From an optimization exercise on the open Yosys and OpenROAD flow, aimed at small area; shortcuts taken in it are not production practice.
At most, simulation tests tie the RTL to the original design; equivalence was not proved.
Not every run is shown, and edits may drop behaviour that the tests do not exercise.
No functional check of the RTL was part of runs 2 and 3.

### run.sh
#!/bin/bash
# synth_recipe.tcl (not shown) runs the flow's synth.tcl, then flattens the netlist and writes it again
# the make line also repeats each setting of config.mk as NAME=value (left out here)
make -C /OpenROAD-flow-scripts/flow DESIGN_CONFIG=/design/flow/config.mk WORK_HOME=/design/flow/orfs CLKGATE_MAP_FILE= SYNTH_SCRIPT=/design/flow/synth_recipe.tcl finish
### config.mk
export PLATFORM = sky130hd
export DESIGN_NAME = deja_glitch_power
export DESIGN_NICKNAME = deja_glitch_power
export VERILOG_FILES = /design/flow/design.v
export SDC_FILE = /design/flow/constraint.sdc
export NUM_CORES = 4
export LEC_CHECK = 0
export CAP_MARGIN = 20
export CORE_MARGIN = 2
export CORE_UTILIZATION = 40
export PLACE_DENSITY = 0.6
export SLEW_MARGIN = 20
### constraint.sdc
create_clock -name core_clock -period 6.0 [get_ports {clk_i}]
set_input_delay 1.2000 -clock core_clock [delete_from_list [all_inputs] [get_ports {clk_i}]]
set_output_delay 1.2000 -clock core_clock [all_outputs]
set_load 0.01 [all_outputs]
### design.v
module deja_glitch_power (
	input	wire	clk_i,
	input	wire	rst_i,
	input	wire	stb_i,
	input	wire	we_i,
	input	wire	[3:0] adr_i,
	input	wire	[7:0] dat_i,
	output	reg		ack_o,
	output	reg		[7:0] dat_o,
	input	wire	run_i,	 
	output	reg		power_o
	);
reg		[15:0]	run_cnt;
reg		[15:0]	iter_cnt;	 
reg		[3:0]	state;
reg		[7:0]	size;		 
reg		[7:0]	step;		 
reg				finished;	 
always @ (posedge clk_i)
begin
	power_o		<= power_o;
	run_cnt		<= run_cnt;
	iter_cnt	<= iter_cnt;
	state		<= state;
	size		<= size;
	step		<= step;
	finished	<= finished;
	ack_o		<= 1'b0;
	dat_o		<= dat_o;
	if(rst_i)
	begin
		size		<= 8'd1;
		step		<= 8'd1;
		finished	<= 1'b0;
		power_o		<= 1'b1;
		dat_o		<= 8'd0;
		ack_o		<= 1'b0;
		run_cnt		<= 16'd0;
		iter_cnt	<= 16'd0;
		state		<= 4'd0;
	end
	else
	begin
		if(stb_i && we_i)
		begin
			case(adr_i)
				4'd0:
				begin
					size <= dat_i;
					ack_o <= 1'b1;
				end
				4'd1:
				begin
					step <= dat_i;
					ack_o <= 1'b1;
				end
				default:
				begin
					dat_o <= 8'd0;
					ack_o <= 1'b0;
				end
			endcase
		end
		else if(stb_i && !we_i)
		begin
			case(adr_i)
				4'd0:
				begin
					dat_o <= size;
					ack_o <= 1'b1;
				end
				4'd1:
				begin
					dat_o <= step;
					ack_o <= 1'b1;
				end
				4'd2:
				begin
					dat_o <= {7'd0, finished};
					ack_o <= 1'b1;
				end
				default:
				begin
					dat_o <= 8'd0;
					ack_o <= 1'b0;
				end
			endcase
		end
		case(state)
			4'd0:
			begin
				power_o <= 1'b1;
				finished <= 1'b0;
				if(run_i)
				begin
					if((iter_cnt * step) == 16'd0)
					begin
						power_o <= 1'b0;
					end
					run_cnt <= 16'd1;  
					state <= 4'd1;
				end
			end
			4'd1:
			begin
				run_cnt <= (run_cnt + 16'd1);
				if(!run_i)
				begin
					state <= 4'd2;
				end
				else if(run_cnt == (iter_cnt * step))
				begin
					power_o <= 1'b0;
				end
				else if(run_cnt == ((iter_cnt * step) + size))
				begin
					power_o <= 1'b1;
					state <= 4'd3;
				end
			end
			4'd3:
			begin
				if(!run_i)
				begin
					iter_cnt <= iter_cnt + 16'd1;
					state <= 4'd0;
				end
			end
			4'd2:
			begin
				iter_cnt <= iter_cnt + 16'd1;
				power_o <= 1'b1;
				finished <= 1'b1;
				state <= 4'd0;
			end
		endcase
	end
end
endmodule
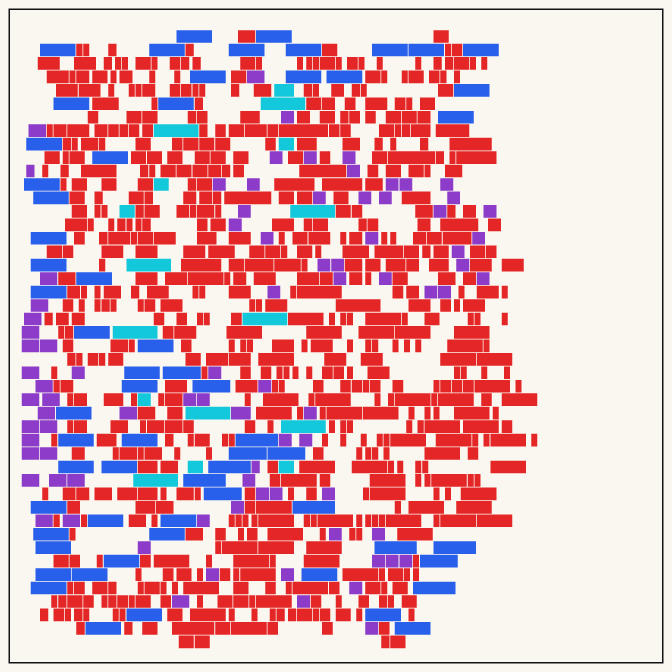
Figure 1: run 1, cells coloured by class.
| colour | class | cells | share of their area |
|---|---|---|---|
| red | combinational and other logic | 651 | 70% |
| blue | sequential cells | 61 | 17% |
| purple | remaining buffers and delay cells | 84 | 9.2% |
| cyan | clock drivers and dummy loads | 16 | 3.8% |
post-route cell area: 0.00777 mm²
Core Area: 0.0159 mm²
sequential share of cell area: 16.2%
row count: 46

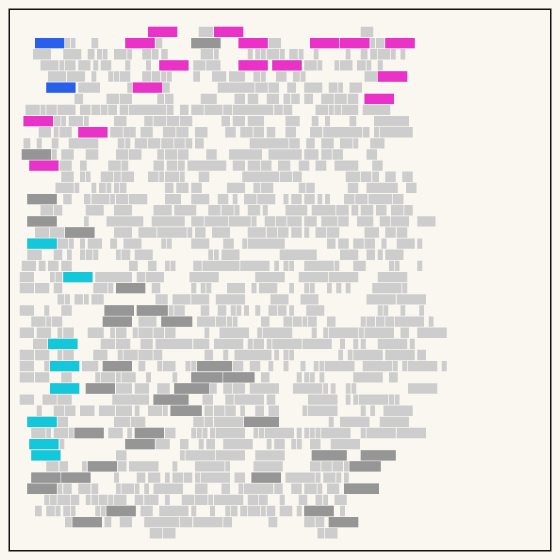
Figure 2: run 1, where the registers sit.
| colour | signal | placed flops |
|---|---|---|
| magenta | run_cnt | 16 |
| blue | state | 2 |
| cyan | dat_o | 8 |
not coloured: 35
fin util: 48.7%
register area: 0.00125 mm²

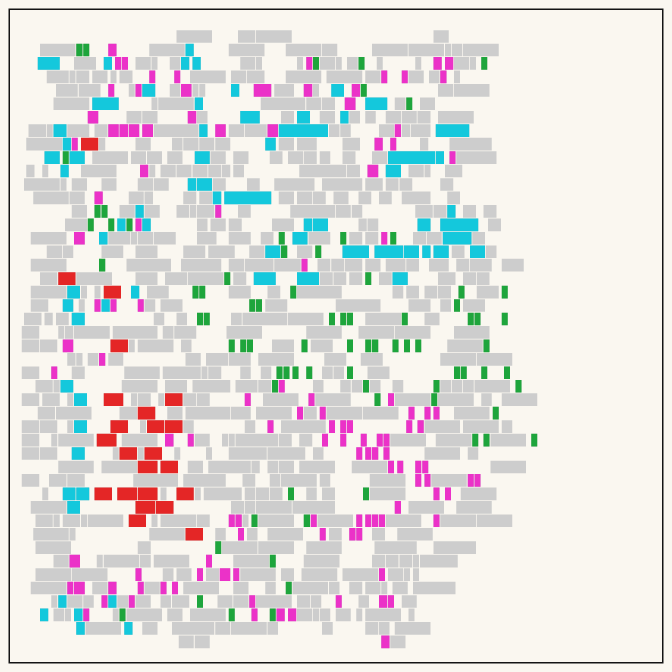
Figure 3: run 1, gate families picked out.
| colour | family | cells |
|---|---|---|
| magenta | nand cells | 118 |
| cyan | aoi and oai cells | 70 |
| red | mux cells | 23 |
| green | inv cells | 79 |
fraction of area in multi-input gates: 63.9%
most common cell after layout, fill and taps aside: nand2_1
Layout Cells excl Fill: 1,028

==> impl_metrics.py, run 1 <==
metrics = {
    "status": {
        "status": "finished clean",
    },
    "drt": {
        "route.detailed.drc": 0,
        "routed_via_density": 5.21,
        "drt-total-wl_um": 16200,
        "postRouteAntennaNets": 0,
        "drt_iter0_drc": 227,
        "vias": 5356,
    },
    "synth": {
        "syn-cell-area_mm2": 0.00654,
        "synthDistinctLibCells": 83,
        "postSynthCellCount": 747,
        "syn_nets": 863,
        "synth_edf_count": 0,
        "syn_area_per_cell_um2": 8.75,
        "ys_ff_latch": 61,
        "synth_async_sr_flop_share_pct": 0,
        "ys_seq_area_share_pct": 18.7,
        "synth_warnings": 1,
    },
    "layout": {
        "nFillCells": 1514,
        "area_growth_syn_to_layout_pct": 18.8,
        "drive_gt1_share_pct": 17.9,
        "antenna-diode-count": 0,
    },
    "clock_tree": {
        "cts_buffers": 9,
        "cts_root_buf": "clkbuf_16",
        "cts_max_level": 3,
        "cts_buffer_depth": 2,
        "cts.sinks": 61,
        "cts.reportedPaths.clkPinSlew_ps": 60,
        "cts_tree": "yes",
        "clock_latency_ps": 340,
    },
    "sta": {
        "setup_slack_ps": 201,
        "setup_violations": 0,
        "finalMaxSlewViolations": 0,
        "fin_crit_ps": 5800,
        "clock-skew-final_ps": 11.1,
        "fmax_mhz": 172,
        "tightest_slew_ps": 960,
        "finalCritPeriodShare_pct": 96.7,
        "slew_headroom_pct": 36.0,
        "hold_viol_final": 0,
    },
    "critical_path": {
        "crit_chain": "buf_2 -> buf_4 -> and2_1 -> fa_1 -> inv_1 -> fa_1 -> fa_1 -> fa_1 -> xor2_1 -> xnor2_1 -> xnor2_1 -> xnor3_2 -> xnor3_1 -> or4_4 -> a2111oi_4 -> nand3_2 -> a31o_1 -> a221oi_2",
        "crit_fanout": 7,
        "critPathRequiredTime_ps": 6250,
        "cpMostUsedCell": "fa_1",
        "max_stage_delay_ps": 560,
        "startpoint_type": "flip-flop",
        "worst_r2r_path_depth": 18,
        "end_kind": "flip-flop",
        "crit_type": "reg -> reg",
        "path_depth": 18,
        "timing.critical_path.buf_inv": 3,
        "cp_data_arrival_time_ps": 6050,
        "crit_path_top_delay_cell": "or4_4",
    },
    "die": {
        "die_w_um": 132,
        "dieArea_mm2": 0.0174,
        "ios": 27,
        "start_util_pct": 41.0,
    },
    "global_route": {
        "grt_max_degree": 50,
        "grt_first_pass_wirelength_um": 27200,
        "track_usage_pct": 19.2,
        "antenna_found_initial": 0,
        "grt_pass1_vias": 5411,
        "grt_overflow": 0,
    },
    "placement": {
        "dp_hpwl_um": 12900,
        "dp_slack_ps": -101,
        "gp_congestion": 0.888,
        "io_buffers": 26,
    },
    "worst_hold_path": {
        "min_delay_path_depth": 2,
        "hold_class": "reg -> reg",
    },
    "flow_run": {
        "cap_violations": 0,
    },
}
==> run 1: worst min-delay path, delay by kind of cell, from the launching register on <==
family / cells / cell delay (ps)
AO/OA/AOI/OAI: 2 / 140
flip-flops: 1 / 320
==> run 1: what timing repair did <==
action                     4_1_cts  5_1_grt
gates resized for setup          9       35
gates cloned                     0        0
pin swaps                        0        9
buffers inserted                 0        1
hold endpoints to repair         0        0
setup endpoints to repair        3        3
hold buffers                     0        0
==> run 1: sequential cells by signal, summed over array words and instances, names as in the netlist <==
signal / cells
finished: 1
state: 2
step: 8
iter_cnt: 16
dat_o: 8
run_cnt: 16
size: 8
power_o: 1
ack_o: 1
==> run 1: worst paths after layout <==
check	startpoint	to	slack, ps
worst min register to register	iter_cnt[15]$_SDFFE_PP0P_	iter_cnt[15]$_SDFFE_PP0P_	510
worst max register to register	step[3]$_SDFFE_PP0P_	state[0]$_SDFFE_PP0P_	200
worst min-delay path	iter_cnt[15]$_SDFFE_PP0P_	iter_cnt[15]$_SDFFE_PP0P_	510
worst max-delay path	step[3]$_SDFFE_PP0P_	state[0]$_SDFFE_PP0P_	200
==> run 1: cell type report <==
| type | instances | area, µm² | share of cell area [%] |
|---|---|---|---|
| tap | 216 | 270 | 3.48 |
| inverter | 79 | 297 | 3.82 |
| clock buffer | 9 | 225 | 2.90 |
| clock inverter | 7 | 62.6 | 0.805 |
| sequential | 61 | 1250 | 16.2 |
| timing repair buffer | 84 | 692 | 8.91 |
| multi-input combinational | 572 | 4970 | 63.9 |
==> run 1: cells by family after synthesis <==
group                    after synthesis  share of synthesized area [%]
AO/OA/AOI/OAI                        109                           13.6
AND/OR/NAND/NOR                      270                           20.2
flip-flops                            61                           18.7
multiplexers                          23                           3.64
XOR/XNOR                              71                           11.0
adder cells (fa/ha/maj)               99                           26.0
buffers and inverters                114                           6.95
==> run 1: metrics by stage <==
stage               std cells  hold WS, ps  TNS, ps
floorplan                 747          456        0
detailed placement       1011          503     -245
global placement         1011          476    -36.5
global route             1028          530    -8.06
CTS                      1027          515        0
finish                   1028          513        0
==> run 1: layer usage <==
layer	global-route usage (%)	up-vias	part of all wire [%]
met5	0	-	0
met4	6.04	0	2.3
met3	2.31	24	4.1
met2	31.8	120	46
met1	26.4	2614	47
li1	-	2598	-
==> run 1: cell usage in the layout, fill, tap and decap left out, types with 13 or more instances in the layout <==
cell type and instances:
nand2_1 87, inv_1 79, nor2_1 63, fa_1 60
buf_4 56, dfxtp_1 48, and2_1 41, ha_1 35
xnor2_1 34, xor2_1 29, clkdlybuf4s50_1 25, mux2i_1 17
nand3_1 16, o21ai_0 13, a21oi_1 13
==> run 1: Yosys cell counts, drive strengths merged, types with 9 or more instances <==
cell type  instances  area (µm²)
a211o              9        81.3
a21o              10        76.3
a21oi             16        80.1
a22oi              9        67.6
and2              41         257
clkbuf            31         126
dfxtp             61        1220
fa                61        1220
ha                38         475
inv               79         297
mux2i             17         170
nand2             88         333
nand3             17        85.1
nor2              63         236
o21a               9        70.1
o21ai             15        75.1
or3                9        62.6
xnor2             34         298
xor2              31         279
## Run 2: what changed since run 1
==> design.v (replaced) <==
module deja_glitch_power (
	input	wire	clk_i,
	input	wire	rst_i,
	input	wire	stb_i,
	input	wire	we_i,
	input	wire	[3:0] adr_i,
	input	wire	[7:0] dat_i,
	output	reg		ack_o,
	output	reg		[7:0] dat_o,
	input	wire	run_i,
	output	reg		power_o
	);
localparam IDLE = 2'd0, RUN = 2'd1, FIN = 2'd2, RUN_IDLE = 2'd3;
reg	[15:0]	run_cnt;
reg	[15:0]	nit;
reg	[1:0]	state;
reg	[7:0]	size;
reg	[7:0]	step;
reg			finished;
wire [15:0] diff = run_cnt + nit * step;
wire hi0 = (diff[15:8] == 8'd0);
wire eq0 = hi0 && (diff[7:0] == 8'd0);
wire eqs = hi0 && (diff[7:0] == size);
always @(posedge clk_i) begin
	ack_o <= 1'b0;
	if (rst_i) begin
		size <= 8'd1;
		step <= 8'd1;
		finished <= 1'b0;
		power_o <= 1'b1;
		dat_o <= 8'd0;
		run_cnt <= 16'd0;
		nit <= 16'd0;
		state <= IDLE;
	end else begin
		if (stb_i) begin
			if (we_i) begin
				if (adr_i == 4'd0) size <= dat_i;
				if (adr_i == 4'd1) step <= dat_i;
				if (adr_i[3:1] == 3'd0) ack_o <= 1'b1;
				else dat_o <= 8'd0;
			end else begin
				case (adr_i)
				4'd0: dat_o <= size;
				4'd1: dat_o <= step;
				4'd2: dat_o <= {7'd0, finished};
				default: dat_o <= 8'd0;
				endcase
				ack_o <= (adr_i < 4'd3);
			end
		end
		finished <= (state == FIN);
		run_cnt <= (state == RUN) ? run_cnt + 16'd1 : {15'd0, (state == IDLE) & run_i};
		case (state)
		IDLE: begin
			power_o <= !(run_i && eq0);
			if (run_i) state <= RUN;
		end
		RUN: begin
			if (!run_i) state <= FIN;
			else if (eq0) power_o <= 1'b0;
			else if (eqs) begin
				power_o <= 1'b1;
				state <= RUN_IDLE;
			end
		end
		RUN_IDLE: begin
			if (!run_i) begin
				nit <= nit - 16'd1;
				state <= IDLE;
			end
		end
		FIN: begin
			nit <= nit - 16'd1;
			power_o <= 1'b1;
			state <= IDLE;
		end
		endcase
	end
end
endmodule
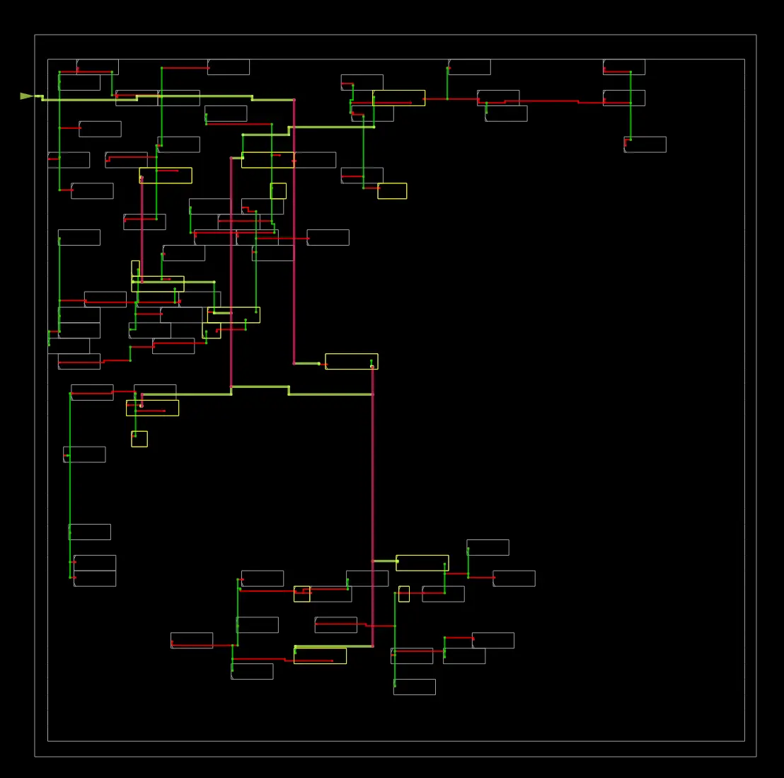
Figure 4: run 2, clock routing.
CTS Buf Count: 9
clock latency (worst-skew pair): 340 ps
Seq cells: 61

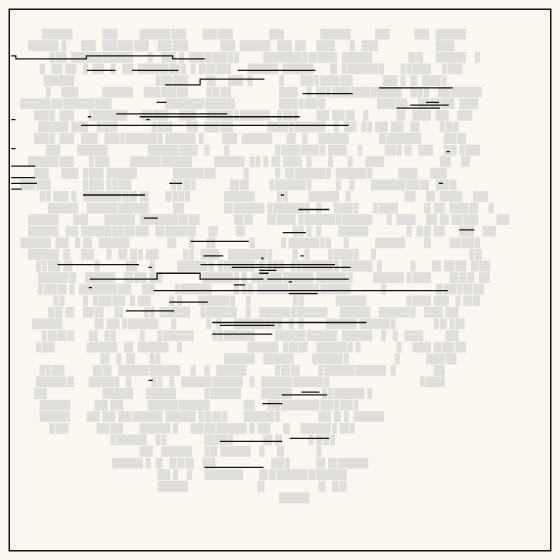
Figure 5: run 2, the metal 3 layer.
wire length on this layer: 720 µm
longest straight run: 68.8 µm
main direction: horizontal
nets with wire on the layer: 40
met3 GRT Util: 4.05%
vias: 4,584
Total Wirelength: 14,200 µm

==> run 2 against run 1 <==
Sequential share of layout area increased by 2.1 points. Largest cell class unchanged. Die area decreased by 7.6%. Still clean on timing, DRC and antenna. Highest routed layer unchanged.
==> impl_metrics.py, run 2 <==
metrics = {
    "status": {
        "status": "finished clean",
    },
    "sta": {
        "slew_headroom_pct": 38.9,
        "setup_violations": 0,
        "finalCritPeriodShare_pct": 93.1,
        "fmax_mhz": 179,
        "hold_viol_final": 0,
        "tightest_slew_ps": 909,
        "setup_tns_ps": 0,
        "fin_crit_ps": 5590,
        "finalMaxSlewViolations": 0,
    },
    "critical_path": {
        "crit_path_top_delay_cell": "fa_1",
        "critPathRequiredTime_ps": 6250,
        "end_kind": "flip-flop",
        "startpoint_type": "flip-flop",
        "crit_type": "reg -> reg",
        "cp_data_arrival_time_ps": 5840,
        "crit_fanout": 14,
        "crit_chain": "and2_1 -> fa_1 -> inv_1 -> fa_1 -> inv_1 -> fa_1 -> inv_1 -> fa_1 -> inv_1 -> ha_1 -> and3_4 -> a2111oi_2 -> a32o_1 -> o32ai_1 -> nor4_2 -> nand2_1 -> or4b_1 -> a311oi_1",
        "timing.critical_path.buf_inv": 4,
        "max_stage_delay_ps": 580,
    },
    "die": {
        "die_w_um": 127,
        "start_util_pct": 41.1,
        "ios": 27,
        "core-area_mm2": 0.0146,
        "dieArea_mm2": 0.0161,
    },
    "global_route": {
        "grt_max_degree": 43,
        "grt_first_pass_wirelength_um": 23600,
        "track_usage_pct": 18.7,
        "antenna_found_initial": 0,
        "grt_overflow": 0,
    },
    "layout": {
        "antenna-diode-count": 0,
        "area_growth_syn_to_layout_pct": 11.2,
        "drive_gt1_share_pct": 5.40,
        "mostFrequentLayoutCell": "nand2_1",
        "reg_top3": "nit x16, run_cnt x16",
        "layout_common_cells": "92 x nand2_1, 88 x inv_1, 74 x fa_1",
    },
    "synth": {
        "syn-cell-area_mm2": 0.00602,
        "synth_edf_count": 0,
        "synthTopCellsByArea": "fa_1 25%, dfxtp_1 20%, ha_1 6.6%",
        "yosys-top-cells-count": "92 x nand2_1, 88 x inv_1, 74 x fa_1",
        "synthDistinctLibCells": 59,
        "post-synth-top-count-cell": "nand2_1",
        "postSynthCellCount": 690,
        "syn_nets": 813,
        "post-synth-top-area-cell": "fa_1",
        "yosysTopAreaCellShare_pct": 24.6,
        "syn_area_per_cell_um2": 8.73,
        "synth_async_sr_flop_share_pct": 0,
        "ys_seq_area_share_pct": 20.3,
    },
    "clock_tree": {
        "postCtsSetupRepairBufs": 0,
        "cts.sinks": 61,
        "cts.reportedPaths.clkPinSlew_ps": 60,
        "cts_tree": "yes",
        "postCtsHoldBufs": 0,
        "cts_max_level": 3,
        "cts_root_buf": "clkbuf_16",
        "post_cts_resized": 0,
        "cts_buffer_depth": 2,
    },
    "placement": {
        "dp_hpwl_um": 11400,
        "gp_congestion": 0.916,
        "io_buffers": 26,
    },
    "drt": {
        "postRouteAntennaNets": 0,
        "route.detailed.drc": 0,
        "drt_iter0_drc": 248,
    },
    "worst_hold_path": {
        "hold_class": "reg -> reg",
    },
    "flow_run": {
        "cap_violations": 0,
    },
}
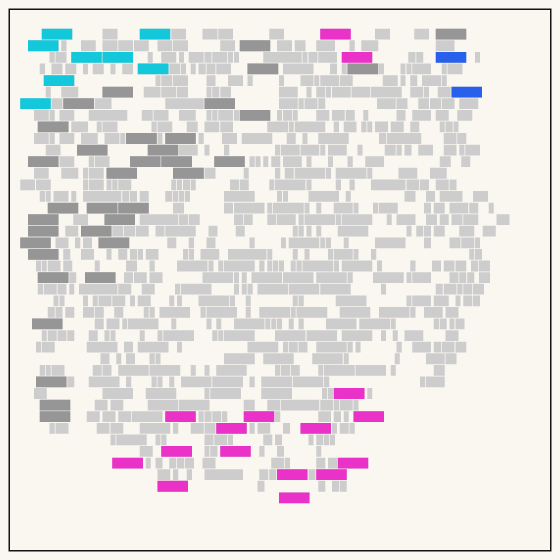
Figure 6: run 2, where the registers sit.
| colour | signal | placed flops |
|---|---|---|
| magenta | run_cnt | 16 |
| cyan | dat_o | 8 |
| blue | state | 2 |
not coloured: 35
fin util: 45.7%
register area: 0.00122 mm²
sequential share of cell area: 18.2%

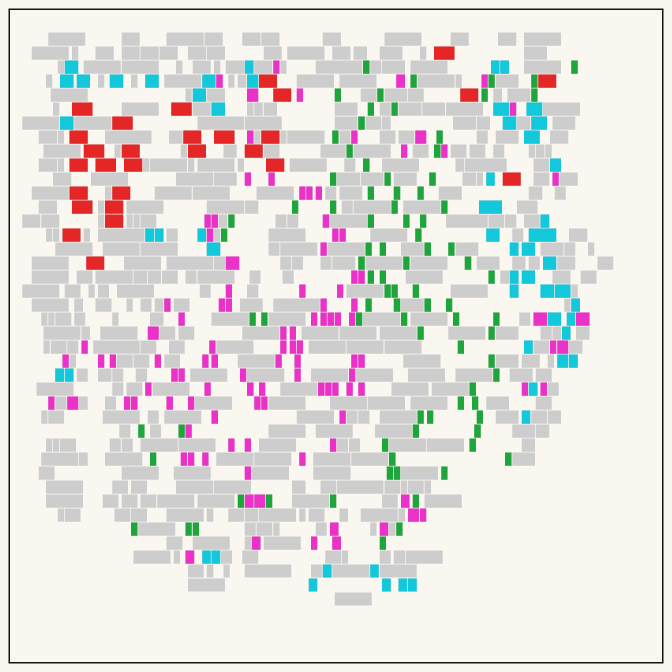
Figure 7: run 2, gate families picked out.
| colour | family | cells |
|---|---|---|
| magenta | nand cells | 110 |
| green | inv cells | 88 |
| red | mux cells | 28 |
| cyan | aoi and oai cells | 55 |
fraction of area in multi-input gates: 64.6%
Layout Cells excl Fill: 888

==> run 2: cell count changes after synthesis, sizes merged, moves of 6 or more <==
cell | before | now
and2 | 41 | 32
a211o | 9 | 2
nand3 | 17 | 8
ha | 38 | 32
nor3 | 8 | 14
o21a | 9 | 3
inv | 79 | 88
xor2 | 31 | 17
fa | 61 | 74
==> run 2: per-layer routing <==
metal	global-route usage [%]	up-vias	wire length, µm
met5	0	-	0
met4	7.63	0	382
met3	4.05	26	720
met2	30.0	94	6630
met1	24.8	2235	6470
li1	-	2229	-
==> run 2: logic make-up (layout without fill, tap and decap cells) <==
| kind of cell | after synthesis | in the layout | share of synthesized area (%) |
|---|---|---|---|
| compound gates | 71 | 71 | 8.21 |
| xor+xnor | 53 | 53 | 8.16 |
| fa+ha+maj | 106 | 106 | 31.2 |
| buf+inv | 123 | 137 | 7.94 |
| flops | 61 | 61 | 20.3 |
| mux | 28 | 28 | 4.82 |
| simple gates | 248 | 248 | 19.4 |
==> run 2: area by class of cell <==
cell class / instances / area, µm²
well taps: 184 / 230
fillers: 1427 / 7950
clock buffers: 11 / 243
clock inverters: 5 / 36.3
flip-flops and latches: 61 / 1220
inverters: 88 / 330
repair buffers: 33 / 313
multi-input cells: 506 / 4320
==> run 2: worst paths after layout <==
check	startpoint	endpoint	slack, ps	depth (start not counted)
max	step[4]$_SDFFE_PP0P_	state[1]$_SDFFE_PP0P_	410	18
min	run_cnt[7]$_SDFF_PP0_	run_cnt[7]$_SDFF_PP0_	500	2
max reg2reg	step[4]$_SDFFE_PP0P_	state[1]$_SDFFE_PP0P_	410	18
min reg2reg	run_cnt[7]$_SDFF_PP0_	run_cnt[7]$_SDFF_PP0_	500	2
==> run 2: worst register-to-register path, stage by stage, from the launching register on <==
cell and delay [ps]:
dfxtp_1 480, and2_1 260, fa_1 480, inv_1 60, fa_1 580, inv_1 70
fa_1 530, inv_1 50, fa_1 520, inv_1 40, ha_1 390, and3_4 220
a2111oi_2 430, a32o_1 190, o32ai_1 90, nor4_2 200, nand2_1 120, or4b_1 550
a311oi_1 270
==> run 2: through the flow <==
stage	hold slack (ps)	instances	area [µm²]	setup slack, ps	util (%)
finish	499	888	6700	411	45.7
global route	506	888	6700	92.7	45.7
CTS	496	888	6700	426	45.7
detailed placement	489	872	6420	433	43.8
global placement	473	872	6420	532	43.8
floorplan	458	690	6020	677	-
## Run 3: files that changed since run 2, shown whole
==> design.v <==
module deja_glitch_power (
	input	wire	clk_i,
	input	wire	rst_i,
	input	wire	stb_i,
	input	wire	we_i,
	input	wire	[3:0] adr_i,
	input	wire	[7:0] dat_i,
	output	reg		ack_o,
	output	reg		[7:0] dat_o,
	input	wire	run_i,
	output	reg		power_o
	);
localparam IDLE = 2'd0, RUN = 2'd1, FIN = 2'd2, RUN_IDLE = 2'd3;
reg	[15:0]	run_cnt;
reg	[15:0]	nit;		 
reg	[1:0]	state;
reg	[7:0]	size;
reg	[7:0]	step;
reg			finished;
wire t1 = step[0] & nit[0];
wire t2 = step[0] & nit[1];
wire t3 = step[0] & nit[2];
wire t4 = step[0] & nit[3];
wire t5 = step[0] & nit[4];
wire t6 = step[0] & nit[5];
wire t7 = step[0] & nit[6];
wire t8 = step[0] & nit[7];
wire t9 = step[0] & nit[8];
wire t10 = step[0] & nit[9];
wire t11 = step[0] & nit[10];
wire t12 = step[0] & nit[11];
wire t13 = step[0] & nit[12];
wire t14 = step[0] & nit[13];
wire t15 = step[0] & nit[14];
wire t16 = step[0] & nit[15];
wire t17 = step[1] & nit[0];
wire t18 = step[1] & nit[1];
wire t19 = step[1] & nit[2];
wire t20 = step[1] & nit[3];
wire t21 = step[1] & nit[4];
wire t22 = step[1] & nit[5];
wire t23 = step[1] & nit[6];
wire t24 = step[1] & nit[7];
wire t25 = step[1] & nit[8];
wire t26 = step[1] & nit[9];
wire t27 = step[1] & nit[10];
wire t28 = step[1] & nit[11];
wire t29 = step[1] & nit[12];
wire t30 = step[1] & nit[13];
wire t31 = step[1] & nit[14];
wire t32 = step[2] & nit[0];
wire t33 = step[2] & nit[1];
wire t34 = step[2] & nit[2];
wire t35 = step[2] & nit[3];
wire t36 = step[2] & nit[4];
wire t37 = step[2] & nit[5];
wire t38 = step[2] & nit[6];
wire t39 = step[2] & nit[7];
wire t40 = step[2] & nit[8];
wire t41 = step[2] & nit[9];
wire t42 = step[2] & nit[10];
wire t43 = step[2] & nit[11];
wire t44 = step[2] & nit[12];
wire t45 = step[2] & nit[13];
wire t46 = step[3] & nit[0];
wire t47 = step[3] & nit[1];
wire t48 = step[3] & nit[2];
wire t49 = step[3] & nit[3];
wire t50 = step[3] & nit[4];
wire t51 = step[3] & nit[5];
wire t52 = step[3] & nit[6];
wire t53 = step[3] & nit[7];
wire t54 = step[3] & nit[8];
wire t55 = step[3] & nit[9];
wire t56 = step[3] & nit[10];
wire t57 = step[3] & nit[11];
wire t58 = step[3] & nit[12];
wire t59 = step[4] & nit[0];
wire t60 = step[4] & nit[1];
wire t61 = step[4] & nit[2];
wire t62 = step[4] & nit[3];
wire t63 = step[4] & nit[4];
wire t64 = step[4] & nit[5];
wire t65 = step[4] & nit[6];
wire t66 = step[4] & nit[7];
wire t67 = step[4] & nit[8];
wire t68 = step[4] & nit[9];
wire t69 = step[4] & nit[10];
wire t70 = step[4] & nit[11];
wire t71 = step[5] & nit[0];
wire t72 = step[5] & nit[1];
wire t73 = step[5] & nit[2];
wire t74 = step[5] & nit[3];
wire t75 = step[5] & nit[4];
wire t76 = step[5] & nit[5];
wire t77 = step[5] & nit[6];
wire t78 = step[5] & nit[7];
wire t79 = step[5] & nit[8];
wire t80 = step[5] & nit[9];
wire t81 = step[5] & nit[10];
wire t82 = step[6] & nit[0];
wire t83 = step[6] & nit[1];
wire t84 = step[6] & nit[2];
wire t85 = step[6] & nit[3];
wire t86 = step[6] & nit[4];
wire t87 = step[6] & nit[5];
wire t88 = step[6] & nit[6];
wire t89 = step[6] & nit[7];
wire t90 = step[6] & nit[8];
wire t91 = step[6] & nit[9];
wire t92 = step[7] & nit[0];
wire t93 = step[7] & nit[1];
wire t94 = step[7] & nit[2];
wire t95 = step[7] & nit[3];
wire t96 = step[7] & nit[4];
wire t97 = step[7] & nit[5];
wire t98 = step[7] & nit[6];
wire t99 = step[7] & nit[7];
wire t100 = step[7] & nit[8];
wire t101 = run_cnt[0] ^ t1;
wire t102 = run_cnt[0] & t1;
wire t105 = run_cnt[1] ^ t17;
wire t103 = t105 ^ t2;
wire t104 = (run_cnt[1] & t17) | (t2 & t105);
wire t106 = t102 ^ t103;
wire t107 = t102 & t103;
wire t110 = run_cnt[2] ^ t18;
wire t108 = t110 ^ t3;
wire t109 = (run_cnt[2] & t18) | (t3 & t110);
wire t113 = t32 ^ t104;
wire t111 = t113 ^ t108;
wire t112 = (t32 & t104) | (t108 & t113);
wire t114 = t107 ^ t111;
wire t115 = t107 & t111;
wire t118 = run_cnt[3] ^ t19;
wire t116 = t118 ^ t33;
wire t117 = (run_cnt[3] & t19) | (t33 & t118);
wire t121 = t4 ^ t46;
wire t119 = t121 ^ t109;
wire t120 = (t4 & t46) | (t109 & t121);
wire t124 = t116 ^ t119;
wire t122 = t124 ^ t112;
wire t123 = (t116 & t119) | (t112 & t124);
wire t125 = t115 ^ t122;
wire t126 = t115 & t122;
wire t129 = run_cnt[4] ^ t20;
wire t127 = t129 ^ t34;
wire t128 = (run_cnt[4] & t20) | (t34 & t129);
wire t132 = t47 ^ t5;
wire t130 = t132 ^ t59;
wire t131 = (t47 & t5) | (t59 & t132);
wire t135 = t117 ^ t127;
wire t133 = t135 ^ t130;
wire t134 = (t117 & t127) | (t130 & t135);
wire t138 = t120 ^ t133;
wire t136 = t138 ^ t123;
wire t137 = (t120 & t133) | (t123 & t138);
wire t139 = t126 ^ t136;
wire t140 = t126 & t136;
wire t143 = run_cnt[5] ^ t21;
wire t141 = t143 ^ t35;
wire t142 = (run_cnt[5] & t21) | (t35 & t143);
wire t146 = t48 ^ t6;
wire t144 = t146 ^ t60;
wire t145 = (t48 & t6) | (t60 & t146);
wire t149 = t71 ^ t128;
wire t147 = t149 ^ t131;
wire t148 = (t71 & t128) | (t131 & t149);
wire t152 = t141 ^ t144;
wire t150 = t152 ^ t147;
wire t151 = (t141 & t144) | (t147 & t152);
wire t155 = t134 ^ t150;
wire t153 = t155 ^ t137;
wire t154 = (t134 & t150) | (t137 & t155);
wire t156 = t140 ^ t153;
wire t157 = t140 & t153;
wire t160 = run_cnt[6] ^ t22;
wire t158 = t160 ^ t36;
wire t159 = (run_cnt[6] & t22) | (t36 & t160);
wire t163 = t49 ^ t61;
wire t161 = t163 ^ t7;
wire t162 = (t49 & t61) | (t7 & t163);
wire t166 = t72 ^ t82;
wire t164 = t166 ^ t142;
wire t165 = (t72 & t82) | (t142 & t166);
wire t169 = t145 ^ t158;
wire t167 = t169 ^ t161;
wire t168 = (t145 & t158) | (t161 & t169);
wire t172 = t148 ^ t164;
wire t170 = t172 ^ t167;
wire t171 = (t148 & t164) | (t167 & t172);
wire t175 = t151 ^ t170;
wire t173 = t175 ^ t154;
wire t174 = (t151 & t170) | (t154 & t175);
wire t176 = t157 ^ t173;
wire t177 = t157 & t173;
wire t180 = run_cnt[7] ^ t23;
wire t178 = t180 ^ t37;
wire t179 = (run_cnt[7] & t23) | (t37 & t180);
wire t183 = t50 ^ t62;
wire t181 = t183 ^ t73;
wire t182 = (t50 & t62) | (t73 & t183);
wire t186 = t8 ^ t83;
wire t184 = t186 ^ t92;
wire t185 = (t8 & t83) | (t92 & t186);
wire t189 = t159 ^ t162;
wire t187 = t189 ^ t178;
wire t188 = (t159 & t162) | (t178 & t189);
wire t192 = t181 ^ t184;
wire t190 = t192 ^ t165;
wire t191 = (t181 & t184) | (t165 & t192);
wire t195 = t168 ^ t187;
wire t193 = t195 ^ t190;
wire t194 = (t168 & t187) | (t190 & t195);
wire t198 = t171 ^ t193;
wire t196 = t198 ^ t174;
wire t197 = (t171 & t193) | (t174 & t198);
wire t199 = t177 ^ t196;
wire t200 = t177 & t196;
wire t203 = run_cnt[8] ^ t24;
wire t201 = t203 ^ t38;
wire t202 = (run_cnt[8] & t24) | (t38 & t203);
wire t206 = t51 ^ t63;
wire t204 = t206 ^ t74;
wire t205 = (t51 & t63) | (t74 & t206);
wire t209 = t84 ^ t9;
wire t207 = t209 ^ t93;
wire t208 = (t84 & t9) | (t93 & t209);
wire t212 = t179 ^ t182;
wire t210 = t212 ^ t185;
wire t211 = (t179 & t182) | (t185 & t212);
wire t215 = t201 ^ t204;
wire t213 = t215 ^ t207;
wire t214 = (t201 & t204) | (t207 & t215);
wire t218 = t210 ^ t188;
wire t216 = t218 ^ t213;
wire t217 = (t210 & t188) | (t213 & t218);
wire t221 = t191 ^ t216;
wire t219 = t221 ^ t194;
wire t220 = (t191 & t216) | (t194 & t221);
wire t224 = t219 ^ t197;
wire t222 = t224 ^ t200;
wire t223 = (t219 & t197) | (t200 & t224);
wire t227 = run_cnt[9] ^ t10;
wire t225 = t227 ^ t25;
wire t226 = (run_cnt[9] & t10) | (t25 & t227);
wire t230 = t39 ^ t52;
wire t228 = t230 ^ t64;
wire t229 = (t39 & t52) | (t64 & t230);
wire t233 = t75 ^ t85;
wire t231 = t233 ^ t94;
wire t232 = (t75 & t85) | (t94 & t233);
wire t236 = t202 ^ t205;
wire t234 = t236 ^ t208;
wire t235 = (t202 & t205) | (t208 & t236);
wire t239 = t225 ^ t228;
wire t237 = t239 ^ t231;
wire t238 = (t225 & t228) | (t231 & t239);
wire t242 = t211 ^ t234;
wire t240 = t242 ^ t214;
wire t241 = (t211 & t234) | (t214 & t242);
wire t245 = t237 ^ t217;
wire t243 = t245 ^ t240;
wire t244 = (t237 & t217) | (t240 & t245);
wire t248 = t243 ^ t220;
wire t246 = t248 ^ t223;
wire t247 = (t243 & t220) | (t223 & t248);
wire t251 = run_cnt[10] ^ t11;
wire t249 = t251 ^ t26;
wire t250 = (run_cnt[10] & t11) | (t26 & t251);
wire t254 = t40 ^ t53;
wire t252 = t254 ^ t65;
wire t253 = (t40 & t53) | (t65 & t254);
wire t257 = t76 ^ t86;
wire t255 = t257 ^ t95;
wire t256 = (t76 & t86) | (t95 & t257);
wire t260 = t226 ^ t229;
wire t258 = t260 ^ t232;
wire t259 = (t226 & t229) | (t232 & t260);
wire t263 = t249 ^ t252;
wire t261 = t263 ^ t255;
wire t262 = (t249 & t252) | (t255 & t263);
wire t266 = t235 ^ t258;
wire t264 = t266 ^ t238;
wire t265 = (t235 & t258) | (t238 & t266);
wire t269 = t261 ^ t241;
wire t267 = t269 ^ t264;
wire t268 = (t261 & t241) | (t264 & t269);
wire t272 = t244 ^ t267;
wire t270 = t272 ^ t247;
wire t271 = (t244 & t267) | (t247 & t272);
wire t275 = run_cnt[11] ^ t12;
wire t273 = t275 ^ t27;
wire t274 = (run_cnt[11] & t12) | (t27 & t275);
wire t278 = t41 ^ t54;
wire t276 = t278 ^ t66;
wire t277 = (t41 & t54) | (t66 & t278);
wire t281 = t77 ^ t87;
wire t279 = t281 ^ t96;
wire t280 = (t77 & t87) | (t96 & t281);
wire t284 = t250 ^ t253;
wire t282 = t284 ^ t256;
wire t283 = (t250 & t253) | (t256 & t284);
wire t287 = t273 ^ t276;
wire t285 = t287 ^ t279;
wire t286 = (t273 & t276) | (t279 & t287);
wire t290 = t259 ^ t282;
wire t288 = t290 ^ t262;
wire t289 = (t259 & t282) | (t262 & t290);
wire t293 = t285 ^ t265;
wire t291 = t293 ^ t288;
wire t292 = (t285 & t265) | (t288 & t293);
wire t296 = t268 ^ t291;
wire t294 = t296 ^ t271;
wire t295 = (t268 & t291) | (t271 & t296);
wire t299 = run_cnt[12] ^ t13;
wire t297 = t299 ^ t28;
wire t298 = (run_cnt[12] & t13) | (t28 & t299);
wire t302 = t42 ^ t55;
wire t300 = t302 ^ t67;
wire t301 = (t42 & t55) | (t67 & t302);
wire t305 = t78 ^ t88;
wire t303 = t305 ^ t97;
wire t304 = (t78 & t88) | (t97 & t305);
wire t308 = t274 ^ t277;
wire t306 = t308 ^ t280;
wire t307 = (t274 & t277) | (t280 & t308);
wire t311 = t297 ^ t300;
wire t309 = t311 ^ t303;
wire t310 = (t297 & t300) | (t303 & t311);
wire t314 = t283 ^ t306;
wire t312 = t314 ^ t286;
wire t313 = (t283 & t306) | (t286 & t314);
wire t317 = t309 ^ t289;
wire t315 = t317 ^ t312;
wire t316 = (t309 & t289) | (t312 & t317);
wire t320 = t292 ^ t315;
wire t318 = t320 ^ t295;
wire t319 = (t292 & t315) | (t295 & t320);
wire t323 = run_cnt[13] ^ t14;
wire t321 = t323 ^ t29;
wire t322 = (run_cnt[13] & t14) | (t29 & t323);
wire t326 = t43 ^ t56;
wire t324 = t326 ^ t68;
wire t325 = (t43 & t56) | (t68 & t326);
wire t329 = t79 ^ t89;
wire t327 = t329 ^ t98;
wire t328 = (t79 & t89) | (t98 & t329);
wire t332 = t298 ^ t301;
wire t330 = t332 ^ t304;
wire t331 = (t298 & t301) | (t304 & t332);
wire t335 = t321 ^ t324;
wire t333 = t335 ^ t327;
wire t334 = (t321 & t324) | (t327 & t335);
wire t338 = t307 ^ t330;
wire t336 = t338 ^ t310;
wire t337 = (t307 & t330) | (t310 & t338);
wire t341 = t333 ^ t313;
wire t339 = t341 ^ t336;
wire t340 = (t333 & t313) | (t336 & t341);
wire t344 = t316 ^ t339;
wire t342 = t344 ^ t319;
wire t343 = (t316 & t339) | (t319 & t344);
wire t347 = run_cnt[14] ^ t15;
wire t345 = t347 ^ t30;
wire t346 = (run_cnt[14] & t15) | (t30 & t347);
wire t350 = t44 ^ t57;
wire t348 = t350 ^ t69;
wire t349 = (t44 & t57) | (t69 & t350);
wire t353 = t80 ^ t90;
wire t351 = t353 ^ t99;
wire t352 = (t80 & t90) | (t99 & t353);
wire t356 = t322 ^ t325;
wire t354 = t356 ^ t328;
wire t355 = (t322 & t325) | (t328 & t356);
wire t359 = t345 ^ t348;
wire t357 = t359 ^ t351;
wire t358 = (t345 & t348) | (t351 & t359);
wire t362 = t331 ^ t354;
wire t360 = t362 ^ t334;
wire t361 = (t331 & t354) | (t334 & t362);
wire t365 = t357 ^ t337;
wire t363 = t365 ^ t360;
wire t364 = (t357 & t337) | (t360 & t365);
wire t368 = t340 ^ t363;
wire t366 = t368 ^ t343;
wire t367 = (t340 & t363) | (t343 & t368);
wire t369 = run_cnt[15] ^ t100 ^ t31 ^ t16 ^ t58 ^ t70 ^ t81 ^ t91 ^ t45 ^ t346 ^ t349 ^ t352 ^ t355 ^ t358 ^ t361 ^ t364 ^ t367;
wire [15:0] diff = {t369, t366, t342, t318, t294, t270, t246, t222, t199, t176, t156, t139, t125, t114, t106, t101};
wire hi0 = (diff[15:8] == 8'd0);
wire eq0 = hi0 && (diff[7:0] == 8'd0);
wire eqs = hi0 && (diff[7:0] == size);
always @(posedge clk_i) begin
	ack_o <= 1'b0;
	if (rst_i) begin
		size <= 8'd1;
		step <= 8'd1;
		finished <= 1'b0;
		power_o <= 1'b1;
		dat_o <= 8'd0;
		run_cnt <= 16'd0;
		nit <= 16'd0;
		state <= IDLE;
	end else begin
		if (stb_i) begin
			if (we_i) begin
				if (adr_i == 4'd0) size <= dat_i;
				if (adr_i == 4'd1) step <= dat_i;
				if (adr_i[3:1] == 3'd0) ack_o <= 1'b1;
				else dat_o <= 8'd0;
			end else begin
				case (adr_i)
				4'd0: dat_o <= size;
				4'd1: dat_o <= step;
				4'd2: dat_o <= {7'd0, finished};
				default: dat_o <= 8'd0;
				endcase
				ack_o <= (adr_i < 4'd3);
			end
		end
		finished <= (state == FIN);
		run_cnt <= (state == RUN) ? run_cnt + 16'd1 : {15'd0, (state == IDLE) & run_i};
		case (state)
		IDLE: begin
			power_o <= !(run_i && eq0);
			if (run_i) state <= RUN;
		end
		RUN: begin
			if (!run_i) state <= FIN;
			else if (eq0) power_o <= 1'b0;
			else if (eqs) begin
				power_o <= 1'b1;
				state <= RUN_IDLE;
			end
		end
		RUN_IDLE: begin
			if (!run_i) begin
				nit <= nit - 16'd1;
				state <= IDLE;
			end
		end
		FIN: begin
			nit <= nit - 16'd1;
			power_o <= 1'b1;
			state <= IDLE;
		end
		endcase
	end
end
endmodule
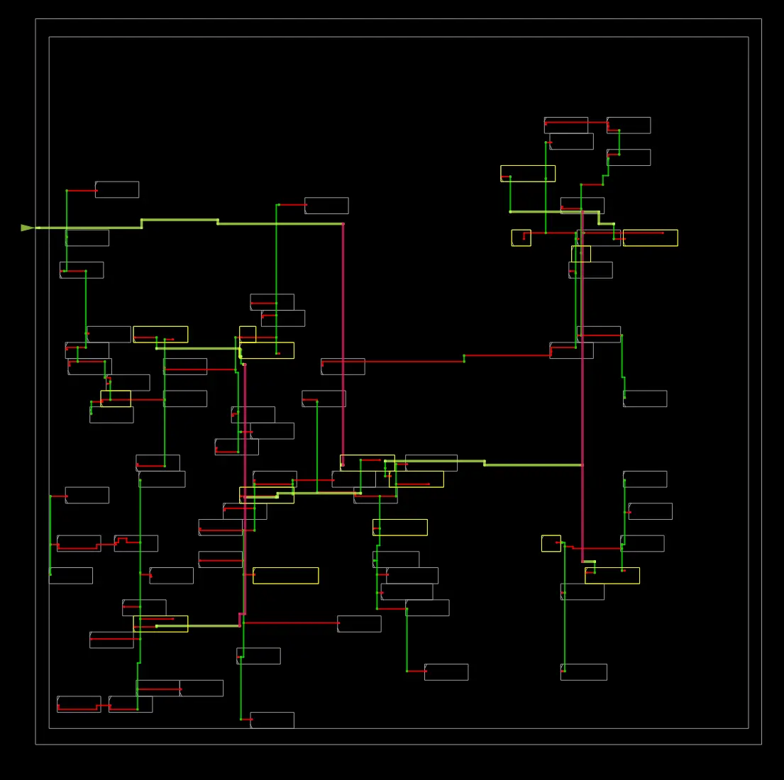
Figure 8: run 3, clock routing.
clock sink total: 61

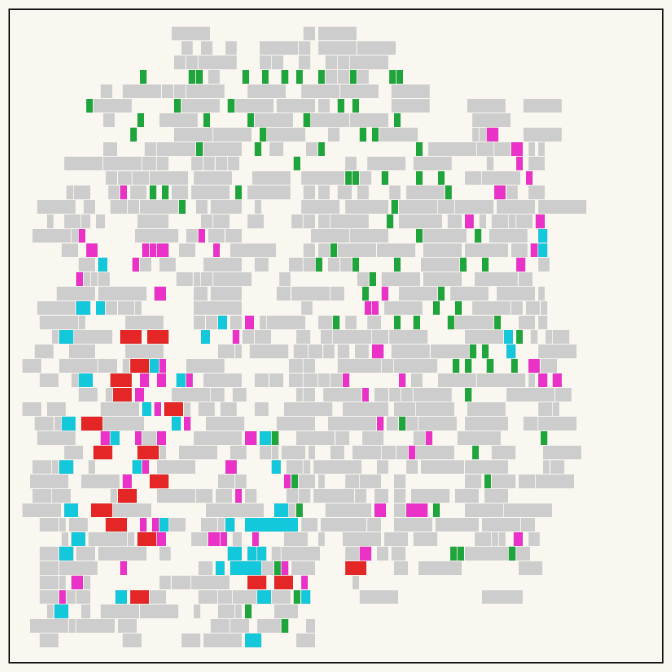
Figure 9: run 3, gate families picked out.
| colour | family | cells |
|---|---|---|
| cyan | aoi and oai cells | 38 |
| magenta | nand cells | 66 |
| green | inv cells | 83 |
| red | mux cells | 18 |
most common cell after layout, fill and taps aside: and2_1
Layout Cells excl Fill: 849
fraction of area in multi-input gates: 60.3%

==> run 3 against run 2 <==
The layout now fails its checks (negative setup slack). Final area increased by 1.8%. Area after synthesis decreased by 6.4%. Critical path depth increased by 8. First-iteration DRC count increased by 21%.
==> impl_metrics.py, run 3 <==
metrics = {
    "status": {
        "status": "finished with violations",
        "so_faults": "negative setup slack",
    },
    "critical_path": {
        "startpoint_type": "flip-flop",
        "crit_type": "reg -> reg",
        "crit_start": "step[1]$_SDFFE_PP0P_",
        "crit_fanout": 5,
        "r2r_slack_ps": -1010,
        "worst_r2r_path_depth": 26,
        "end_kind": "flip-flop",
        "r2r-start": "step[1]$_SDFFE_PP0P_",
        "critPathRequiredTime_ps": 6230,
        "cp_data_arrival_time_ps": 7240,
    },
    "sta": {
        "fmax_mhz": 143,
        "finalMaxSlewViolations": 0,
        "tightest_slew_ps": 955,
        "clock-skew-final_ps": 7.45,
        "slew_headroom_pct": 35.8,
        "setup_violations": 3,
        "hold_ws_ps": 511,
        "setup_slack_ps": -1010,
        "finalCritPeriodShare_pct": 117,
        "hold_viol_final": 0,
        "fin_crit_ps": 7010,
    },
    "drt": {
        "route.detailed.drc": 0,
        "top_layer": "met4",
        "postRouteAntennaNets": 0,
        "route.met3.wl_um": 539,
        "drt_iter0_drc": 300,
        "dr_wl_met2_um": 6480,
        "routed_via_density": 4.95,
    },
    "synth": {
        "postSynthCellCount": 612,
        "yosys-top-cells-count": "84 x fa_1, 80 x inv_1, 77 x and2_1",
        "synth_async_sr_flop_share_pct": 0,
        "ys_seq_area_share_pct": 21.7,
        "yosysTopAreaCellShare_pct": 29.8,
        "syn-cell-area_mm2": 0.00564,
        "syn_area_per_cell_um2": 9.22,
        "synth_warnings": 1,
        "syn_nets": 728,
        "synth_edf_count": 0,
        "post-synth-top-area-cell": "fa_1",
        "synthTopCellsByArea": "fa_1 30%, dfxtp_1 22%, and2_1 8.5%",
    },
    "global_route": {
        "track_usage_pct": 20.6,
        "grt_overflow": 0,
        "grt_pass1_vias": 4618,
        "antenna_found_initial": 0,
        "grt_first_pass_wirelength_um": 23400,
        "grt_max_degree": 49,
    },
    "worst_hold_path": {
        "hold_class": "reg -> reg",
    },
    "placement": {
        "place_area_mm2": 0.00638,
        "gp_congestion": 0.860,
        "dp.cells": 832,
        "dp_slack_ps": -1130,
    },
    "clock_tree": {
        "cts_buffers": 9,
        "clock_latency_ps": 340,
        "cts_max_level": 3,
        "cts_tree": "yes",
        "cts_buffer_depth": 2,
        "cts_root_buf": "clkbuf_16",
    },
    "layout": {
        "antenna-diode-count": 0,
        "finalInstanceArea_mm2": 0.00682,
        "drive_gt1_share_pct": 16.9,
        "area_growth_syn_to_layout_pct": 20.8,
        "reg_top3": "nit x16, run_cnt x16",
        "utilization_pct": 49.3,
        "nFillCells": 1274,
    },
    "die": {
        "rows": 43,
        "core-area_mm2": 0.0138,
        "start_util_pct": 40.8,
        "die_w_um": 123,
    },
    "flow_run": {
        "cap_violations": 0,
    },
}
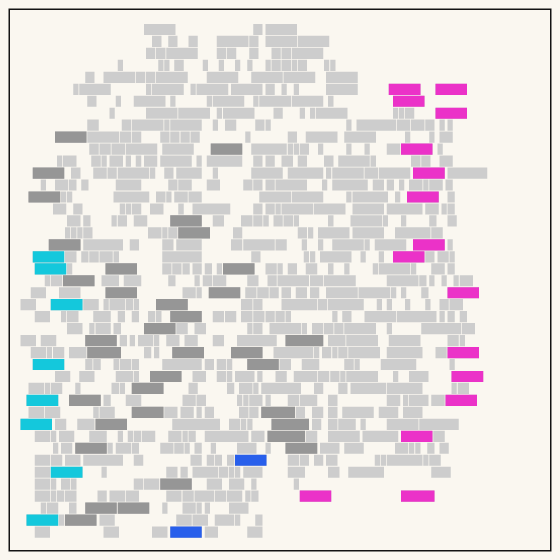
Figure 10: run 3, where the registers sit.
| colour | signal | placed flops |
|---|---|---|
| magenta | run_cnt | 16 |
| cyan | dat_o | 8 |
| blue | state | 2 |
not coloured: 35
sequential share of cell area: 18.1%
register area: 0.00124 mm²

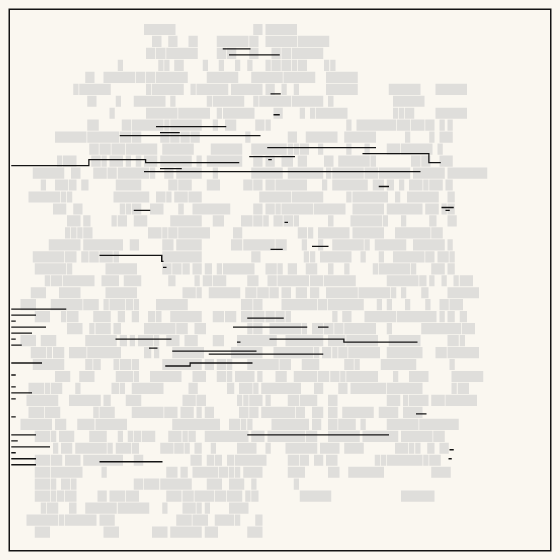
Figure 11: run 3, the metal 3 layer.
share of all routed wire: 3.9%
main direction: horizontal
met3 GRT Util: 4.00%
Total Wirelength: 13,800 µm
vias: 4,201

[run 3: changes by cell type in the layout (fill, tap and decap cells not counted), sizes merged, moves of 9 or more]
cell and change:
and2 +48, nand2 -51, mux2i -10, o21ai -9, buf +38, ha -17, fa +10
[run 3: layer usage]
metal	track usage [%]	vias up
li1	-	2014
met1	27.0	2087
met3	4.00	25
met5	0	-
met4	8.62	0
met2	33.1	75
[run 3: what timing repair did]
item                                   4_1_cts  5_1_grt
gates cloned                                 0        0
endpoints found under the hold margin        0        0
resized for setup                           18        9
buffers inserted                             1        0
setup endpoints to repair                    3        3
hold buffers                                 0        0
pin swaps                                    6        3
[run 3: worst min-delay path by stage]
stage | start | end | cells after the start
floorplan | step[5]$_SDFFE_PP0P_ | step[5]$_SDFFE_PP0P_ | 2
global placement | run_cnt[7]$_SDFF_PP0_ | run_cnt[7]$_SDFF_PP0_ | 2
detailed placement | power_o$_SDFFE_PP1P_ | power_o$_SDFFE_PP1P_ | 1
CTS | power_o$_SDFFE_PP1P_ | power_o$_SDFFE_PP1P_ | 1
global route | run_cnt[7]$_SDFF_PP0_ | run_cnt[7]$_SDFF_PP0_ | 2
finish | run_cnt[7]$_SDFF_PP0_ | run_cnt[7]$_SDFF_PP0_ | 2
[run 3: cell families after synthesis]
logic type	after synthesis	share of synthesized area, %
xor+xnor	46	7.90
mux	18	3.37
simple gates	232	21.3
buf+inv	112	7.45
flops	61	21.7
compound gates	44	5.17
fa+ha+maj	99	33.1
[run 3: critical path, stage by stage, from the launching register on]
cell	delay (ps)
dfxtp_4	380
nand2_4	50
fa_2	530
inv_2	40
fa_2	340
fa_2	360
fa_2	350
fa_2	350
fa_2	450
ha_4	180
ha_4	150
inv_2	50
fa_2	180
inv_2	40
fa_2	330
fa_2	360
fa_2	350
fa_2	350
fa_2	350
fa_2	360
xor2_2	180
xnor2_1	160
xnor2_1	140
xnor3_2	350
o32ai_4	250
o21ai_1	100
o32a_1	170
[run 3: layout make-up]
| cell class | count | share of cell area (%) |
|---|---|---|
| multi-input cells | 439 | 60.3 |
| flip-flops and latches | 61 | 18.1 |
| repair buffers | 70 | 8.87 |
| inverters | 83 | 4.57 |
| clock buffers | 11 | 3.87 |
| well taps | 180 | 3.30 |
| clock inverters | 5 | 0.936 |
[run 3: through the flow]
step,TNS [ps]
4_1_cts,-2830
3_5_place_dp,-3130
3_3_place_gp,-2850
6_report,-2840
5_1_grt,-3510
2_1_floorplan,-2390
--- run 4 (changed files replaced; the others as in run 3) ---
==> design.v <==
module deja_glitch_power (
	input	wire	clk_i,
	input	wire	rst_i,
	input	wire	stb_i,
	input	wire	we_i,
	input	wire	[3:0] adr_i,
	input	wire	[7:0] dat_i,
	output	reg		ack_o,
	output	reg		[7:0] dat_o,
	input	wire	run_i,
	output	reg		power_o
	);
localparam IDLE = 2'd0, RUN = 2'd1, FIN = 2'd2, RUN_IDLE = 2'd3;
reg	[15:0]	run_cnt;
reg	[15:0]	nit;		 
reg	[1:0]	state;
reg	[7:0]	size;
reg	[7:0]	step;
reg			finished;
wire m1 = step[0] & nit[0];
wire m2 = step[0] & nit[1];
wire m3 = step[0] & nit[2];
wire m4 = step[0] & nit[3];
wire m5 = step[0] & nit[4];
wire m6 = step[0] & nit[5];
wire m7 = step[0] & nit[6];
wire m8 = step[0] & nit[7];
wire m9 = step[0] & nit[8];
wire m10 = step[0] & nit[9];
wire m11 = step[0] & nit[10];
wire m12 = step[0] & nit[11];
wire m13 = step[0] & nit[12];
wire m14 = step[0] & nit[13];
wire m15 = step[0] & nit[14];
wire m16 = step[0] & nit[15];
wire m17 = step[1] & nit[0];
wire m18 = step[1] & nit[1];
wire m19 = step[1] & nit[2];
wire m20 = step[1] & nit[3];
wire m21 = step[1] & nit[4];
wire m22 = step[1] & nit[5];
wire m23 = step[1] & nit[6];
wire m24 = step[1] & nit[7];
wire m25 = step[1] & nit[8];
wire m26 = step[1] & nit[9];
wire m27 = step[1] & nit[10];
wire m28 = step[1] & nit[11];
wire m29 = step[1] & nit[12];
wire m30 = step[1] & nit[13];
wire m31 = step[1] & nit[14];
wire m32 = step[2] & nit[0];
wire m33 = step[2] & nit[1];
wire m34 = step[2] & nit[2];
wire m35 = step[2] & nit[3];
wire m36 = step[2] & nit[4];
wire m37 = step[2] & nit[5];
wire m38 = step[2] & nit[6];
wire m39 = step[2] & nit[7];
wire m40 = step[2] & nit[8];
wire m41 = step[2] & nit[9];
wire m42 = step[2] & nit[10];
wire m43 = step[2] & nit[11];
wire m44 = step[2] & nit[12];
wire m45 = step[2] & nit[13];
wire m46 = step[3] & nit[0];
wire m47 = step[3] & nit[1];
wire m48 = step[3] & nit[2];
wire m49 = step[3] & nit[3];
wire m50 = step[3] & nit[4];
wire m51 = step[3] & nit[5];
wire m52 = step[3] & nit[6];
wire m53 = step[3] & nit[7];
wire m54 = step[3] & nit[8];
wire m55 = step[3] & nit[9];
wire m56 = step[3] & nit[10];
wire m57 = step[3] & nit[11];
wire m58 = step[3] & nit[12];
wire m59 = step[4] & nit[0];
wire m60 = step[4] & nit[1];
wire m61 = step[4] & nit[2];
wire m62 = step[4] & nit[3];
wire m63 = step[4] & nit[4];
wire m64 = step[4] & nit[5];
wire m65 = step[4] & nit[6];
wire m66 = step[4] & nit[7];
wire m67 = step[4] & nit[8];
wire m68 = step[4] & nit[9];
wire m69 = step[4] & nit[10];
wire m70 = step[4] & nit[11];
wire m71 = step[5] & nit[0];
wire m72 = step[5] & nit[1];
wire m73 = step[5] & nit[2];
wire m74 = step[5] & nit[3];
wire m75 = step[5] & nit[4];
wire m76 = step[5] & nit[5];
wire m77 = step[5] & nit[6];
wire m78 = step[5] & nit[7];
wire m79 = step[5] & nit[8];
wire m80 = step[5] & nit[9];
wire m81 = step[5] & nit[10];
wire m82 = step[6] & nit[0];
wire m83 = step[6] & nit[1];
wire m84 = step[6] & nit[2];
wire m85 = step[6] & nit[3];
wire m86 = step[6] & nit[4];
wire m87 = step[6] & nit[5];
wire m88 = step[6] & nit[6];
wire m89 = step[6] & nit[7];
wire m90 = step[6] & nit[8];
wire m91 = step[6] & nit[9];
wire m92 = step[7] & nit[0];
wire m93 = step[7] & nit[1];
wire m94 = step[7] & nit[2];
wire m95 = step[7] & nit[3];
wire m96 = step[7] & nit[4];
wire m97 = step[7] & nit[5];
wire m98 = step[7] & nit[6];
wire m99 = step[7] & nit[7];
wire m100 = step[7] & nit[8];
wire m101 = run_cnt[5] ^ m21;
wire m102 = run_cnt[5] & m21;
wire m103 = run_cnt[6] ^ m22 ^ m36;
wire m104 = (run_cnt[6] & m22) | (run_cnt[6] & m36) | (m22 & m36);
wire m105 = m49 ^ m61;
wire m106 = m49 & m61;
wire m107 = run_cnt[7] ^ m23 ^ m37;
wire m108 = (run_cnt[7] & m23) | (run_cnt[7] & m37) | (m23 & m37);
wire m109 = m50 ^ m62 ^ m73;
wire m110 = (m50 & m62) | (m50 & m73) | (m62 & m73);
wire m111 = m8 ^ m83;
wire m112 = m8 & m83;
wire m113 = run_cnt[8] ^ m24 ^ m38;
wire m114 = (run_cnt[8] & m24) | (run_cnt[8] & m38) | (m24 & m38);
wire m115 = m51 ^ m63 ^ m74;
wire m116 = (m51 & m63) | (m51 & m74) | (m63 & m74);
wire m117 = m84 ^ m9 ^ m93;
wire m118 = (m84 & m9) | (m84 & m93) | (m9 & m93);
wire m119 = run_cnt[9] ^ m10 ^ m25;
wire m120 = (run_cnt[9] & m10) | (run_cnt[9] & m25) | (m10 & m25);
wire m121 = m39 ^ m52 ^ m64;
wire m122 = (m39 & m52) | (m39 & m64) | (m52 & m64);
wire m123 = m75 ^ m85 ^ m94;
wire m124 = (m75 & m85) | (m75 & m94) | (m85 & m94);
wire m125 = run_cnt[10] ^ m11 ^ m26;
wire m126 = (run_cnt[10] & m11) | (run_cnt[10] & m26) | (m11 & m26);
wire m127 = m40 ^ m53 ^ m65;
wire m128 = (m40 & m53) | (m40 & m65) | (m53 & m65);
wire m129 = m76 ^ m86 ^ m95;
wire m130 = (m76 & m86) | (m76 & m95) | (m86 & m95);
wire m131 = run_cnt[11] ^ m12 ^ m27;
wire m132 = (run_cnt[11] & m12) | (run_cnt[11] & m27) | (m12 & m27);
wire m133 = m41 ^ m54 ^ m66;
wire m134 = (m41 & m54) | (m41 & m66) | (m54 & m66);
wire m135 = m77 ^ m87 ^ m96;
wire m136 = (m77 & m87) | (m77 & m96) | (m87 & m96);
wire m137 = run_cnt[12] ^ m13 ^ m28;
wire m138 = (run_cnt[12] & m13) | (run_cnt[12] & m28) | (m13 & m28);
wire m139 = m42 ^ m55 ^ m67;
wire m140 = (m42 & m55) | (m42 & m67) | (m55 & m67);
wire m141 = m78 ^ m88 ^ m97;
wire m142 = (m78 & m88) | (m78 & m97) | (m88 & m97);
wire m143 = run_cnt[13] ^ m14 ^ m29;
wire m144 = (run_cnt[13] & m14) | (run_cnt[13] & m29) | (m14 & m29);
wire m145 = m43 ^ m56 ^ m68;
wire m146 = (m43 & m56) | (m43 & m68) | (m56 & m68);
wire m147 = m79 ^ m89 ^ m98;
wire m148 = (m79 & m89) | (m79 & m98) | (m89 & m98);
wire m149 = run_cnt[14] ^ m15 ^ m30;
wire m150 = (run_cnt[14] & m15) | (run_cnt[14] & m30) | (m15 & m30);
wire m151 = m44 ^ m57 ^ m69;
wire m152 = (m44 & m57) | (m44 & m69) | (m57 & m69);
wire m153 = m80 ^ m90 ^ m99;
wire m154 = (m80 & m90) | (m80 & m99) | (m90 & m99);
wire m155 = run_cnt[3] ^ m19;
wire m156 = run_cnt[3] & m19;
wire m157 = run_cnt[4] ^ m20 ^ m34;
wire m158 = (run_cnt[4] & m20) | (run_cnt[4] & m34) | (m20 & m34);
wire m159 = m47 ^ m5;
wire m160 = m47 & m5;
wire m161 = m35 ^ m48 ^ m6;
wire m162 = (m35 & m48) | (m35 & m6) | (m48 & m6);
wire m163 = m60 ^ m71 ^ m101;
wire m164 = (m60 & m71) | (m60 & m101) | (m71 & m101);
wire m165 = m7 ^ m72 ^ m82;
wire m166 = (m7 & m72) | (m7 & m82) | (m72 & m82);
wire m167 = m102 ^ m105 ^ m103;
wire m168 = (m102 & m105) | (m102 & m103) | (m105 & m103);
wire m169 = m92 ^ m106 ^ m111;
wire m170 = (m92 & m106) | (m92 & m111) | (m106 & m111);
wire m171 = m104 ^ m107 ^ m109;
wire m172 = (m104 & m107) | (m104 & m109) | (m107 & m109);
wire m173 = m112 ^ m108 ^ m110;
wire m174 = (m112 & m108) | (m112 & m110) | (m108 & m110);
wire m175 = m113 ^ m115 ^ m117;
wire m176 = (m113 & m115) | (m113 & m117) | (m115 & m117);
wire m177 = m114 ^ m116 ^ m118;
wire m178 = (m114 & m116) | (m114 & m118) | (m116 & m118);
wire m179 = m119 ^ m121 ^ m123;
wire m180 = (m119 & m121) | (m119 & m123) | (m121 & m123);
wire m181 = m120 ^ m122 ^ m124;
wire m182 = (m120 & m122) | (m120 & m124) | (m122 & m124);
wire m183 = m125 ^ m127 ^ m129;
wire m184 = (m125 & m127) | (m125 & m129) | (m127 & m129);
wire m185 = m126 ^ m128 ^ m130;
wire m186 = (m126 & m128) | (m126 & m130) | (m128 & m130);
wire m187 = m131 ^ m133 ^ m135;
wire m188 = (m131 & m133) | (m131 & m135) | (m133 & m135);
wire m189 = m132 ^ m134 ^ m136;
wire m190 = (m132 & m134) | (m132 & m136) | (m134 & m136);
wire m191 = m137 ^ m139 ^ m141;
wire m192 = (m137 & m139) | (m137 & m141) | (m139 & m141);
wire m193 = m138 ^ m140 ^ m142;
wire m194 = (m138 & m140) | (m138 & m142) | (m140 & m142);
wire m195 = m143 ^ m145 ^ m147;
wire m196 = (m143 & m145) | (m143 & m147) | (m145 & m147);
wire m197 = m144 ^ m146 ^ m148;
wire m198 = (m144 & m146) | (m144 & m148) | (m146 & m148);
wire m199 = m149 ^ m151 ^ m153;
wire m200 = (m149 & m151) | (m149 & m153) | (m151 & m153);
wire m201 = run_cnt[2] ^ m18;
wire m202 = run_cnt[2] & m18;
wire m203 = m33 ^ m4 ^ m46;
wire m204 = (m33 & m4) | (m33 & m46) | (m4 & m46);
wire m205 = m59 ^ m156 ^ m159;
wire m206 = (m59 & m156) | (m59 & m159) | (m156 & m159);
wire m207 = m160 ^ m158 ^ m161;
wire m208 = (m160 & m158) | (m160 & m161) | (m158 & m161);
wire m209 = m162 ^ m165 ^ m164;
wire m210 = (m162 & m165) | (m162 & m164) | (m165 & m164);
wire m211 = m166 ^ m169 ^ m168;
wire m212 = (m166 & m169) | (m166 & m168) | (m169 & m168);
wire m213 = m170 ^ m172 ^ m173;
wire m214 = (m170 & m172) | (m170 & m173) | (m172 & m173);
wire m215 = m174 ^ m176 ^ m177;
wire m216 = (m174 & m176) | (m174 & m177) | (m176 & m177);
wire m217 = m178 ^ m180 ^ m181;
wire m218 = (m178 & m180) | (m178 & m181) | (m180 & m181);
wire m219 = m182 ^ m184 ^ m185;
wire m220 = (m182 & m184) | (m182 & m185) | (m184 & m185);
wire m221 = m186 ^ m188 ^ m189;
wire m222 = (m186 & m188) | (m186 & m189) | (m188 & m189);
wire m223 = m190 ^ m192 ^ m193;
wire m224 = (m190 & m192) | (m190 & m193) | (m192 & m193);
wire m225 = m194 ^ m196 ^ m197;
wire m226 = (m194 & m196) | (m194 & m197) | (m196 & m197);
wire m227 = run_cnt[1] ^ m17;
wire m228 = run_cnt[1] & m17;
wire m229 = m3 ^ m32 ^ m201;
wire m230 = (m3 & m32) | (m3 & m201) | (m32 & m201);
wire m231 = m202 ^ m155 ^ m203;
wire m232 = (m202 & m155) | (m202 & m203) | (m155 & m203);
wire m233 = m204 ^ m157 ^ m205;
wire m234 = (m204 & m157) | (m204 & m205) | (m157 & m205);
wire m235 = m206 ^ m163 ^ m207;
wire m236 = (m206 & m163) | (m206 & m207) | (m163 & m207);
wire m237 = m208 ^ m167 ^ m209;
wire m238 = (m208 & m167) | (m208 & m209) | (m167 & m209);
wire m239 = m171 ^ m210 ^ m211;
wire m240 = (m171 & m210) | (m171 & m211) | (m210 & m211);
wire m241 = m175 ^ m212 ^ m213;
wire m242 = (m175 & m212) | (m175 & m213) | (m212 & m213);
wire m243 = m179 ^ m214 ^ m215;
wire m244 = (m179 & m214) | (m179 & m215) | (m214 & m215);
wire m245 = m183 ^ m216 ^ m217;
wire m246 = (m183 & m216) | (m183 & m217) | (m216 & m217);
wire m247 = m187 ^ m218 ^ m219;
wire m248 = (m187 & m218) | (m187 & m219) | (m218 & m219);
wire m249 = m191 ^ m220 ^ m221;
wire m250 = (m191 & m220) | (m191 & m221) | (m220 & m221);
wire m251 = m195 ^ m222 ^ m223;
wire m252 = (m195 & m222) | (m195 & m223) | (m222 & m223);
wire m253 = m199 ^ m224 ^ m225;
wire m254 = (m199 & m224) | (m199 & m225) | (m224 & m225);
wire m255 = run_cnt[0] ^ m1;
wire m256 = run_cnt[0] & m1;
wire m257 = m2 ^ m227 ^ m256;
wire m258 = (m2 & m227) | (m2 & m256) | (m227 & m256);
wire m259 = m228 ^ m229 ^ m258;
wire m260 = (m228 & m229) | (m228 & m258) | (m229 & m258);
wire m261 = m230 ^ m231 ^ m260;
wire m262 = (m230 & m231) | (m230 & m260) | (m231 & m260);
wire m263 = m232 ^ m233 ^ m262;
wire m264 = (m232 & m233) | (m232 & m262) | (m233 & m262);
wire m265 = m234 ^ m235 ^ m264;
wire m266 = (m234 & m235) | (m234 & m264) | (m235 & m264);
wire m267 = m236 ^ m237 ^ m266;
wire m268 = (m236 & m237) | (m236 & m266) | (m237 & m266);
wire m269 = m238 ^ m239 ^ m268;
wire m270 = (m238 & m239) | (m238 & m268) | (m239 & m268);
wire [7:0] dlo = {m269, m267, m265, m263, m261, m259, m257, m255};
wire hi0 = ~(m241 ^ m240 ^ m270) &
	~((m243 ^ m242) ^ (m241 | m240)) &
	~((m245 ^ m244) ^ (m243 | m242)) &
	~((m247 ^ m246) ^ (m245 | m244)) &
	~((m249 ^ m248) ^ (m247 | m246)) &
	~((m251 ^ m250) ^ (m249 | m248)) &
	~((m253 ^ m252) ^ (m251 | m250)) &
	~((run_cnt[15] ^ m16 ^ m31 ^ m45 ^ m58 ^ m70 ^ m81 ^ m91 ^ m100 ^ m150 ^ m152 ^ m154 ^ m198 ^ m200 ^ m226 ^ m254) ^ (m253 | m252));
wire eq0 = hi0 && (dlo == 8'd0);
wire eqs = hi0 && (dlo == size);
always @(posedge clk_i) begin
	ack_o <= 1'b0;
	if (rst_i) begin
		size <= 8'd1;
		step <= 8'd1;
		finished <= 1'b0;
		power_o <= 1'b1;
		dat_o <= 8'd0;
		run_cnt <= 16'd0;
		nit <= 16'd0;
		state <= IDLE;
	end else begin
		if (stb_i) begin
			if (we_i) begin
				if (adr_i == 4'd0) size <= dat_i;
				if (adr_i == 4'd1) step <= dat_i;
				if (adr_i[3:1] == 3'd0) ack_o <= 1'b1;
				else dat_o <= 8'd0;
			end else begin
				case (adr_i)
				4'd0: dat_o <= size;
				4'd1: dat_o <= step;
				4'd2: dat_o <= {7'd0, finished};
				default: dat_o <= 8'd0;
				endcase
				ack_o <= (adr_i < 4'd3);
			end
		end
		finished <= (state == FIN);
		run_cnt <= (state == RUN) ? run_cnt + 16'd1 : {15'd0, (state == IDLE) & run_i};
		case (state)
		IDLE: begin
			power_o <= !(run_i && eq0);
			if (run_i) state <= RUN;
		end
		RUN: begin
			if (!run_i) state <= FIN;
			else if (eq0) power_o <= 1'b0;
			else if (eqs) begin
				power_o <= 1'b1;
				state <= RUN_IDLE;
			end
		end
		RUN_IDLE: begin
			if (!run_i) begin
				nit <= nit - 16'd1;
				state <= IDLE;
			end
		end
		FIN: begin
			nit <= nit - 16'd1;
			power_o <= 1'b1;
			state <= IDLE;
		end
		endcase
	end
end
endmodule
==> config.mk <==
export PLATFORM = sky130hd
export DESIGN_NAME = deja_glitch_power
export DESIGN_NICKNAME = deja_glitch_power
export VERILOG_FILES = /design/flow/design.v
export SDC_FILE = /design/flow/constraint.sdc
export NUM_CORES = 4
export LEC_CHECK = 0
export CAP_MARGIN = 20
export CORE_MARGIN = 2
export CORE_UTILIZATION = 40
export CTS_BUF_LIST = sky130_fd_sc_hd__clkbuf_8
export PLACE_DENSITY = 0.6
export SLEW_MARGIN = 20
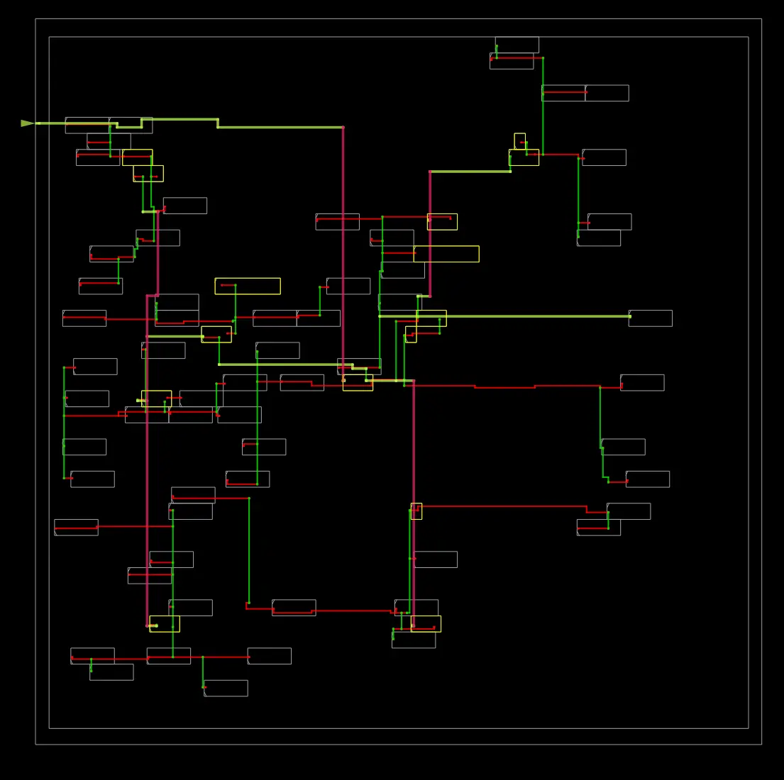
Figure 12: run 4, clock routing.
Clock Skew: 15.4 ps
clock latency (worst-skew pair): 370 ps
clock buffers: 10

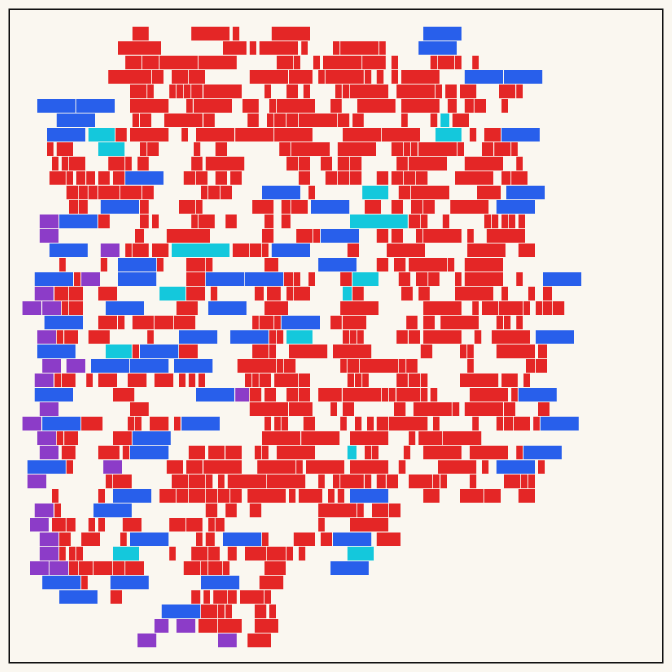
Figure 13: run 4, cells coloured by class.
| colour | class | cells | share of their area |
|---|---|---|---|
| cyan | clock drivers and dummy loads | 15 | 3.5% |
| red | combinational and other logic | 525 | 72% |
| blue | sequential cells | 61 | 20% |
| purple | remaining buffers and delay cells | 28 | 4.6% |
fin util: 45.2%
row count: 43
Core Area: 0.0138 mm²
sequential share of cell area: 19.6%

==> run 4 against run 3 <==
The run now finishes clean. Via count is 4.7% lower. Worst hold slack better by 5.5 ps. Count of clock-buffer cells in the layout is 1 lower. First-iteration DRC count is 24% lower. Non-clock buffer count is 42 lower. Critical path depth is 10 lower. Maximum frequency is 37% higher. Sequential cell count stayed put. Clock skew is 8.0 ps higher.
==> impl_metrics.py, run 4 <==
metrics = {
    "layout": {
        "area_growth_syn_to_layout_pct": 10.7,
        "antenna-diode-count": 0,
        "layout_common_cells": "89 x inv_1, 78 x and2_1, 77 x fa_1",
        "nFillCells": 1340,
        "finalInstanceArea_mm2": 0.00624,
        "reg_top3": "nit x16, run_cnt x16",
    },
    "critical_path": {
        "critPathRequiredTime_ps": 6280,
        "cp_data_arrival_time_ps": 5400,
        "startpoint_type": "flip-flop",
        "crit_fanout": 16,
        "crit_type": "reg -> reg",
        "end_kind": "flip-flop",
    },
    "drt": {
        "postRouteAntennaNets": 0,
        "routed_via_density": 4.95,
        "vias": 4002,
        "route.detailed.drc": 0,
        "drt-total-wl_um": 13200,
        "drt_iter0_drc": 229,
    },
    "worst_hold_path": {
        "hold_class": "reg -> reg",
    },
    "synth": {
        "ys_ff_latch": 61,
        "synth_edf_count": 0,
        "synthDistinctLibCells": 38,
        "ys_seq_area_share_pct": 21.6,
        "yosys-top-cells-count": "89 x inv_1, 78 x and2_1, 77 x fa_1",
        "syn-cell-area_mm2": 0.00564,
        "yosysTopAreaCellShare_pct": 27.3,
        "syn_area_per_cell_um2": 9.17,
        "post-synth-top-area-cell": "fa_1",
        "postSynthCellCount": 615,
    },
    "die": {
        "die_w_um": 123,
        "start_util_pct": 40.8,
        "dieArea_mm2": 0.0151,
    },
    "flow_run": {
        "cap_violations": 0,
    },
    "placement": {
        "gp_congestion": 0.817,
        "place_area_mm2": 0.00603,
        "dp_hpwl_um": 10400,
    },
    "sta": {
        "setup_tns_ps": 0,
        "fin_crit_ps": 5120,
        "hold_ws_ps": 516,
        "tightest_slew_ps": 924,
        "fmax_mhz": 195,
        "finalMaxSlewViolations": 0,
        "slew_headroom_pct": 37.9,
        "hold_viol_final": 0,
        "setup_violations": 0,
        "finalCritPeriodShare_pct": 85.4,
    },
    "global_route": {
        "grt_max_degree": 44,
        "antenna_found_initial": 0,
        "grt_pass1_vias": 4161,
        "grt_overflow": 0,
        "track_usage_pct": 19.5,
    },
    "clock_tree": {
        "cts_tree": "yes",
        "postCtsHoldBufs": 0,
        "postCtsSetupRepairBufs": 0,
        "cts.sinks": 61,
        "cts_buffer_depth": 2,
    },
    "status": {
        "status": "finished clean",
    },
}
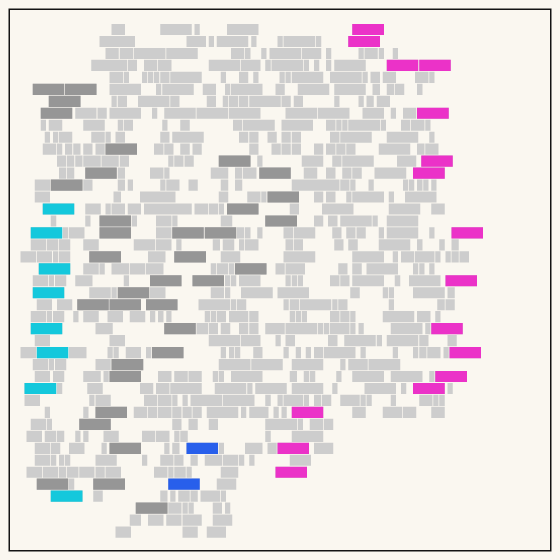
Figure 14: run 4, where the registers sit.
| colour | signal | placed flops |
|---|---|---|
| cyan | dat_o | 8 |
| blue | state | 2 |
| magenta | run_cnt | 16 |
not coloured: 35
register area: 0.00122 mm²

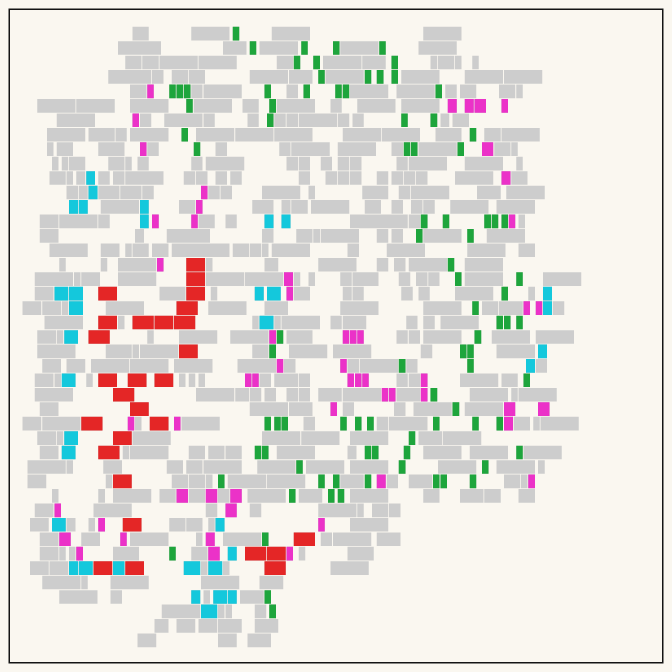
Figure 15: run 4, gate families picked out.
| colour | family | cells |
|---|---|---|
| green | inv cells | 89 |
| red | mux cells | 28 |
| cyan | aoi and oai cells | 34 |
| magenta | nand cells | 55 |
fraction of area in multi-input gates: 63.7%
Layout Cells excl Fill: 809
most common cell after layout, fill and taps aside: inv_1

-- run 4: cell type report --
cell class | instances | area, µm² | area share, %
Clock inverter | 5 | 75.1 | 1.20
Multi-Input combinational cell | 436 | 3980 | 63.7
Timing Repair Buffer | 28 | 275 | 4.41
Clock buffer | 10 | 138 | 2.20
Tap cell | 180 | 225 | 3.61
Sequential cell | 61 | 1220 | 19.6
Inverter | 89 | 334 | 5.35
-- run 4: path summary, 6_finish.rpt --
kind                         start                     to  slack [ps]  cells after the start
max           step[2]$_SDFFE_PP0P_   power_o$_SDFFE_PP1P_         880                     16
max reg2reg   step[2]$_SDFFE_PP0P_   power_o$_SDFFE_PP1P_         880                     16
min reg2reg  dat_o[5]$_SDFFE_PP0P_  dat_o[5]$_SDFFE_PP0P_         520                      2
min          dat_o[5]$_SDFFE_PP0P_  dat_o[5]$_SDFFE_PP0P_         520                      2
-- run 4: critical path, cell delays in order (launching register included) --
cell and delay [ps]:
dfxtp_1 690, nand2_1 160, fa_1 570, inv_1 50
fa_1 460, fa_1 420, fa_1 390, fa_1 390
fa_1 360, inv_1 70, fa_1 180, xor2_1 160
nand4_1 110, nor4_1 450, nand3_1 180, o22a_1 210
o221ai_1 190
-- run 4: per-stage QoR --
stage / std cells / util (%) / setup slack (ps)
2_1_floorplan: 615 / - / 1280
3_3_place_gp: 794 / 43.6 / 1140
3_5_place_dp: 794 / 43.6 / 874
4_1_cts: 809 / 45.2 / 896
5_1_grt: 809 / 45.2 / 625
6_report: 809 / 45.2 / 878
-- run 4: logic make-up after synthesis --
| group | count (synthesis) | share of synthesized area (%) |
|---|---|---|
| AND/OR/NAND/NOR | 222 | 20.4 |
| buffers and inverters | 118 | 7.87 |
| AO/OA/AOI/OAI | 36 | 4.08 |
| multiplexers | 28 | 5.19 |
| adder cells (fa/ha/maj) | 99 | 32.2 |
| flip-flops | 61 | 21.6 |
| XOR/XNOR | 51 | 8.65 |
-- run 4: per-layer routing --
metal | vias up | GRT usage [%] | wire (µm)
met5 | - | 0 | 0
met4 | 0 | 7.61 | 231
met3 | 13 | 2.79 | 550
met2 | 78 | 31.7 | 6420
met1 | 1981 | 26.1 | 6020
li1 | 1930 | - | -
## Run 5: what changed since run 4
--- a/config.mk
+++ b/config.mk
@@ -8,6 +8,5 @@
 export CAP_MARGIN = 20
 export CORE_MARGIN = 2
 export CORE_UTILIZATION = 40
-export CTS_BUF_LIST = sky130_fd_sc_hd__clkbuf_8
 export PLACE_DENSITY = 0.6
 export SLEW_MARGIN = 20
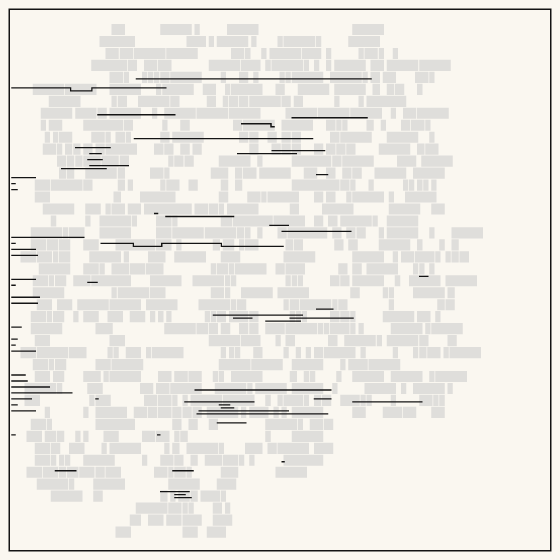
Figure 16: run 5, the metal 3 layer.
main direction: horizontal
nets with wire on the layer: 55
share of all routed wire: 4.7%
wire length on this layer: 618 µm
Total Wirelength: 13,200 µm
met3 GRT Util: 2.93%
vias: 4,012

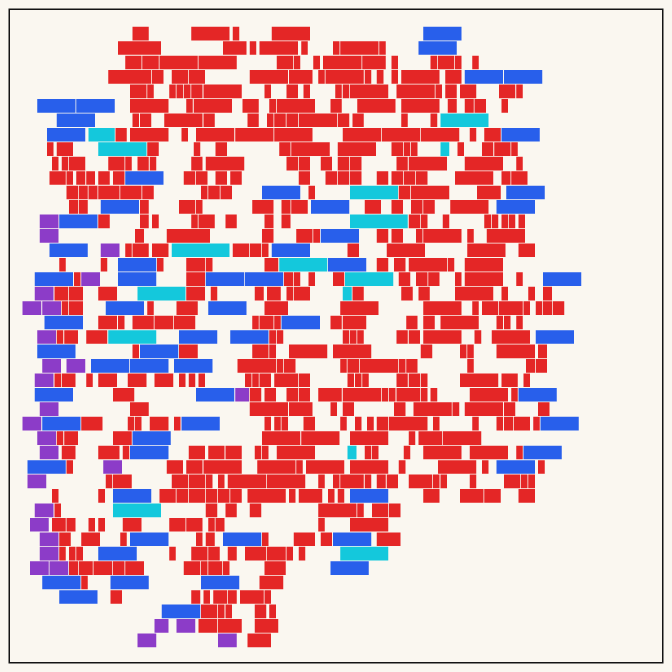
Figure 17: run 5, cells coloured by class.
| colour | class | cells | share of their area |
|---|---|---|---|
| blue | sequential cells | 61 | 20% |
| red | combinational and other logic | 525 | 70% |
| cyan | clock drivers and dummy loads | 15 | 5.1% |
| purple | remaining buffers and delay cells | 28 | 4.5% |
sequential share of cell area: 19.2%
post-route cell area: 0.00635 mm²
fin util: 45.9%

==> run 5 against run 4 <==
First-iteration DRC count down 2.6%. Count of clock-buffer cells in the layout unchanged. Register-to-register slack better by 20 ps. Clock skew down 4.6 ps. Wire length about the same. Die area unchanged. Cell count unchanged. Critical endpoint unchanged.
==> impl_metrics.py, run 5 <==
metrics = {
    "global_route": {
        "grt_overflow": 0,
        "grt_max_degree": 44,
    },
    "clock_tree": {
        "cts_max_level": 3,
        "cts_buffer_depth": 2,
        "cts_tree": "yes",
        "postCtsSetupRepairBufs": 0,
        "postCtsHoldBufs": 0,
        "cts.reportedPaths.clkPinSlew_ps": 60,
        "cts_root_buf": "clkbuf_16",
    },
    "die": {
        "core-area_mm2": 0.0138,
        "rows": 43,
        "start_util_pct": 40.8,
    },
    "worst_hold_path": {
        "worstHoldStart": "dat_o[5]$_SDFFE_PP0P_",
    },
    "placement": {
        "dp_hpwl_um": 10400,
        "place_area_mm2": 0.00603,
        "io_buffers": 26,
        "gp_congestion": 0.817,
    },
    "sta": {
        "hold_viol_final": 0,
        "fmax_mhz": 196,
        "slew_headroom_pct": 36.7,
    },
    "critical_path": {
        "max_stage_delay_ps": 720,
        "crit_path_top_delay_cell": "dfxtp_1",
        "r2r-start": "step[0]$_SDFFE_PP1P_",
        "startpoint_type": "flip-flop",
        "worst_r2r_path_depth": 16,
        "cpMostUsedCell": "fa_1",
        "crit_fanout": 18,
        "crit_family": "adder cells",
    },
    "flow_run": {
        "cap_violations": 0,
    },
    "status": {
        "status": "finished clean",
    },
    "synth": {
        "synth_warnings": 1,
        "synthTopCellsByArea": "fa_1 27%, dfxtp_1 22%, and2_1 8.6%",
        "post-synth-top-area-cell": "fa_1",
        "yosysTopAreaCellShare_pct": 27.3,
        "synth_edf_count": 0,
        "syn_area_per_cell_um2": 9.17,
    },
    "layout": {
        "drive_gt1_share_pct": 5.09,
    },
}
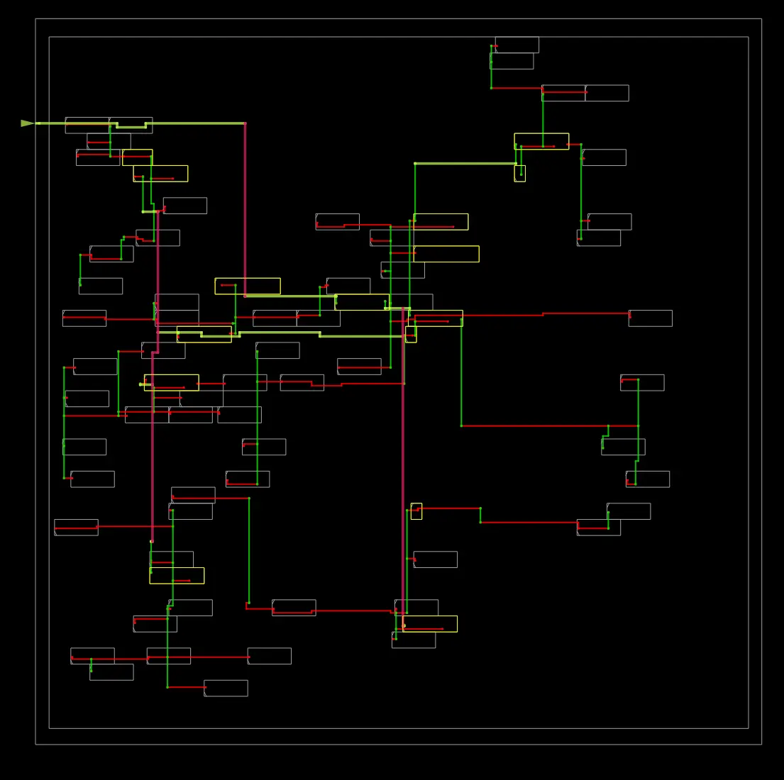
Figure 18: run 5, clock routing.
Clock Skew: 10.8 ps
clock latency (worst-skew pair): 340 ps

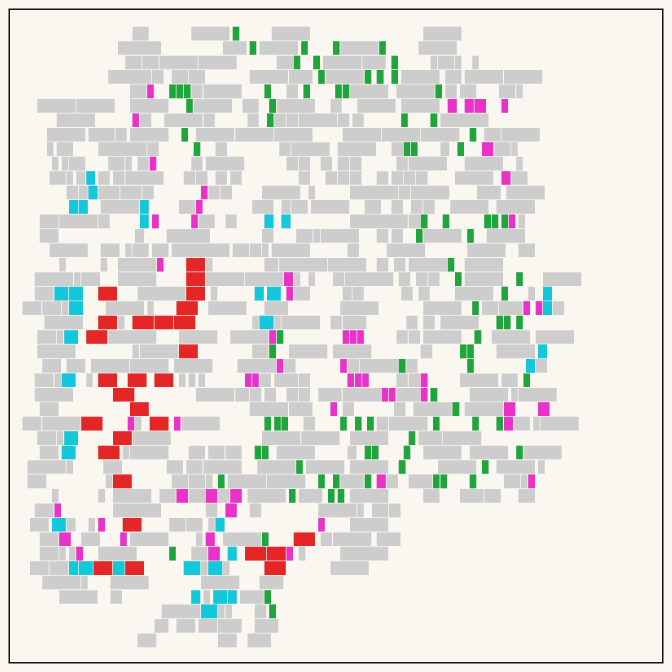
Figure 19: run 5, gate families picked out.
| colour | family | cells |
|---|---|---|
| magenta | nand cells | 55 |
| red | mux cells | 28 |
| green | inv cells | 89 |
| cyan | aoi and oai cells | 34 |
fraction of area in multi-input gates: 62.7%

==> run 5: through the flow <==
step           setup slack, ps  utilization (%)  cells
2_1_floorplan             1280                -    615
3_3_place_gp              1140             43.6    794
3_5_place_dp               874             43.6    794
4_1_cts                    904             45.9    809
5_1_grt                    618             45.9    809
6_report                   897             45.9    809
==> run 5: cells by family (layout without fill, tap and decap cells) <==
logic type / after synthesis / in the layout / share of synthesized area, %
xor+xnor: 51 / 51 / 8.65
mux: 28 / 28 / 5.19
buf+inv: 118 / 132 / 7.87
compound gates: 36 / 36 / 4.08
flops: 61 / 61 / 21.6
fa+ha+maj: 99 / 99 / 32.2
simple gates: 222 / 222 / 20.4
==> run 5: worst min path at each step <==
stage                                 end  slack [ps]  cells after the start
finish              dat_o[5]$_SDFFE_PP0P_         510                      2
CTS                 dat_o[1]$_SDFFE_PP0P_         520                      2
global route        dat_o[2]$_SDFFE_PP0P_         540                      2
global placement    dat_o[6]$_SDFFE_PP0P_         500                      2
floorplan            nit[14]$_SDFFE_PP0P_         480                      2
detailed placement  dat_o[5]$_SDFFE_PP0P_         500                      2
==> run 5: layer usage <==
| layer | part of all wire, % | routed length, µm | global-route usage, % | vias up |
|---|---|---|---|---|
| met1 | 45 | 5970 | 26.2 | 1968 |
| li1 | - | - | - | 1930 |
| met5 | 0 | 0 | 0 | - |
| met4 | 1.8 | 244 | 7.26 | 0 |
| met2 | 48 | 6380 | 31.6 | 101 |
| met3 | 4.7 | 618 | 2.93 | 13 |
==> run 5: layout make-up <==
type                    count  area [µm²]  area share, %
clock inverters             5        75.1           1.18
multi-input cells         436        3980           62.7
inverters                  89         334           5.26
flip-flops and latches     61        1220           19.2
well taps                 180         225           3.55
clock buffers              10         239           3.77
repair buffers             28         275           4.34
==> run 5: worst min-delay path, cell delays in order, from the launching register on <==
cell,delay [ps]
dfxtp_1,330
a22oi_1,80
nor2_1,70
## Run 6: what changed since run 5
--- a/design.v
+++ b/design.v
@@ -11,7 +11,8 @@
 	output	reg		power_o
 	);
 localparam IDLE = 2'd0, RUN = 2'd1, FIN = 2'd2, RUN_IDLE = 2'd3;
-reg	[15:0]	run_cnt;
+reg	[15:0]	rcn;		 
+wire	[15:0]	run_cnt = ~rcn;
 reg	[15:0]	nit;		 
 reg	[1:0]	state;
 reg	[7:0]	size;
@@ -306,7 +307,7 @@
 		finished <= 1'b0;
 		power_o <= 1'b1;
 		dat_o <= 8'd0;
-		run_cnt <= 16'd0;
+		rcn <= 16'hffff;
 		nit <= 16'd0;
 		state <= IDLE;
 	end else begin
@@ -327,7 +328,7 @@
 			end
 		end
 		finished <= (state == FIN);
-		run_cnt <= (state == RUN) ? run_cnt + 16'd1 : {15'd0, (state == IDLE) & run_i};
+		rcn <= (state == RUN) ? rcn - 16'd1 : ~{15'd0, (state == IDLE) & run_i};
 		case (state)
 		IDLE: begin
 			power_o <= !(run_i && eq0);
==> flow/run.sh (new file) <==
#!/bin/bash
# Standard ORFS flow, with one extra step between synthesis and floorplan:
# flow/polar.py re-chooses signal polarities in the synthesized netlist (full
# adders and gates with complemented inputs/outputs) to remove inverters.
# Registers are not touched. Each tool's output goes to its own log here.
set -euo pipefail
RES=orfs/results/${FLOW_PLATFORM}/deja_glitch_power/base
LIB=${FLOW_HOME}/platforms/${FLOW_PLATFORM}/lib/sky130_fd_sc_hd__tt_025C_1v80.lib

bash standard.sh synth > log_synth.txt 2>&1
cp ${RES}/1_2_yosys.v 1_2_yosys_standard.v
yosys -q -l log_yosys_json.txt -p "read_liberty -lib ${LIB}; read_verilog ${RES}/1_2_yosys.v; write_json polar_in.json" > /dev/null 2>&1
python3 flow/polar.py ${LIB} polar_in.json polar_out.json > log_polar.txt 2>&1
yosys -q -l log_yosys_write.txt -p "read_json polar_out.json; write_verilog -noattr -nohex -nodec ${RES}/1_2_yosys.v" > /dev/null 2>&1
rm -f ${RES}/1_synth.odb ${RES}/1_synth.sdc
bash standard.sh finish > log_finish.txt 2>&1
==> flow/polar.py (new file) <==
#!/usr/bin/env python3
"""Re-choose signal polarities in a mapped sky130 netlist (Yosys JSON) to drop inverters.

Every inverter/buffer chain between two cells is removed.  Each remaining cell may be
replaced by the library cell that computes its function with all inputs complemented
and/or its output(s) complemented (and2 -> nand2/nor2/or2, a21oi -> o21a, fa with all
inputs complemented gives complemented outputs, ...); XOR/XNOR cells accept either
polarity on each input.  Half adders are first split into xor2 + and2 so that their
parts can take part.  The choice is made by simulated annealing on total area, and one
inverter is put back on each net that still has a consumer needing the other polarity.
The logic function of the netlist is unchanged.
usage: polar.py LIB in.json out.json"""
import json, re, sys, random, itertools, math

LIB, IN, OUT = sys.argv[1:4]
P = "sky130_fd_sc_hd__"

# ---------------- liberty ----------------
txt = open(LIB).read()
cells = {}
starts = [m.start() for m in re.finditer(r'\n\s*cell\s*\(\s*"?([\w]+)"?\s*\)', txt)]
starts.append(len(txt))
for a, b in zip(starts, starts[1:]):
    blk = txt[a:b]
    name = re.search(r'cell\s*\(\s*"?([\w]+)"?\s*\)', blk).group(1)
    area = float(re.search(r'\barea\s*:\s*([\d.]+)', blk).group(1))
    pins = {}
    for pm in re.finditer(r'\bpin\s*\(\s*"?(\w+)"?\s*\)\s*\{', blk):
        seg = blk[pm.end(): pm.end() + 4000]
        nxt = re.search(r'\bpin\s*\(', seg)
        if nxt: seg = seg[:nxt.start()]
        d = re.search(r'direction\s*:\s*"?(\w+)"?', seg)
        f = re.search(r'\bfunction\s*:\s*"([^"]*)"', seg)
        pins[pm.group(1)] = (d.group(1) if d else None, f.group(1) if f else None)
    seq = bool(re.search(r'\b(ff|latch|statetable)\s*\(', blk))
    cells[name] = dict(area=area, pins=pins, seq=seq)

def tt(func, ins):
    expr = func.replace('!', '~')
    expr = re.sub(r'\b([A-Za-z_]\w*)\b', lambda m: f"v['{m.group(1)}']", expr)
    out = 0
    for i, vals in enumerate(itertools.product([0, 1], repeat=len(ins))):
        v = dict(zip(ins, vals))
        if eval(expr) & 1:
            out |= 1 << i
    return out

info = {}
for name, c in cells.items():
    if c['seq'] or not name.startswith(P):
        continue
    rest = name[len(P):]
    if rest.startswith('lpflow') or rest.startswith('probe'):
        continue
    ins = sorted(p for p, (d, f) in c['pins'].items() if d == 'input')
    outs = [(p, f) for p, (d, f) in c['pins'].items() if d == 'output' and f]
    if not outs or not ins or len(ins) > 5:
        continue
    try:
        tts = tuple(sorted((p, tt(f, ins)) for p, f in outs))
    except Exception:
        continue
    info[name] = dict(ins=tuple(ins), tts=tts, area=c['area'])

def drive(name):
    m = re.search(r'_(\d+)$', name)
    return int(m.group(1)) if m else -1

lookup = {}
for name, c in info.items():
    rest = name[len(P):]
    if 'dly' in rest or rest.startswith('clk'):
        continue
    key = (c['ins'], tuple(t for p, t in c['tts']))
    lookup.setdefault(key, []).append(name)

def transform(t, n, i, o):
    N = 1 << n
    r = 0
    for x in range(N):
        y = (N - 1 - x) if i else x
        bit = (t >> y) & 1
        if o: bit ^= 1
        r |= bit << x
    return r

def variants(ctype):
    """{(i,o): (celltype, {oldpin:newpin})} for the cell type"""
    c = info.get(ctype)
    if not c: return None
    n = len(c['ins'])
    res = {}
    for i in (0, 1):
        for o in (0, 1):
            tts = [transform(t, n, i, o) for p, t in c['tts']]
            cands = []
            for name in lookup.get((c['ins'], tuple(tts)), []) if len(c['tts']) == 1 else []:
                cands.append(name)
            if len(c['tts']) > 1:
                # multi-output: same cell if self-dual in this (i,o)
                if [t for p, t in c['tts']] == tts:
                    cands = [ctype]
                else:
                    # find a cell with same ins and these tts (any pin names, same order)
                    for name, cc in info.items():
                        if cc['ins'] == c['ins'] and len(cc['tts']) == len(tts) and [t for p, t in cc['tts']] == tts:
                            cands.append(name)
            cands = [x for x in cands if drive(x) == drive(ctype)] or \
                    [x for x in cands if drive(x) >= 1 and drive(x) <= max(1, drive(ctype))]
            if not cands: continue
            best = min(cands, key=lambda x: info[x]['area'])
            pm = {po: pn for (po, _), (pn, _) in zip(c['tts'], info[best]['tts'])}
            res[(i, o)] = (best, pm)
    return res

def is_inv(t): return t in info and len(info[t]['ins']) == 1 and [x for p, x in info[t]['tts']] == [0b01]
def is_buf(t): return t in info and len(info[t]['ins']) == 1 and [x for p, x in info[t]['tts']] == [0b10]
def is_xor(t): return re.match(P + r'x(n)?or[23]_\d+$', t) is not None

# ---------------- netlist ----------------
J = json.load(open(IN))
tops = [k for k, m in J['modules'].items() if m.get('attributes', {}).get('top')] or list(J['modules'])
mod = J['modules'][tops[0]]
C = mod['cells']

def allbits():
    bs = [b for c in C.values() for x in c['connections'].values() for b in x if isinstance(b, int)]
    bs += [b for p in mod['ports'].values() for b in p['bits'] if isinstance(b, int)]
    return bs
nextbit = [max(allbits()) + 1]
def newbit():
    b = nextbit[0]; nextbit[0] += 1; return b

def mkcell(t, conns):
    dirs = {}
    for p in conns:
        d = cells[t]['pins'][p][0]
        dirs[p] = d
    return {'hide_name': 0, 'type': t, 'parameters': {}, 'attributes': {},
            'port_directions': dirs, 'connections': conns}

# split half adders
for cn in [cn for cn, c in C.items() if re.match(P + r'ha_\d+$', c['type'])]:
    c = C.pop(cn)
    a, b = c['connections']['A'], c['connections']['B']
    C[cn + '_s'] = mkcell(P + 'xor2_1', {'A': a, 'B': b, 'X': c['connections']['SUM']})
    C[cn + '_c'] = mkcell(P + 'and2_1', {'A': a, 'B': b, 'X': c['connections']['COUT']})

port_bits = set(b for p in mod['ports'].values() for b in p['bits'] if isinstance(b, int))
driver = {}
for cn, c in C.items():
    for pin, bits in c['connections'].items():
        if c['port_directions'][pin] == 'output':
            for b in bits: driver[b] = (cn, pin)

def in_bit(c):
    return [b for p, bs in c['connections'].items() if c['port_directions'][p] == 'input' for b in bs][0]
def out_bit(c):
    return [b for p, bs in c['connections'].items() if c['port_directions'][p] == 'output' for b in bs][0]

T = set()
for cn, c in C.items():
    if (is_inv(c['type']) or is_buf(c['type'])) and out_bit(c) not in port_bits and isinstance(in_bit(c), int):
        T.add(cn)

def resolve(b):
    q = 0
    while isinstance(b, int) and b in driver and driver[b][0] in T:
        c = C[driver[b][0]]
        q ^= 1 if is_inv(c['type']) else 0
        b = in_bit(c)
    return b, q

VAR = {}
for cn, c in C.items():
    if cn in T: continue
    if is_xor(c['type']):
        VAR[cn] = 'xor'
    else:
        v = variants(c['type'])
        if v and len(v) > 1:
            VAR[cn] = v
state = {cn: (0, 0) for cn in VAR}

cons = []
for cn, c in C.items():
    if cn in T: continue
    for pin, bits in c['connections'].items():
        if c['port_directions'][pin] != 'input': continue
        for i, b in enumerate(bits):
            r, q = resolve(b)
            cons.append((cn, pin, i, r, q))
for pn, p in mod['ports'].items():
    if p['direction'] == 'output':
        for i, b in enumerate(p['bits']):
            r, q = resolve(b)
            if r != b:
                cons.append((None, pn, i, r, q))
by_root = {}
for x in cons:
    by_root.setdefault(x[3], []).append(x)

def rootpol(r):
    if not isinstance(r, int) or r not in driver: return 0
    cn = driver[r][0]
    v = VAR.get(cn)
    if v is None: return 0
    return state[cn][1]

def need(x):
    cn, pin, i, r, q = x
    if cn is None: return q
    v = VAR.get(cn)
    if v == 'xor': return None
    if v is None: return q
    return q ^ state[cn][0]

INV = info[P + 'inv_1']['area']
def root_cost(r):
    pr = rootpol(r)
    for x in by_root.get(r, []):
        n = need(x)
        if n is not None and n != pr:
            return INV
    return 0.0

def cell_area(cn):
    v = VAR[cn]
    if v == 'xor': return info[C[cn]['type']]['area']
    return info[v[state[cn]][0]]['area']

def touched(cn):
    rs = set()
    c = C[cn]
    for pin, bits in c['connections'].items():
        for b in bits:
            rs.add(b if c['port_directions'][pin] == 'output' else resolve(b)[0])
    return rs
tr = {cn: touched(cn) for cn in VAR}
roots = set(by_root)
def total():
    return sum(root_cost(r) for r in roots) + sum(cell_area(cn) for cn in VAR)

def opts(cn):
    v = VAR[cn]
    if v == 'xor': return [(0, 0), (0, 1)]
    return list(v.keys())

base = total()
names = list(VAR)
def anneal(seed, init):
    random.seed(seed)
    state.update(init)
    cur = total()
    best, best_state = cur, dict(state)
    iters = 40 * len(names) * 10
    for it in range(iters):
        temp = 3.0 * (1 - it / iters) + 0.01
        cn = random.choice(names)
        o = opts(cn)
        new = random.choice([x for x in o if x != state[cn]])
        rs = tr[cn]
        old = state[cn]
        before = sum(root_cost(r) for r in rs) + cell_area(cn)
        state[cn] = new
        after = sum(root_cost(r) for r in rs) + cell_area(cn)
        d = after - before
        if d <= 0 or random.random() < math.exp(-d / temp):
            cur += d
            if cur < best - 1e-9:
                best, best_state = cur, dict(state)
        else:
            state[cn] = old
    state.update(best_state)
    for sweep in range(10):
        improved = False
        for cn in names:
            for new in opts(cn):
                rs = tr[cn]; old = state[cn]
                before = sum(root_cost(r) for r in rs) + cell_area(cn)
                state[cn] = new
                after = sum(root_cost(r) for r in rs) + cell_area(cn)
                if after < before - 1e-9: improved = True
                else: state[cn] = old
        if not improved: break
    return total(), dict(state)
inits = [{cn: (0, 0) for cn in names}]
flipped = {}
for cn in names:
    o = opts(cn)
    flipped[cn] = (1, 1) if (1, 1) in o else (0, 0)
inits.append(flipped)
results = []
for k, init in enumerate(inits * 2):
    results.append(anneal(k + 1, init))
    sys.stderr.write(f"polar: run {k} cost {results[-1][0]:.1f}\n")
bestc, bests = min(results, key=lambda x: x[0])
state.update(bests)
final = total()
sys.stderr.write(f"polar: {len(T)} inverters/buffers removed, cost {base:.1f} -> {final:.1f}\n")

# ---------------- rebuild ----------------
inv_of = {}
newcells = {}
def inv_bit(r):
    if r not in inv_of:
        if not isinstance(r, int):
            inv_of[r] = {'0': '1', '1': '0'}.get(r, r)
        else:
            b = newbit()
            newcells[f"polar_inv_{b}"] = mkcell(P + 'inv_1', {'A': [r], 'Y': [b]})
            inv_of[r] = b
    return inv_of[r]

xor_par = {cn: 0 for cn in VAR if VAR[cn] == 'xor'}
for x in cons:
    cn, pin, i, r, q = x
    pr = rootpol(r)
    if cn is None:
        # output port reached through a removed chain: drive it with a buffer/inverter
        n = q
        src = r if n == pr else inv_bit(r)
        b = mod['ports'][pin]['bits'][i]
        newcells[f"polar_obuf_{pin}_{i}"] = mkcell(P + 'buf_1', {'A': [src], 'X': [b]})
        continue
    n = need(x)
    if n is None:
        xor_par[cn] ^= (pr ^ q)
        C[cn]['connections'][pin][i] = r
    elif n == pr:
        C[cn]['connections'][pin][i] = r
    else:
        C[cn]['connections'][pin][i] = inv_bit(r)
for cn, v in VAR.items():
    c = C[cn]
    if v == 'xor':
        if xor_par[cn] ^ state[cn][1]:
            old = c['type']
            newt = old.replace('xnor', 'XOR').replace('xor', 'xnor').replace('XOR', 'xor')
            po = info[old]['tts'][0][0]; pn = info[newt]['tts'][0][0]
            conns = {(pn if p == po else p): bs for p, bs in c['connections'].items()}
            C[cn] = mkcell(newt, conns)
        continue
    newt, pm = v[state[cn]]
    if newt == c['type']:
        continue
    conns = {}
    for p, bs in c['connections'].items():
        conns[pm.get(p, p)] = bs
    C[cn] = mkcell(newt, conns)
for cn in T:
    del C[cn]
C.update(newcells)
json.dump(J, open(OUT, 'w'))
==> standard.sh (new file) <==
#!/bin/bash
# synth_recipe.tcl (not shown) runs the flow's synth.tcl, then flattens the netlist and writes it again
# the make line also repeats each setting of config.mk as NAME=value (left out here)
make -C /OpenROAD-flow-scripts/flow DESIGN_CONFIG=/design/flow/config.mk WORK_HOME=/design/flow/orfs CLKGATE_MAP_FILE= SYNTH_SCRIPT=/design/flow/synth_recipe.tcl "${@:-finish}"
--- a/config.mk
+++ b/config.mk
@@ -8,5 +8,6 @@
 export CAP_MARGIN = 20
 export CORE_MARGIN = 2
 export CORE_UTILIZATION = 40
+export CTS_BUF_LIST = sky130_fd_sc_hd__clkbuf_8
 export PLACE_DENSITY = 0.6
 export SLEW_MARGIN = 20
removed: run.sh
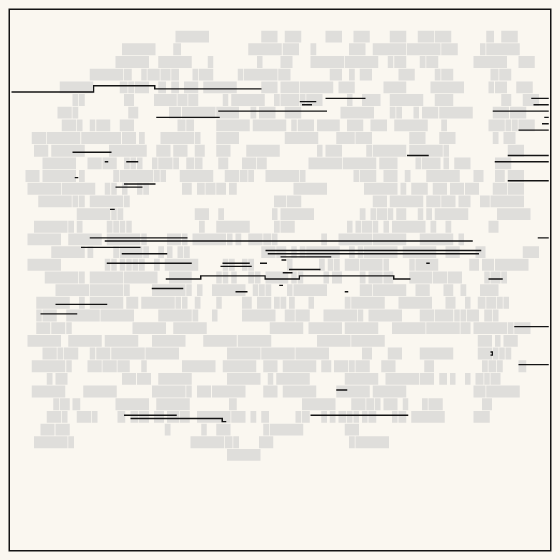
Figure 20: run 6, the metal 3 layer.
nets with wire on the layer: 39
longest straight run: 78.7 µm
main direction: horizontal
wire length on this layer: 607 µm
share of all routed wire: 5.4%
met3 GRT Util: 4.18%
vias: 3,790
Total Wirelength: 11,300 µm

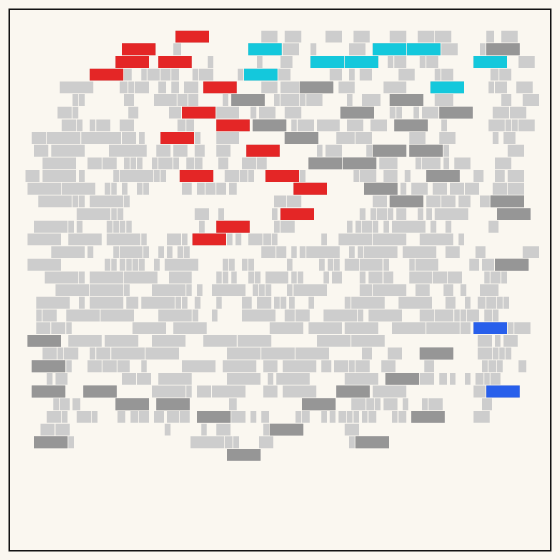
Figure 21: run 6, where the registers sit.
| colour | signal | placed flops |
|---|---|---|
| blue | state | 2 |
| red | nit | 16 |
| cyan | dat_o | 8 |
sequential share of cell area: 21.6%

==> run 6 against run 5 <==
Die area down 11%. Non-clock buffer count decreased by 2. Global-route usage decreased by 1.1 points. Sequential cell count did not move. Critical path type unchanged.
==> impl_metrics.py, run 6 <==
metrics = {
    "global_route": {
        "track_usage_pct": 18.4,
        "grt_first_pass_wirelength_um": 19000,
        "grt_max_degree": 49,
        "grt_overflow": 0,
    },
    "clock_tree": {
        "cts_tree": "yes",
        "postCtsHoldBufs": 0,
        "cts_root_buf": "clkbuf_8",
        "cts.reportedPaths.clkPinSlew_ps": 80,
        "clock_latency_ps": 350,
        "cts.sinks": 61,
        "post_cts_resized": 0,
        "cts_buffers": 9,
        "cts_buffer_depth": 2,
        "cts_max_level": 3,
    },
    "critical_path": {
        "r2r_slack_ps": 650,
        "r2r-end": "state[1]$_SDFFE_PP0P_",
        "crit_end": "state[1]$_SDFFE_PP0P_",
        "crit_type": "reg -> reg",
        "cpMostUsedCell": "fa_1",
        "path_depth": 15,
        "max_stage_delay_ps": 730,
        "startpoint_type": "flip-flop",
        "crit_family": "adder cells",
        "end_kind": "flip-flop",
        "cp_data_arrival_time_ps": 5610,
        "crit_fanout": 18,
        "timing.critical_path.buf_inv": 2,
        "crit_start": "step[0]$_SDFFE_PP1P_",
        "r2r-start": "step[0]$_SDFFE_PP1P_",
    },
    "placement": {
        "io_buffers": 26,
        "gp_congestion": 0.823,
    },
    "drt": {
        "dr_wl_met2_um": 5610,
        "drt_iter0_drc": 211,
        "routed_via_density": 5.15,
        "route.met3.wl_um": 607,
        "route.detailed.drc": 0,
        "wl_met1_um": 4910,
    },
    "sta": {
        "hold_viol_final": 0,
        "hold_ws_ps": 512,
        "finalCritPeriodShare_pct": 89.2,
        "finalMaxSlewViolations": 0,
        "fin_crit_ps": 5350,
        "slew_headroom_pct": 34.2,
        "fmax_mhz": 187,
        "tightest_slew_ps": 978,
    },
    "layout": {
        "multi_input_area_mm2": 0.00375,
        "drive_gt1_share_pct": 4.58,
        "area_growth_syn_to_layout_pct": 13.1,
        "layout_common_cells": "131 x nand2_1, 77 x fa_1, 61 x dfxtp_1",
        "nFillCells": 1206,
    },
    "synth": {
        "syn_area_per_cell_um2": 9.52,
        "syn_nets": 620,
        "syn-cell-area_mm2": 0.00501,
        "postSynthCellCount": 526,
    },
    "die": {
        "rows": 40,
        "die_w_um": 116,
        "core-area_mm2": 0.0121,
        "start_util_pct": 41.3,
    },
    "flow_run": {
        "cap_violations": 0,
    },
    "status": {
        "status": "finished clean",
    },
    "worst_hold_path": {
        "hold_class": "reg -> reg",
    },
}
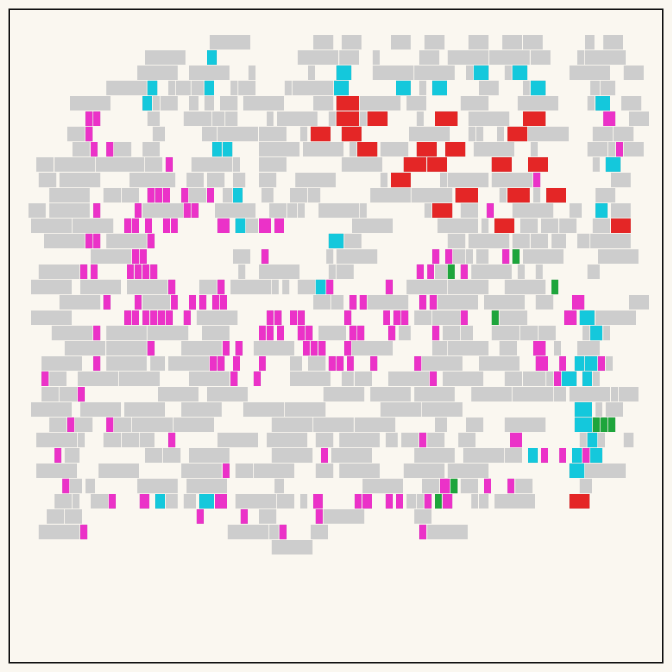
Figure 22: run 6, gate families picked out.
| colour | family | cells |
|---|---|---|
| red | mux cells | 23 |
| magenta | nand cells | 146 |
| green | inv cells | 9 |
| cyan | aoi and oai cells | 35 |
Layout Cells excl Fill: 736
most common cell after layout, fill and taps aside: nand2_1
fraction of area in multi-input gates: 66.3%

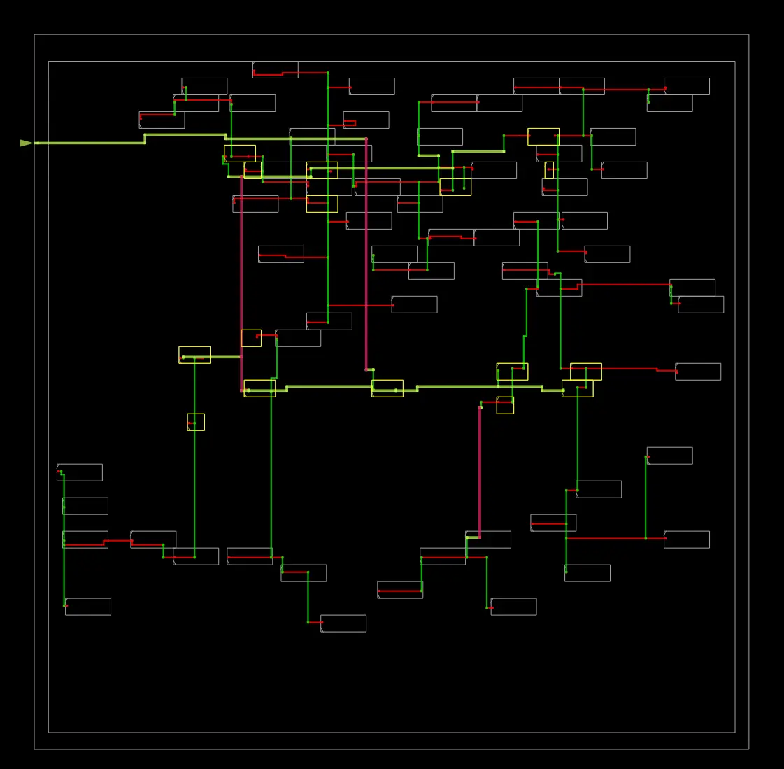
Figure 23: run 6, clock routing.
Clock Skew: 15.3 ps

[run 6: area by class of cell]
class,count,share of cell area [%]
multi-input cells,456,66.3
flip-flops and latches,61,21.6
repair buffers,26,4.51
well taps,168,3.71
clock buffers,11,2.67
clock inverters,5,0.619
inverters,9,0.597
[run 6: how the worst min path moves through the flow]
stage	from	endpoint	slack, ps	depth (start not counted)
final	dat_o[7]$_SDFFE_PP0P_	dat_o[7]$_SDFFE_PP0P_	510	2
after global routing	dat_o[1]$_SDFFE_PP0P_	dat_o[1]$_SDFFE_PP0P_	530	2
after CTS	dat_o[1]$_SDFFE_PP0P_	dat_o[1]$_SDFFE_PP0P_	510	2
after detailed placement	dat_o[1]$_SDFFE_PP0P_	dat_o[1]$_SDFFE_PP0P_	500	2
after global placement	dat_o[0]$_SDFFE_PP0P_	dat_o[0]$_SDFFE_PP0P_	500	2
after floorplan	nit[14]$_SDFFE_PP0P_	nit[14]$_SDFFE_PP0P_	480	2
[run 6: worst min-delay path, stage by stage, from the launching register on]
cell	delay, ps
dfxtp_1	330
a22oi_1	80
nor2_1	70
[run 6: per-layer routing]
| layer | up-vias | global-route usage [%] |
|---|---|---|
| li1 | 1807 | - |
| met1 | 1880 | 24.3 |
| met2 | 86 | 30.5 |
| met3 | 17 | 4.18 |
| met4 | 0 | 4.84 |
| met5 | - | 0 |
[run 6: through the flow]
stage          util [%]  std cells  worst slack (ps)  instance area, µm²
6_report           46.7        736               648                5660
5_1_grt            46.7        736               306                5660
4_1_cts            46.7        736               728                5660
3_5_place_dp       45.2        720               778                5470
3_3_place_gp       45.2        720              1020                5470
2_1_floorplan         -        526              1250                5010

## Gallery

Cells coloured by class.
picture 1
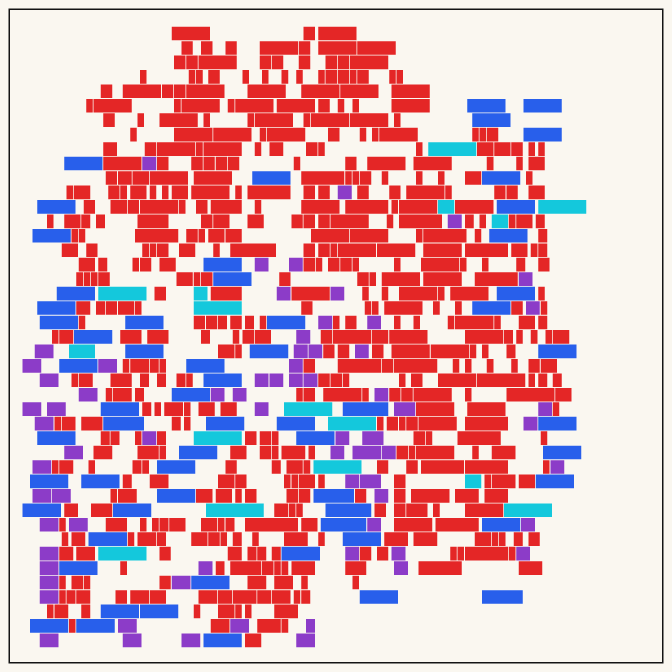
picture 2
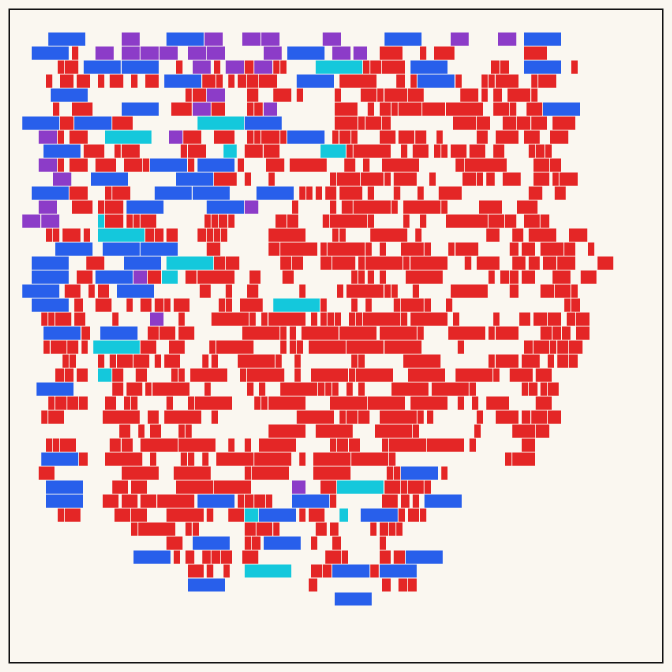
picture 3
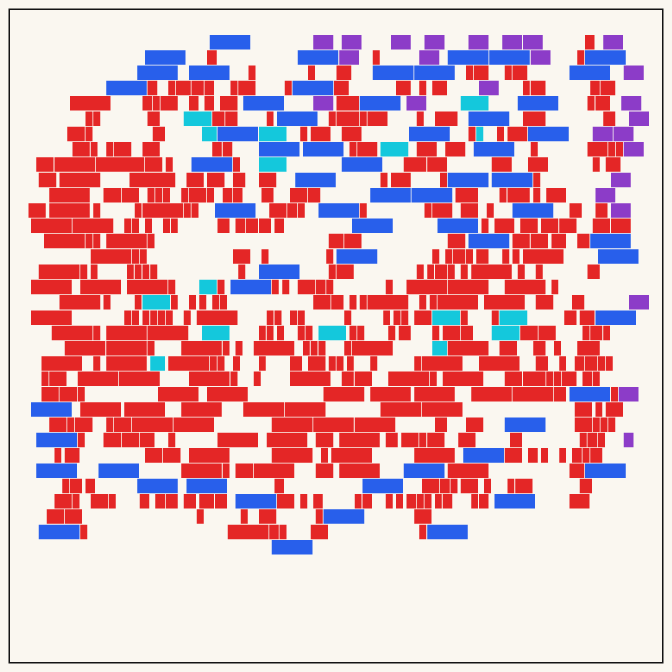
The one with the fewest cells is picture 3.
picture 3: run 6
picture 1: run 3
picture 2: run 2

## re-timing with driven ports
In the flow no input, the clock included, has a driving cell. The finished layouts below were timed again as built, in two steps. Step 1, drivers: a clkbuf_16 drives clk_i and a buf_2 each remaining input, both assumed. Step 2 also shifts input and output timing later by t, the mid clock arrival at the registers, as if the neighbouring blocks saw the same clock. Slacks: ideal ports / drivers / drivers and shift; pairs: ideal ports / drivers.
| run | t, ns | slack for setup (ns) | hold slack, ns | worst setup path after step 2 | cell pins on the clock port's net |
|---|---|---|---|---|---|
| run 1 | 0.372 | 0.201 / 0.201 / 0.201 | 0.513 / 0.513 / 0.513 | register to register | 1 |
| run 2 | 0.378 | 0.411 / 0.411 / 0.411 | 0.499 / 0.499 / 0.499 | register to register | 1 |
| run 3 | 0.379 | -1.006 / -1.006 / -1.006 | 0.511 / 0.511 / 0.511 | register to register | 1 |
| run 4 | 0.396 | 0.878 / 0.878 / 0.878 | 0.516 / 0.516 / 0.516 | register to register | 1 |
| run 5 | 0.372 | 0.897 / 0.897 / 0.897 | 0.512 / 0.512 / 0.512 | register to register | 1 |
| run 6 | 0.378 | 0.648 / 0.648 / 0.648 | 0.512 / 0.512 / 0.512 | register to register | 1 |
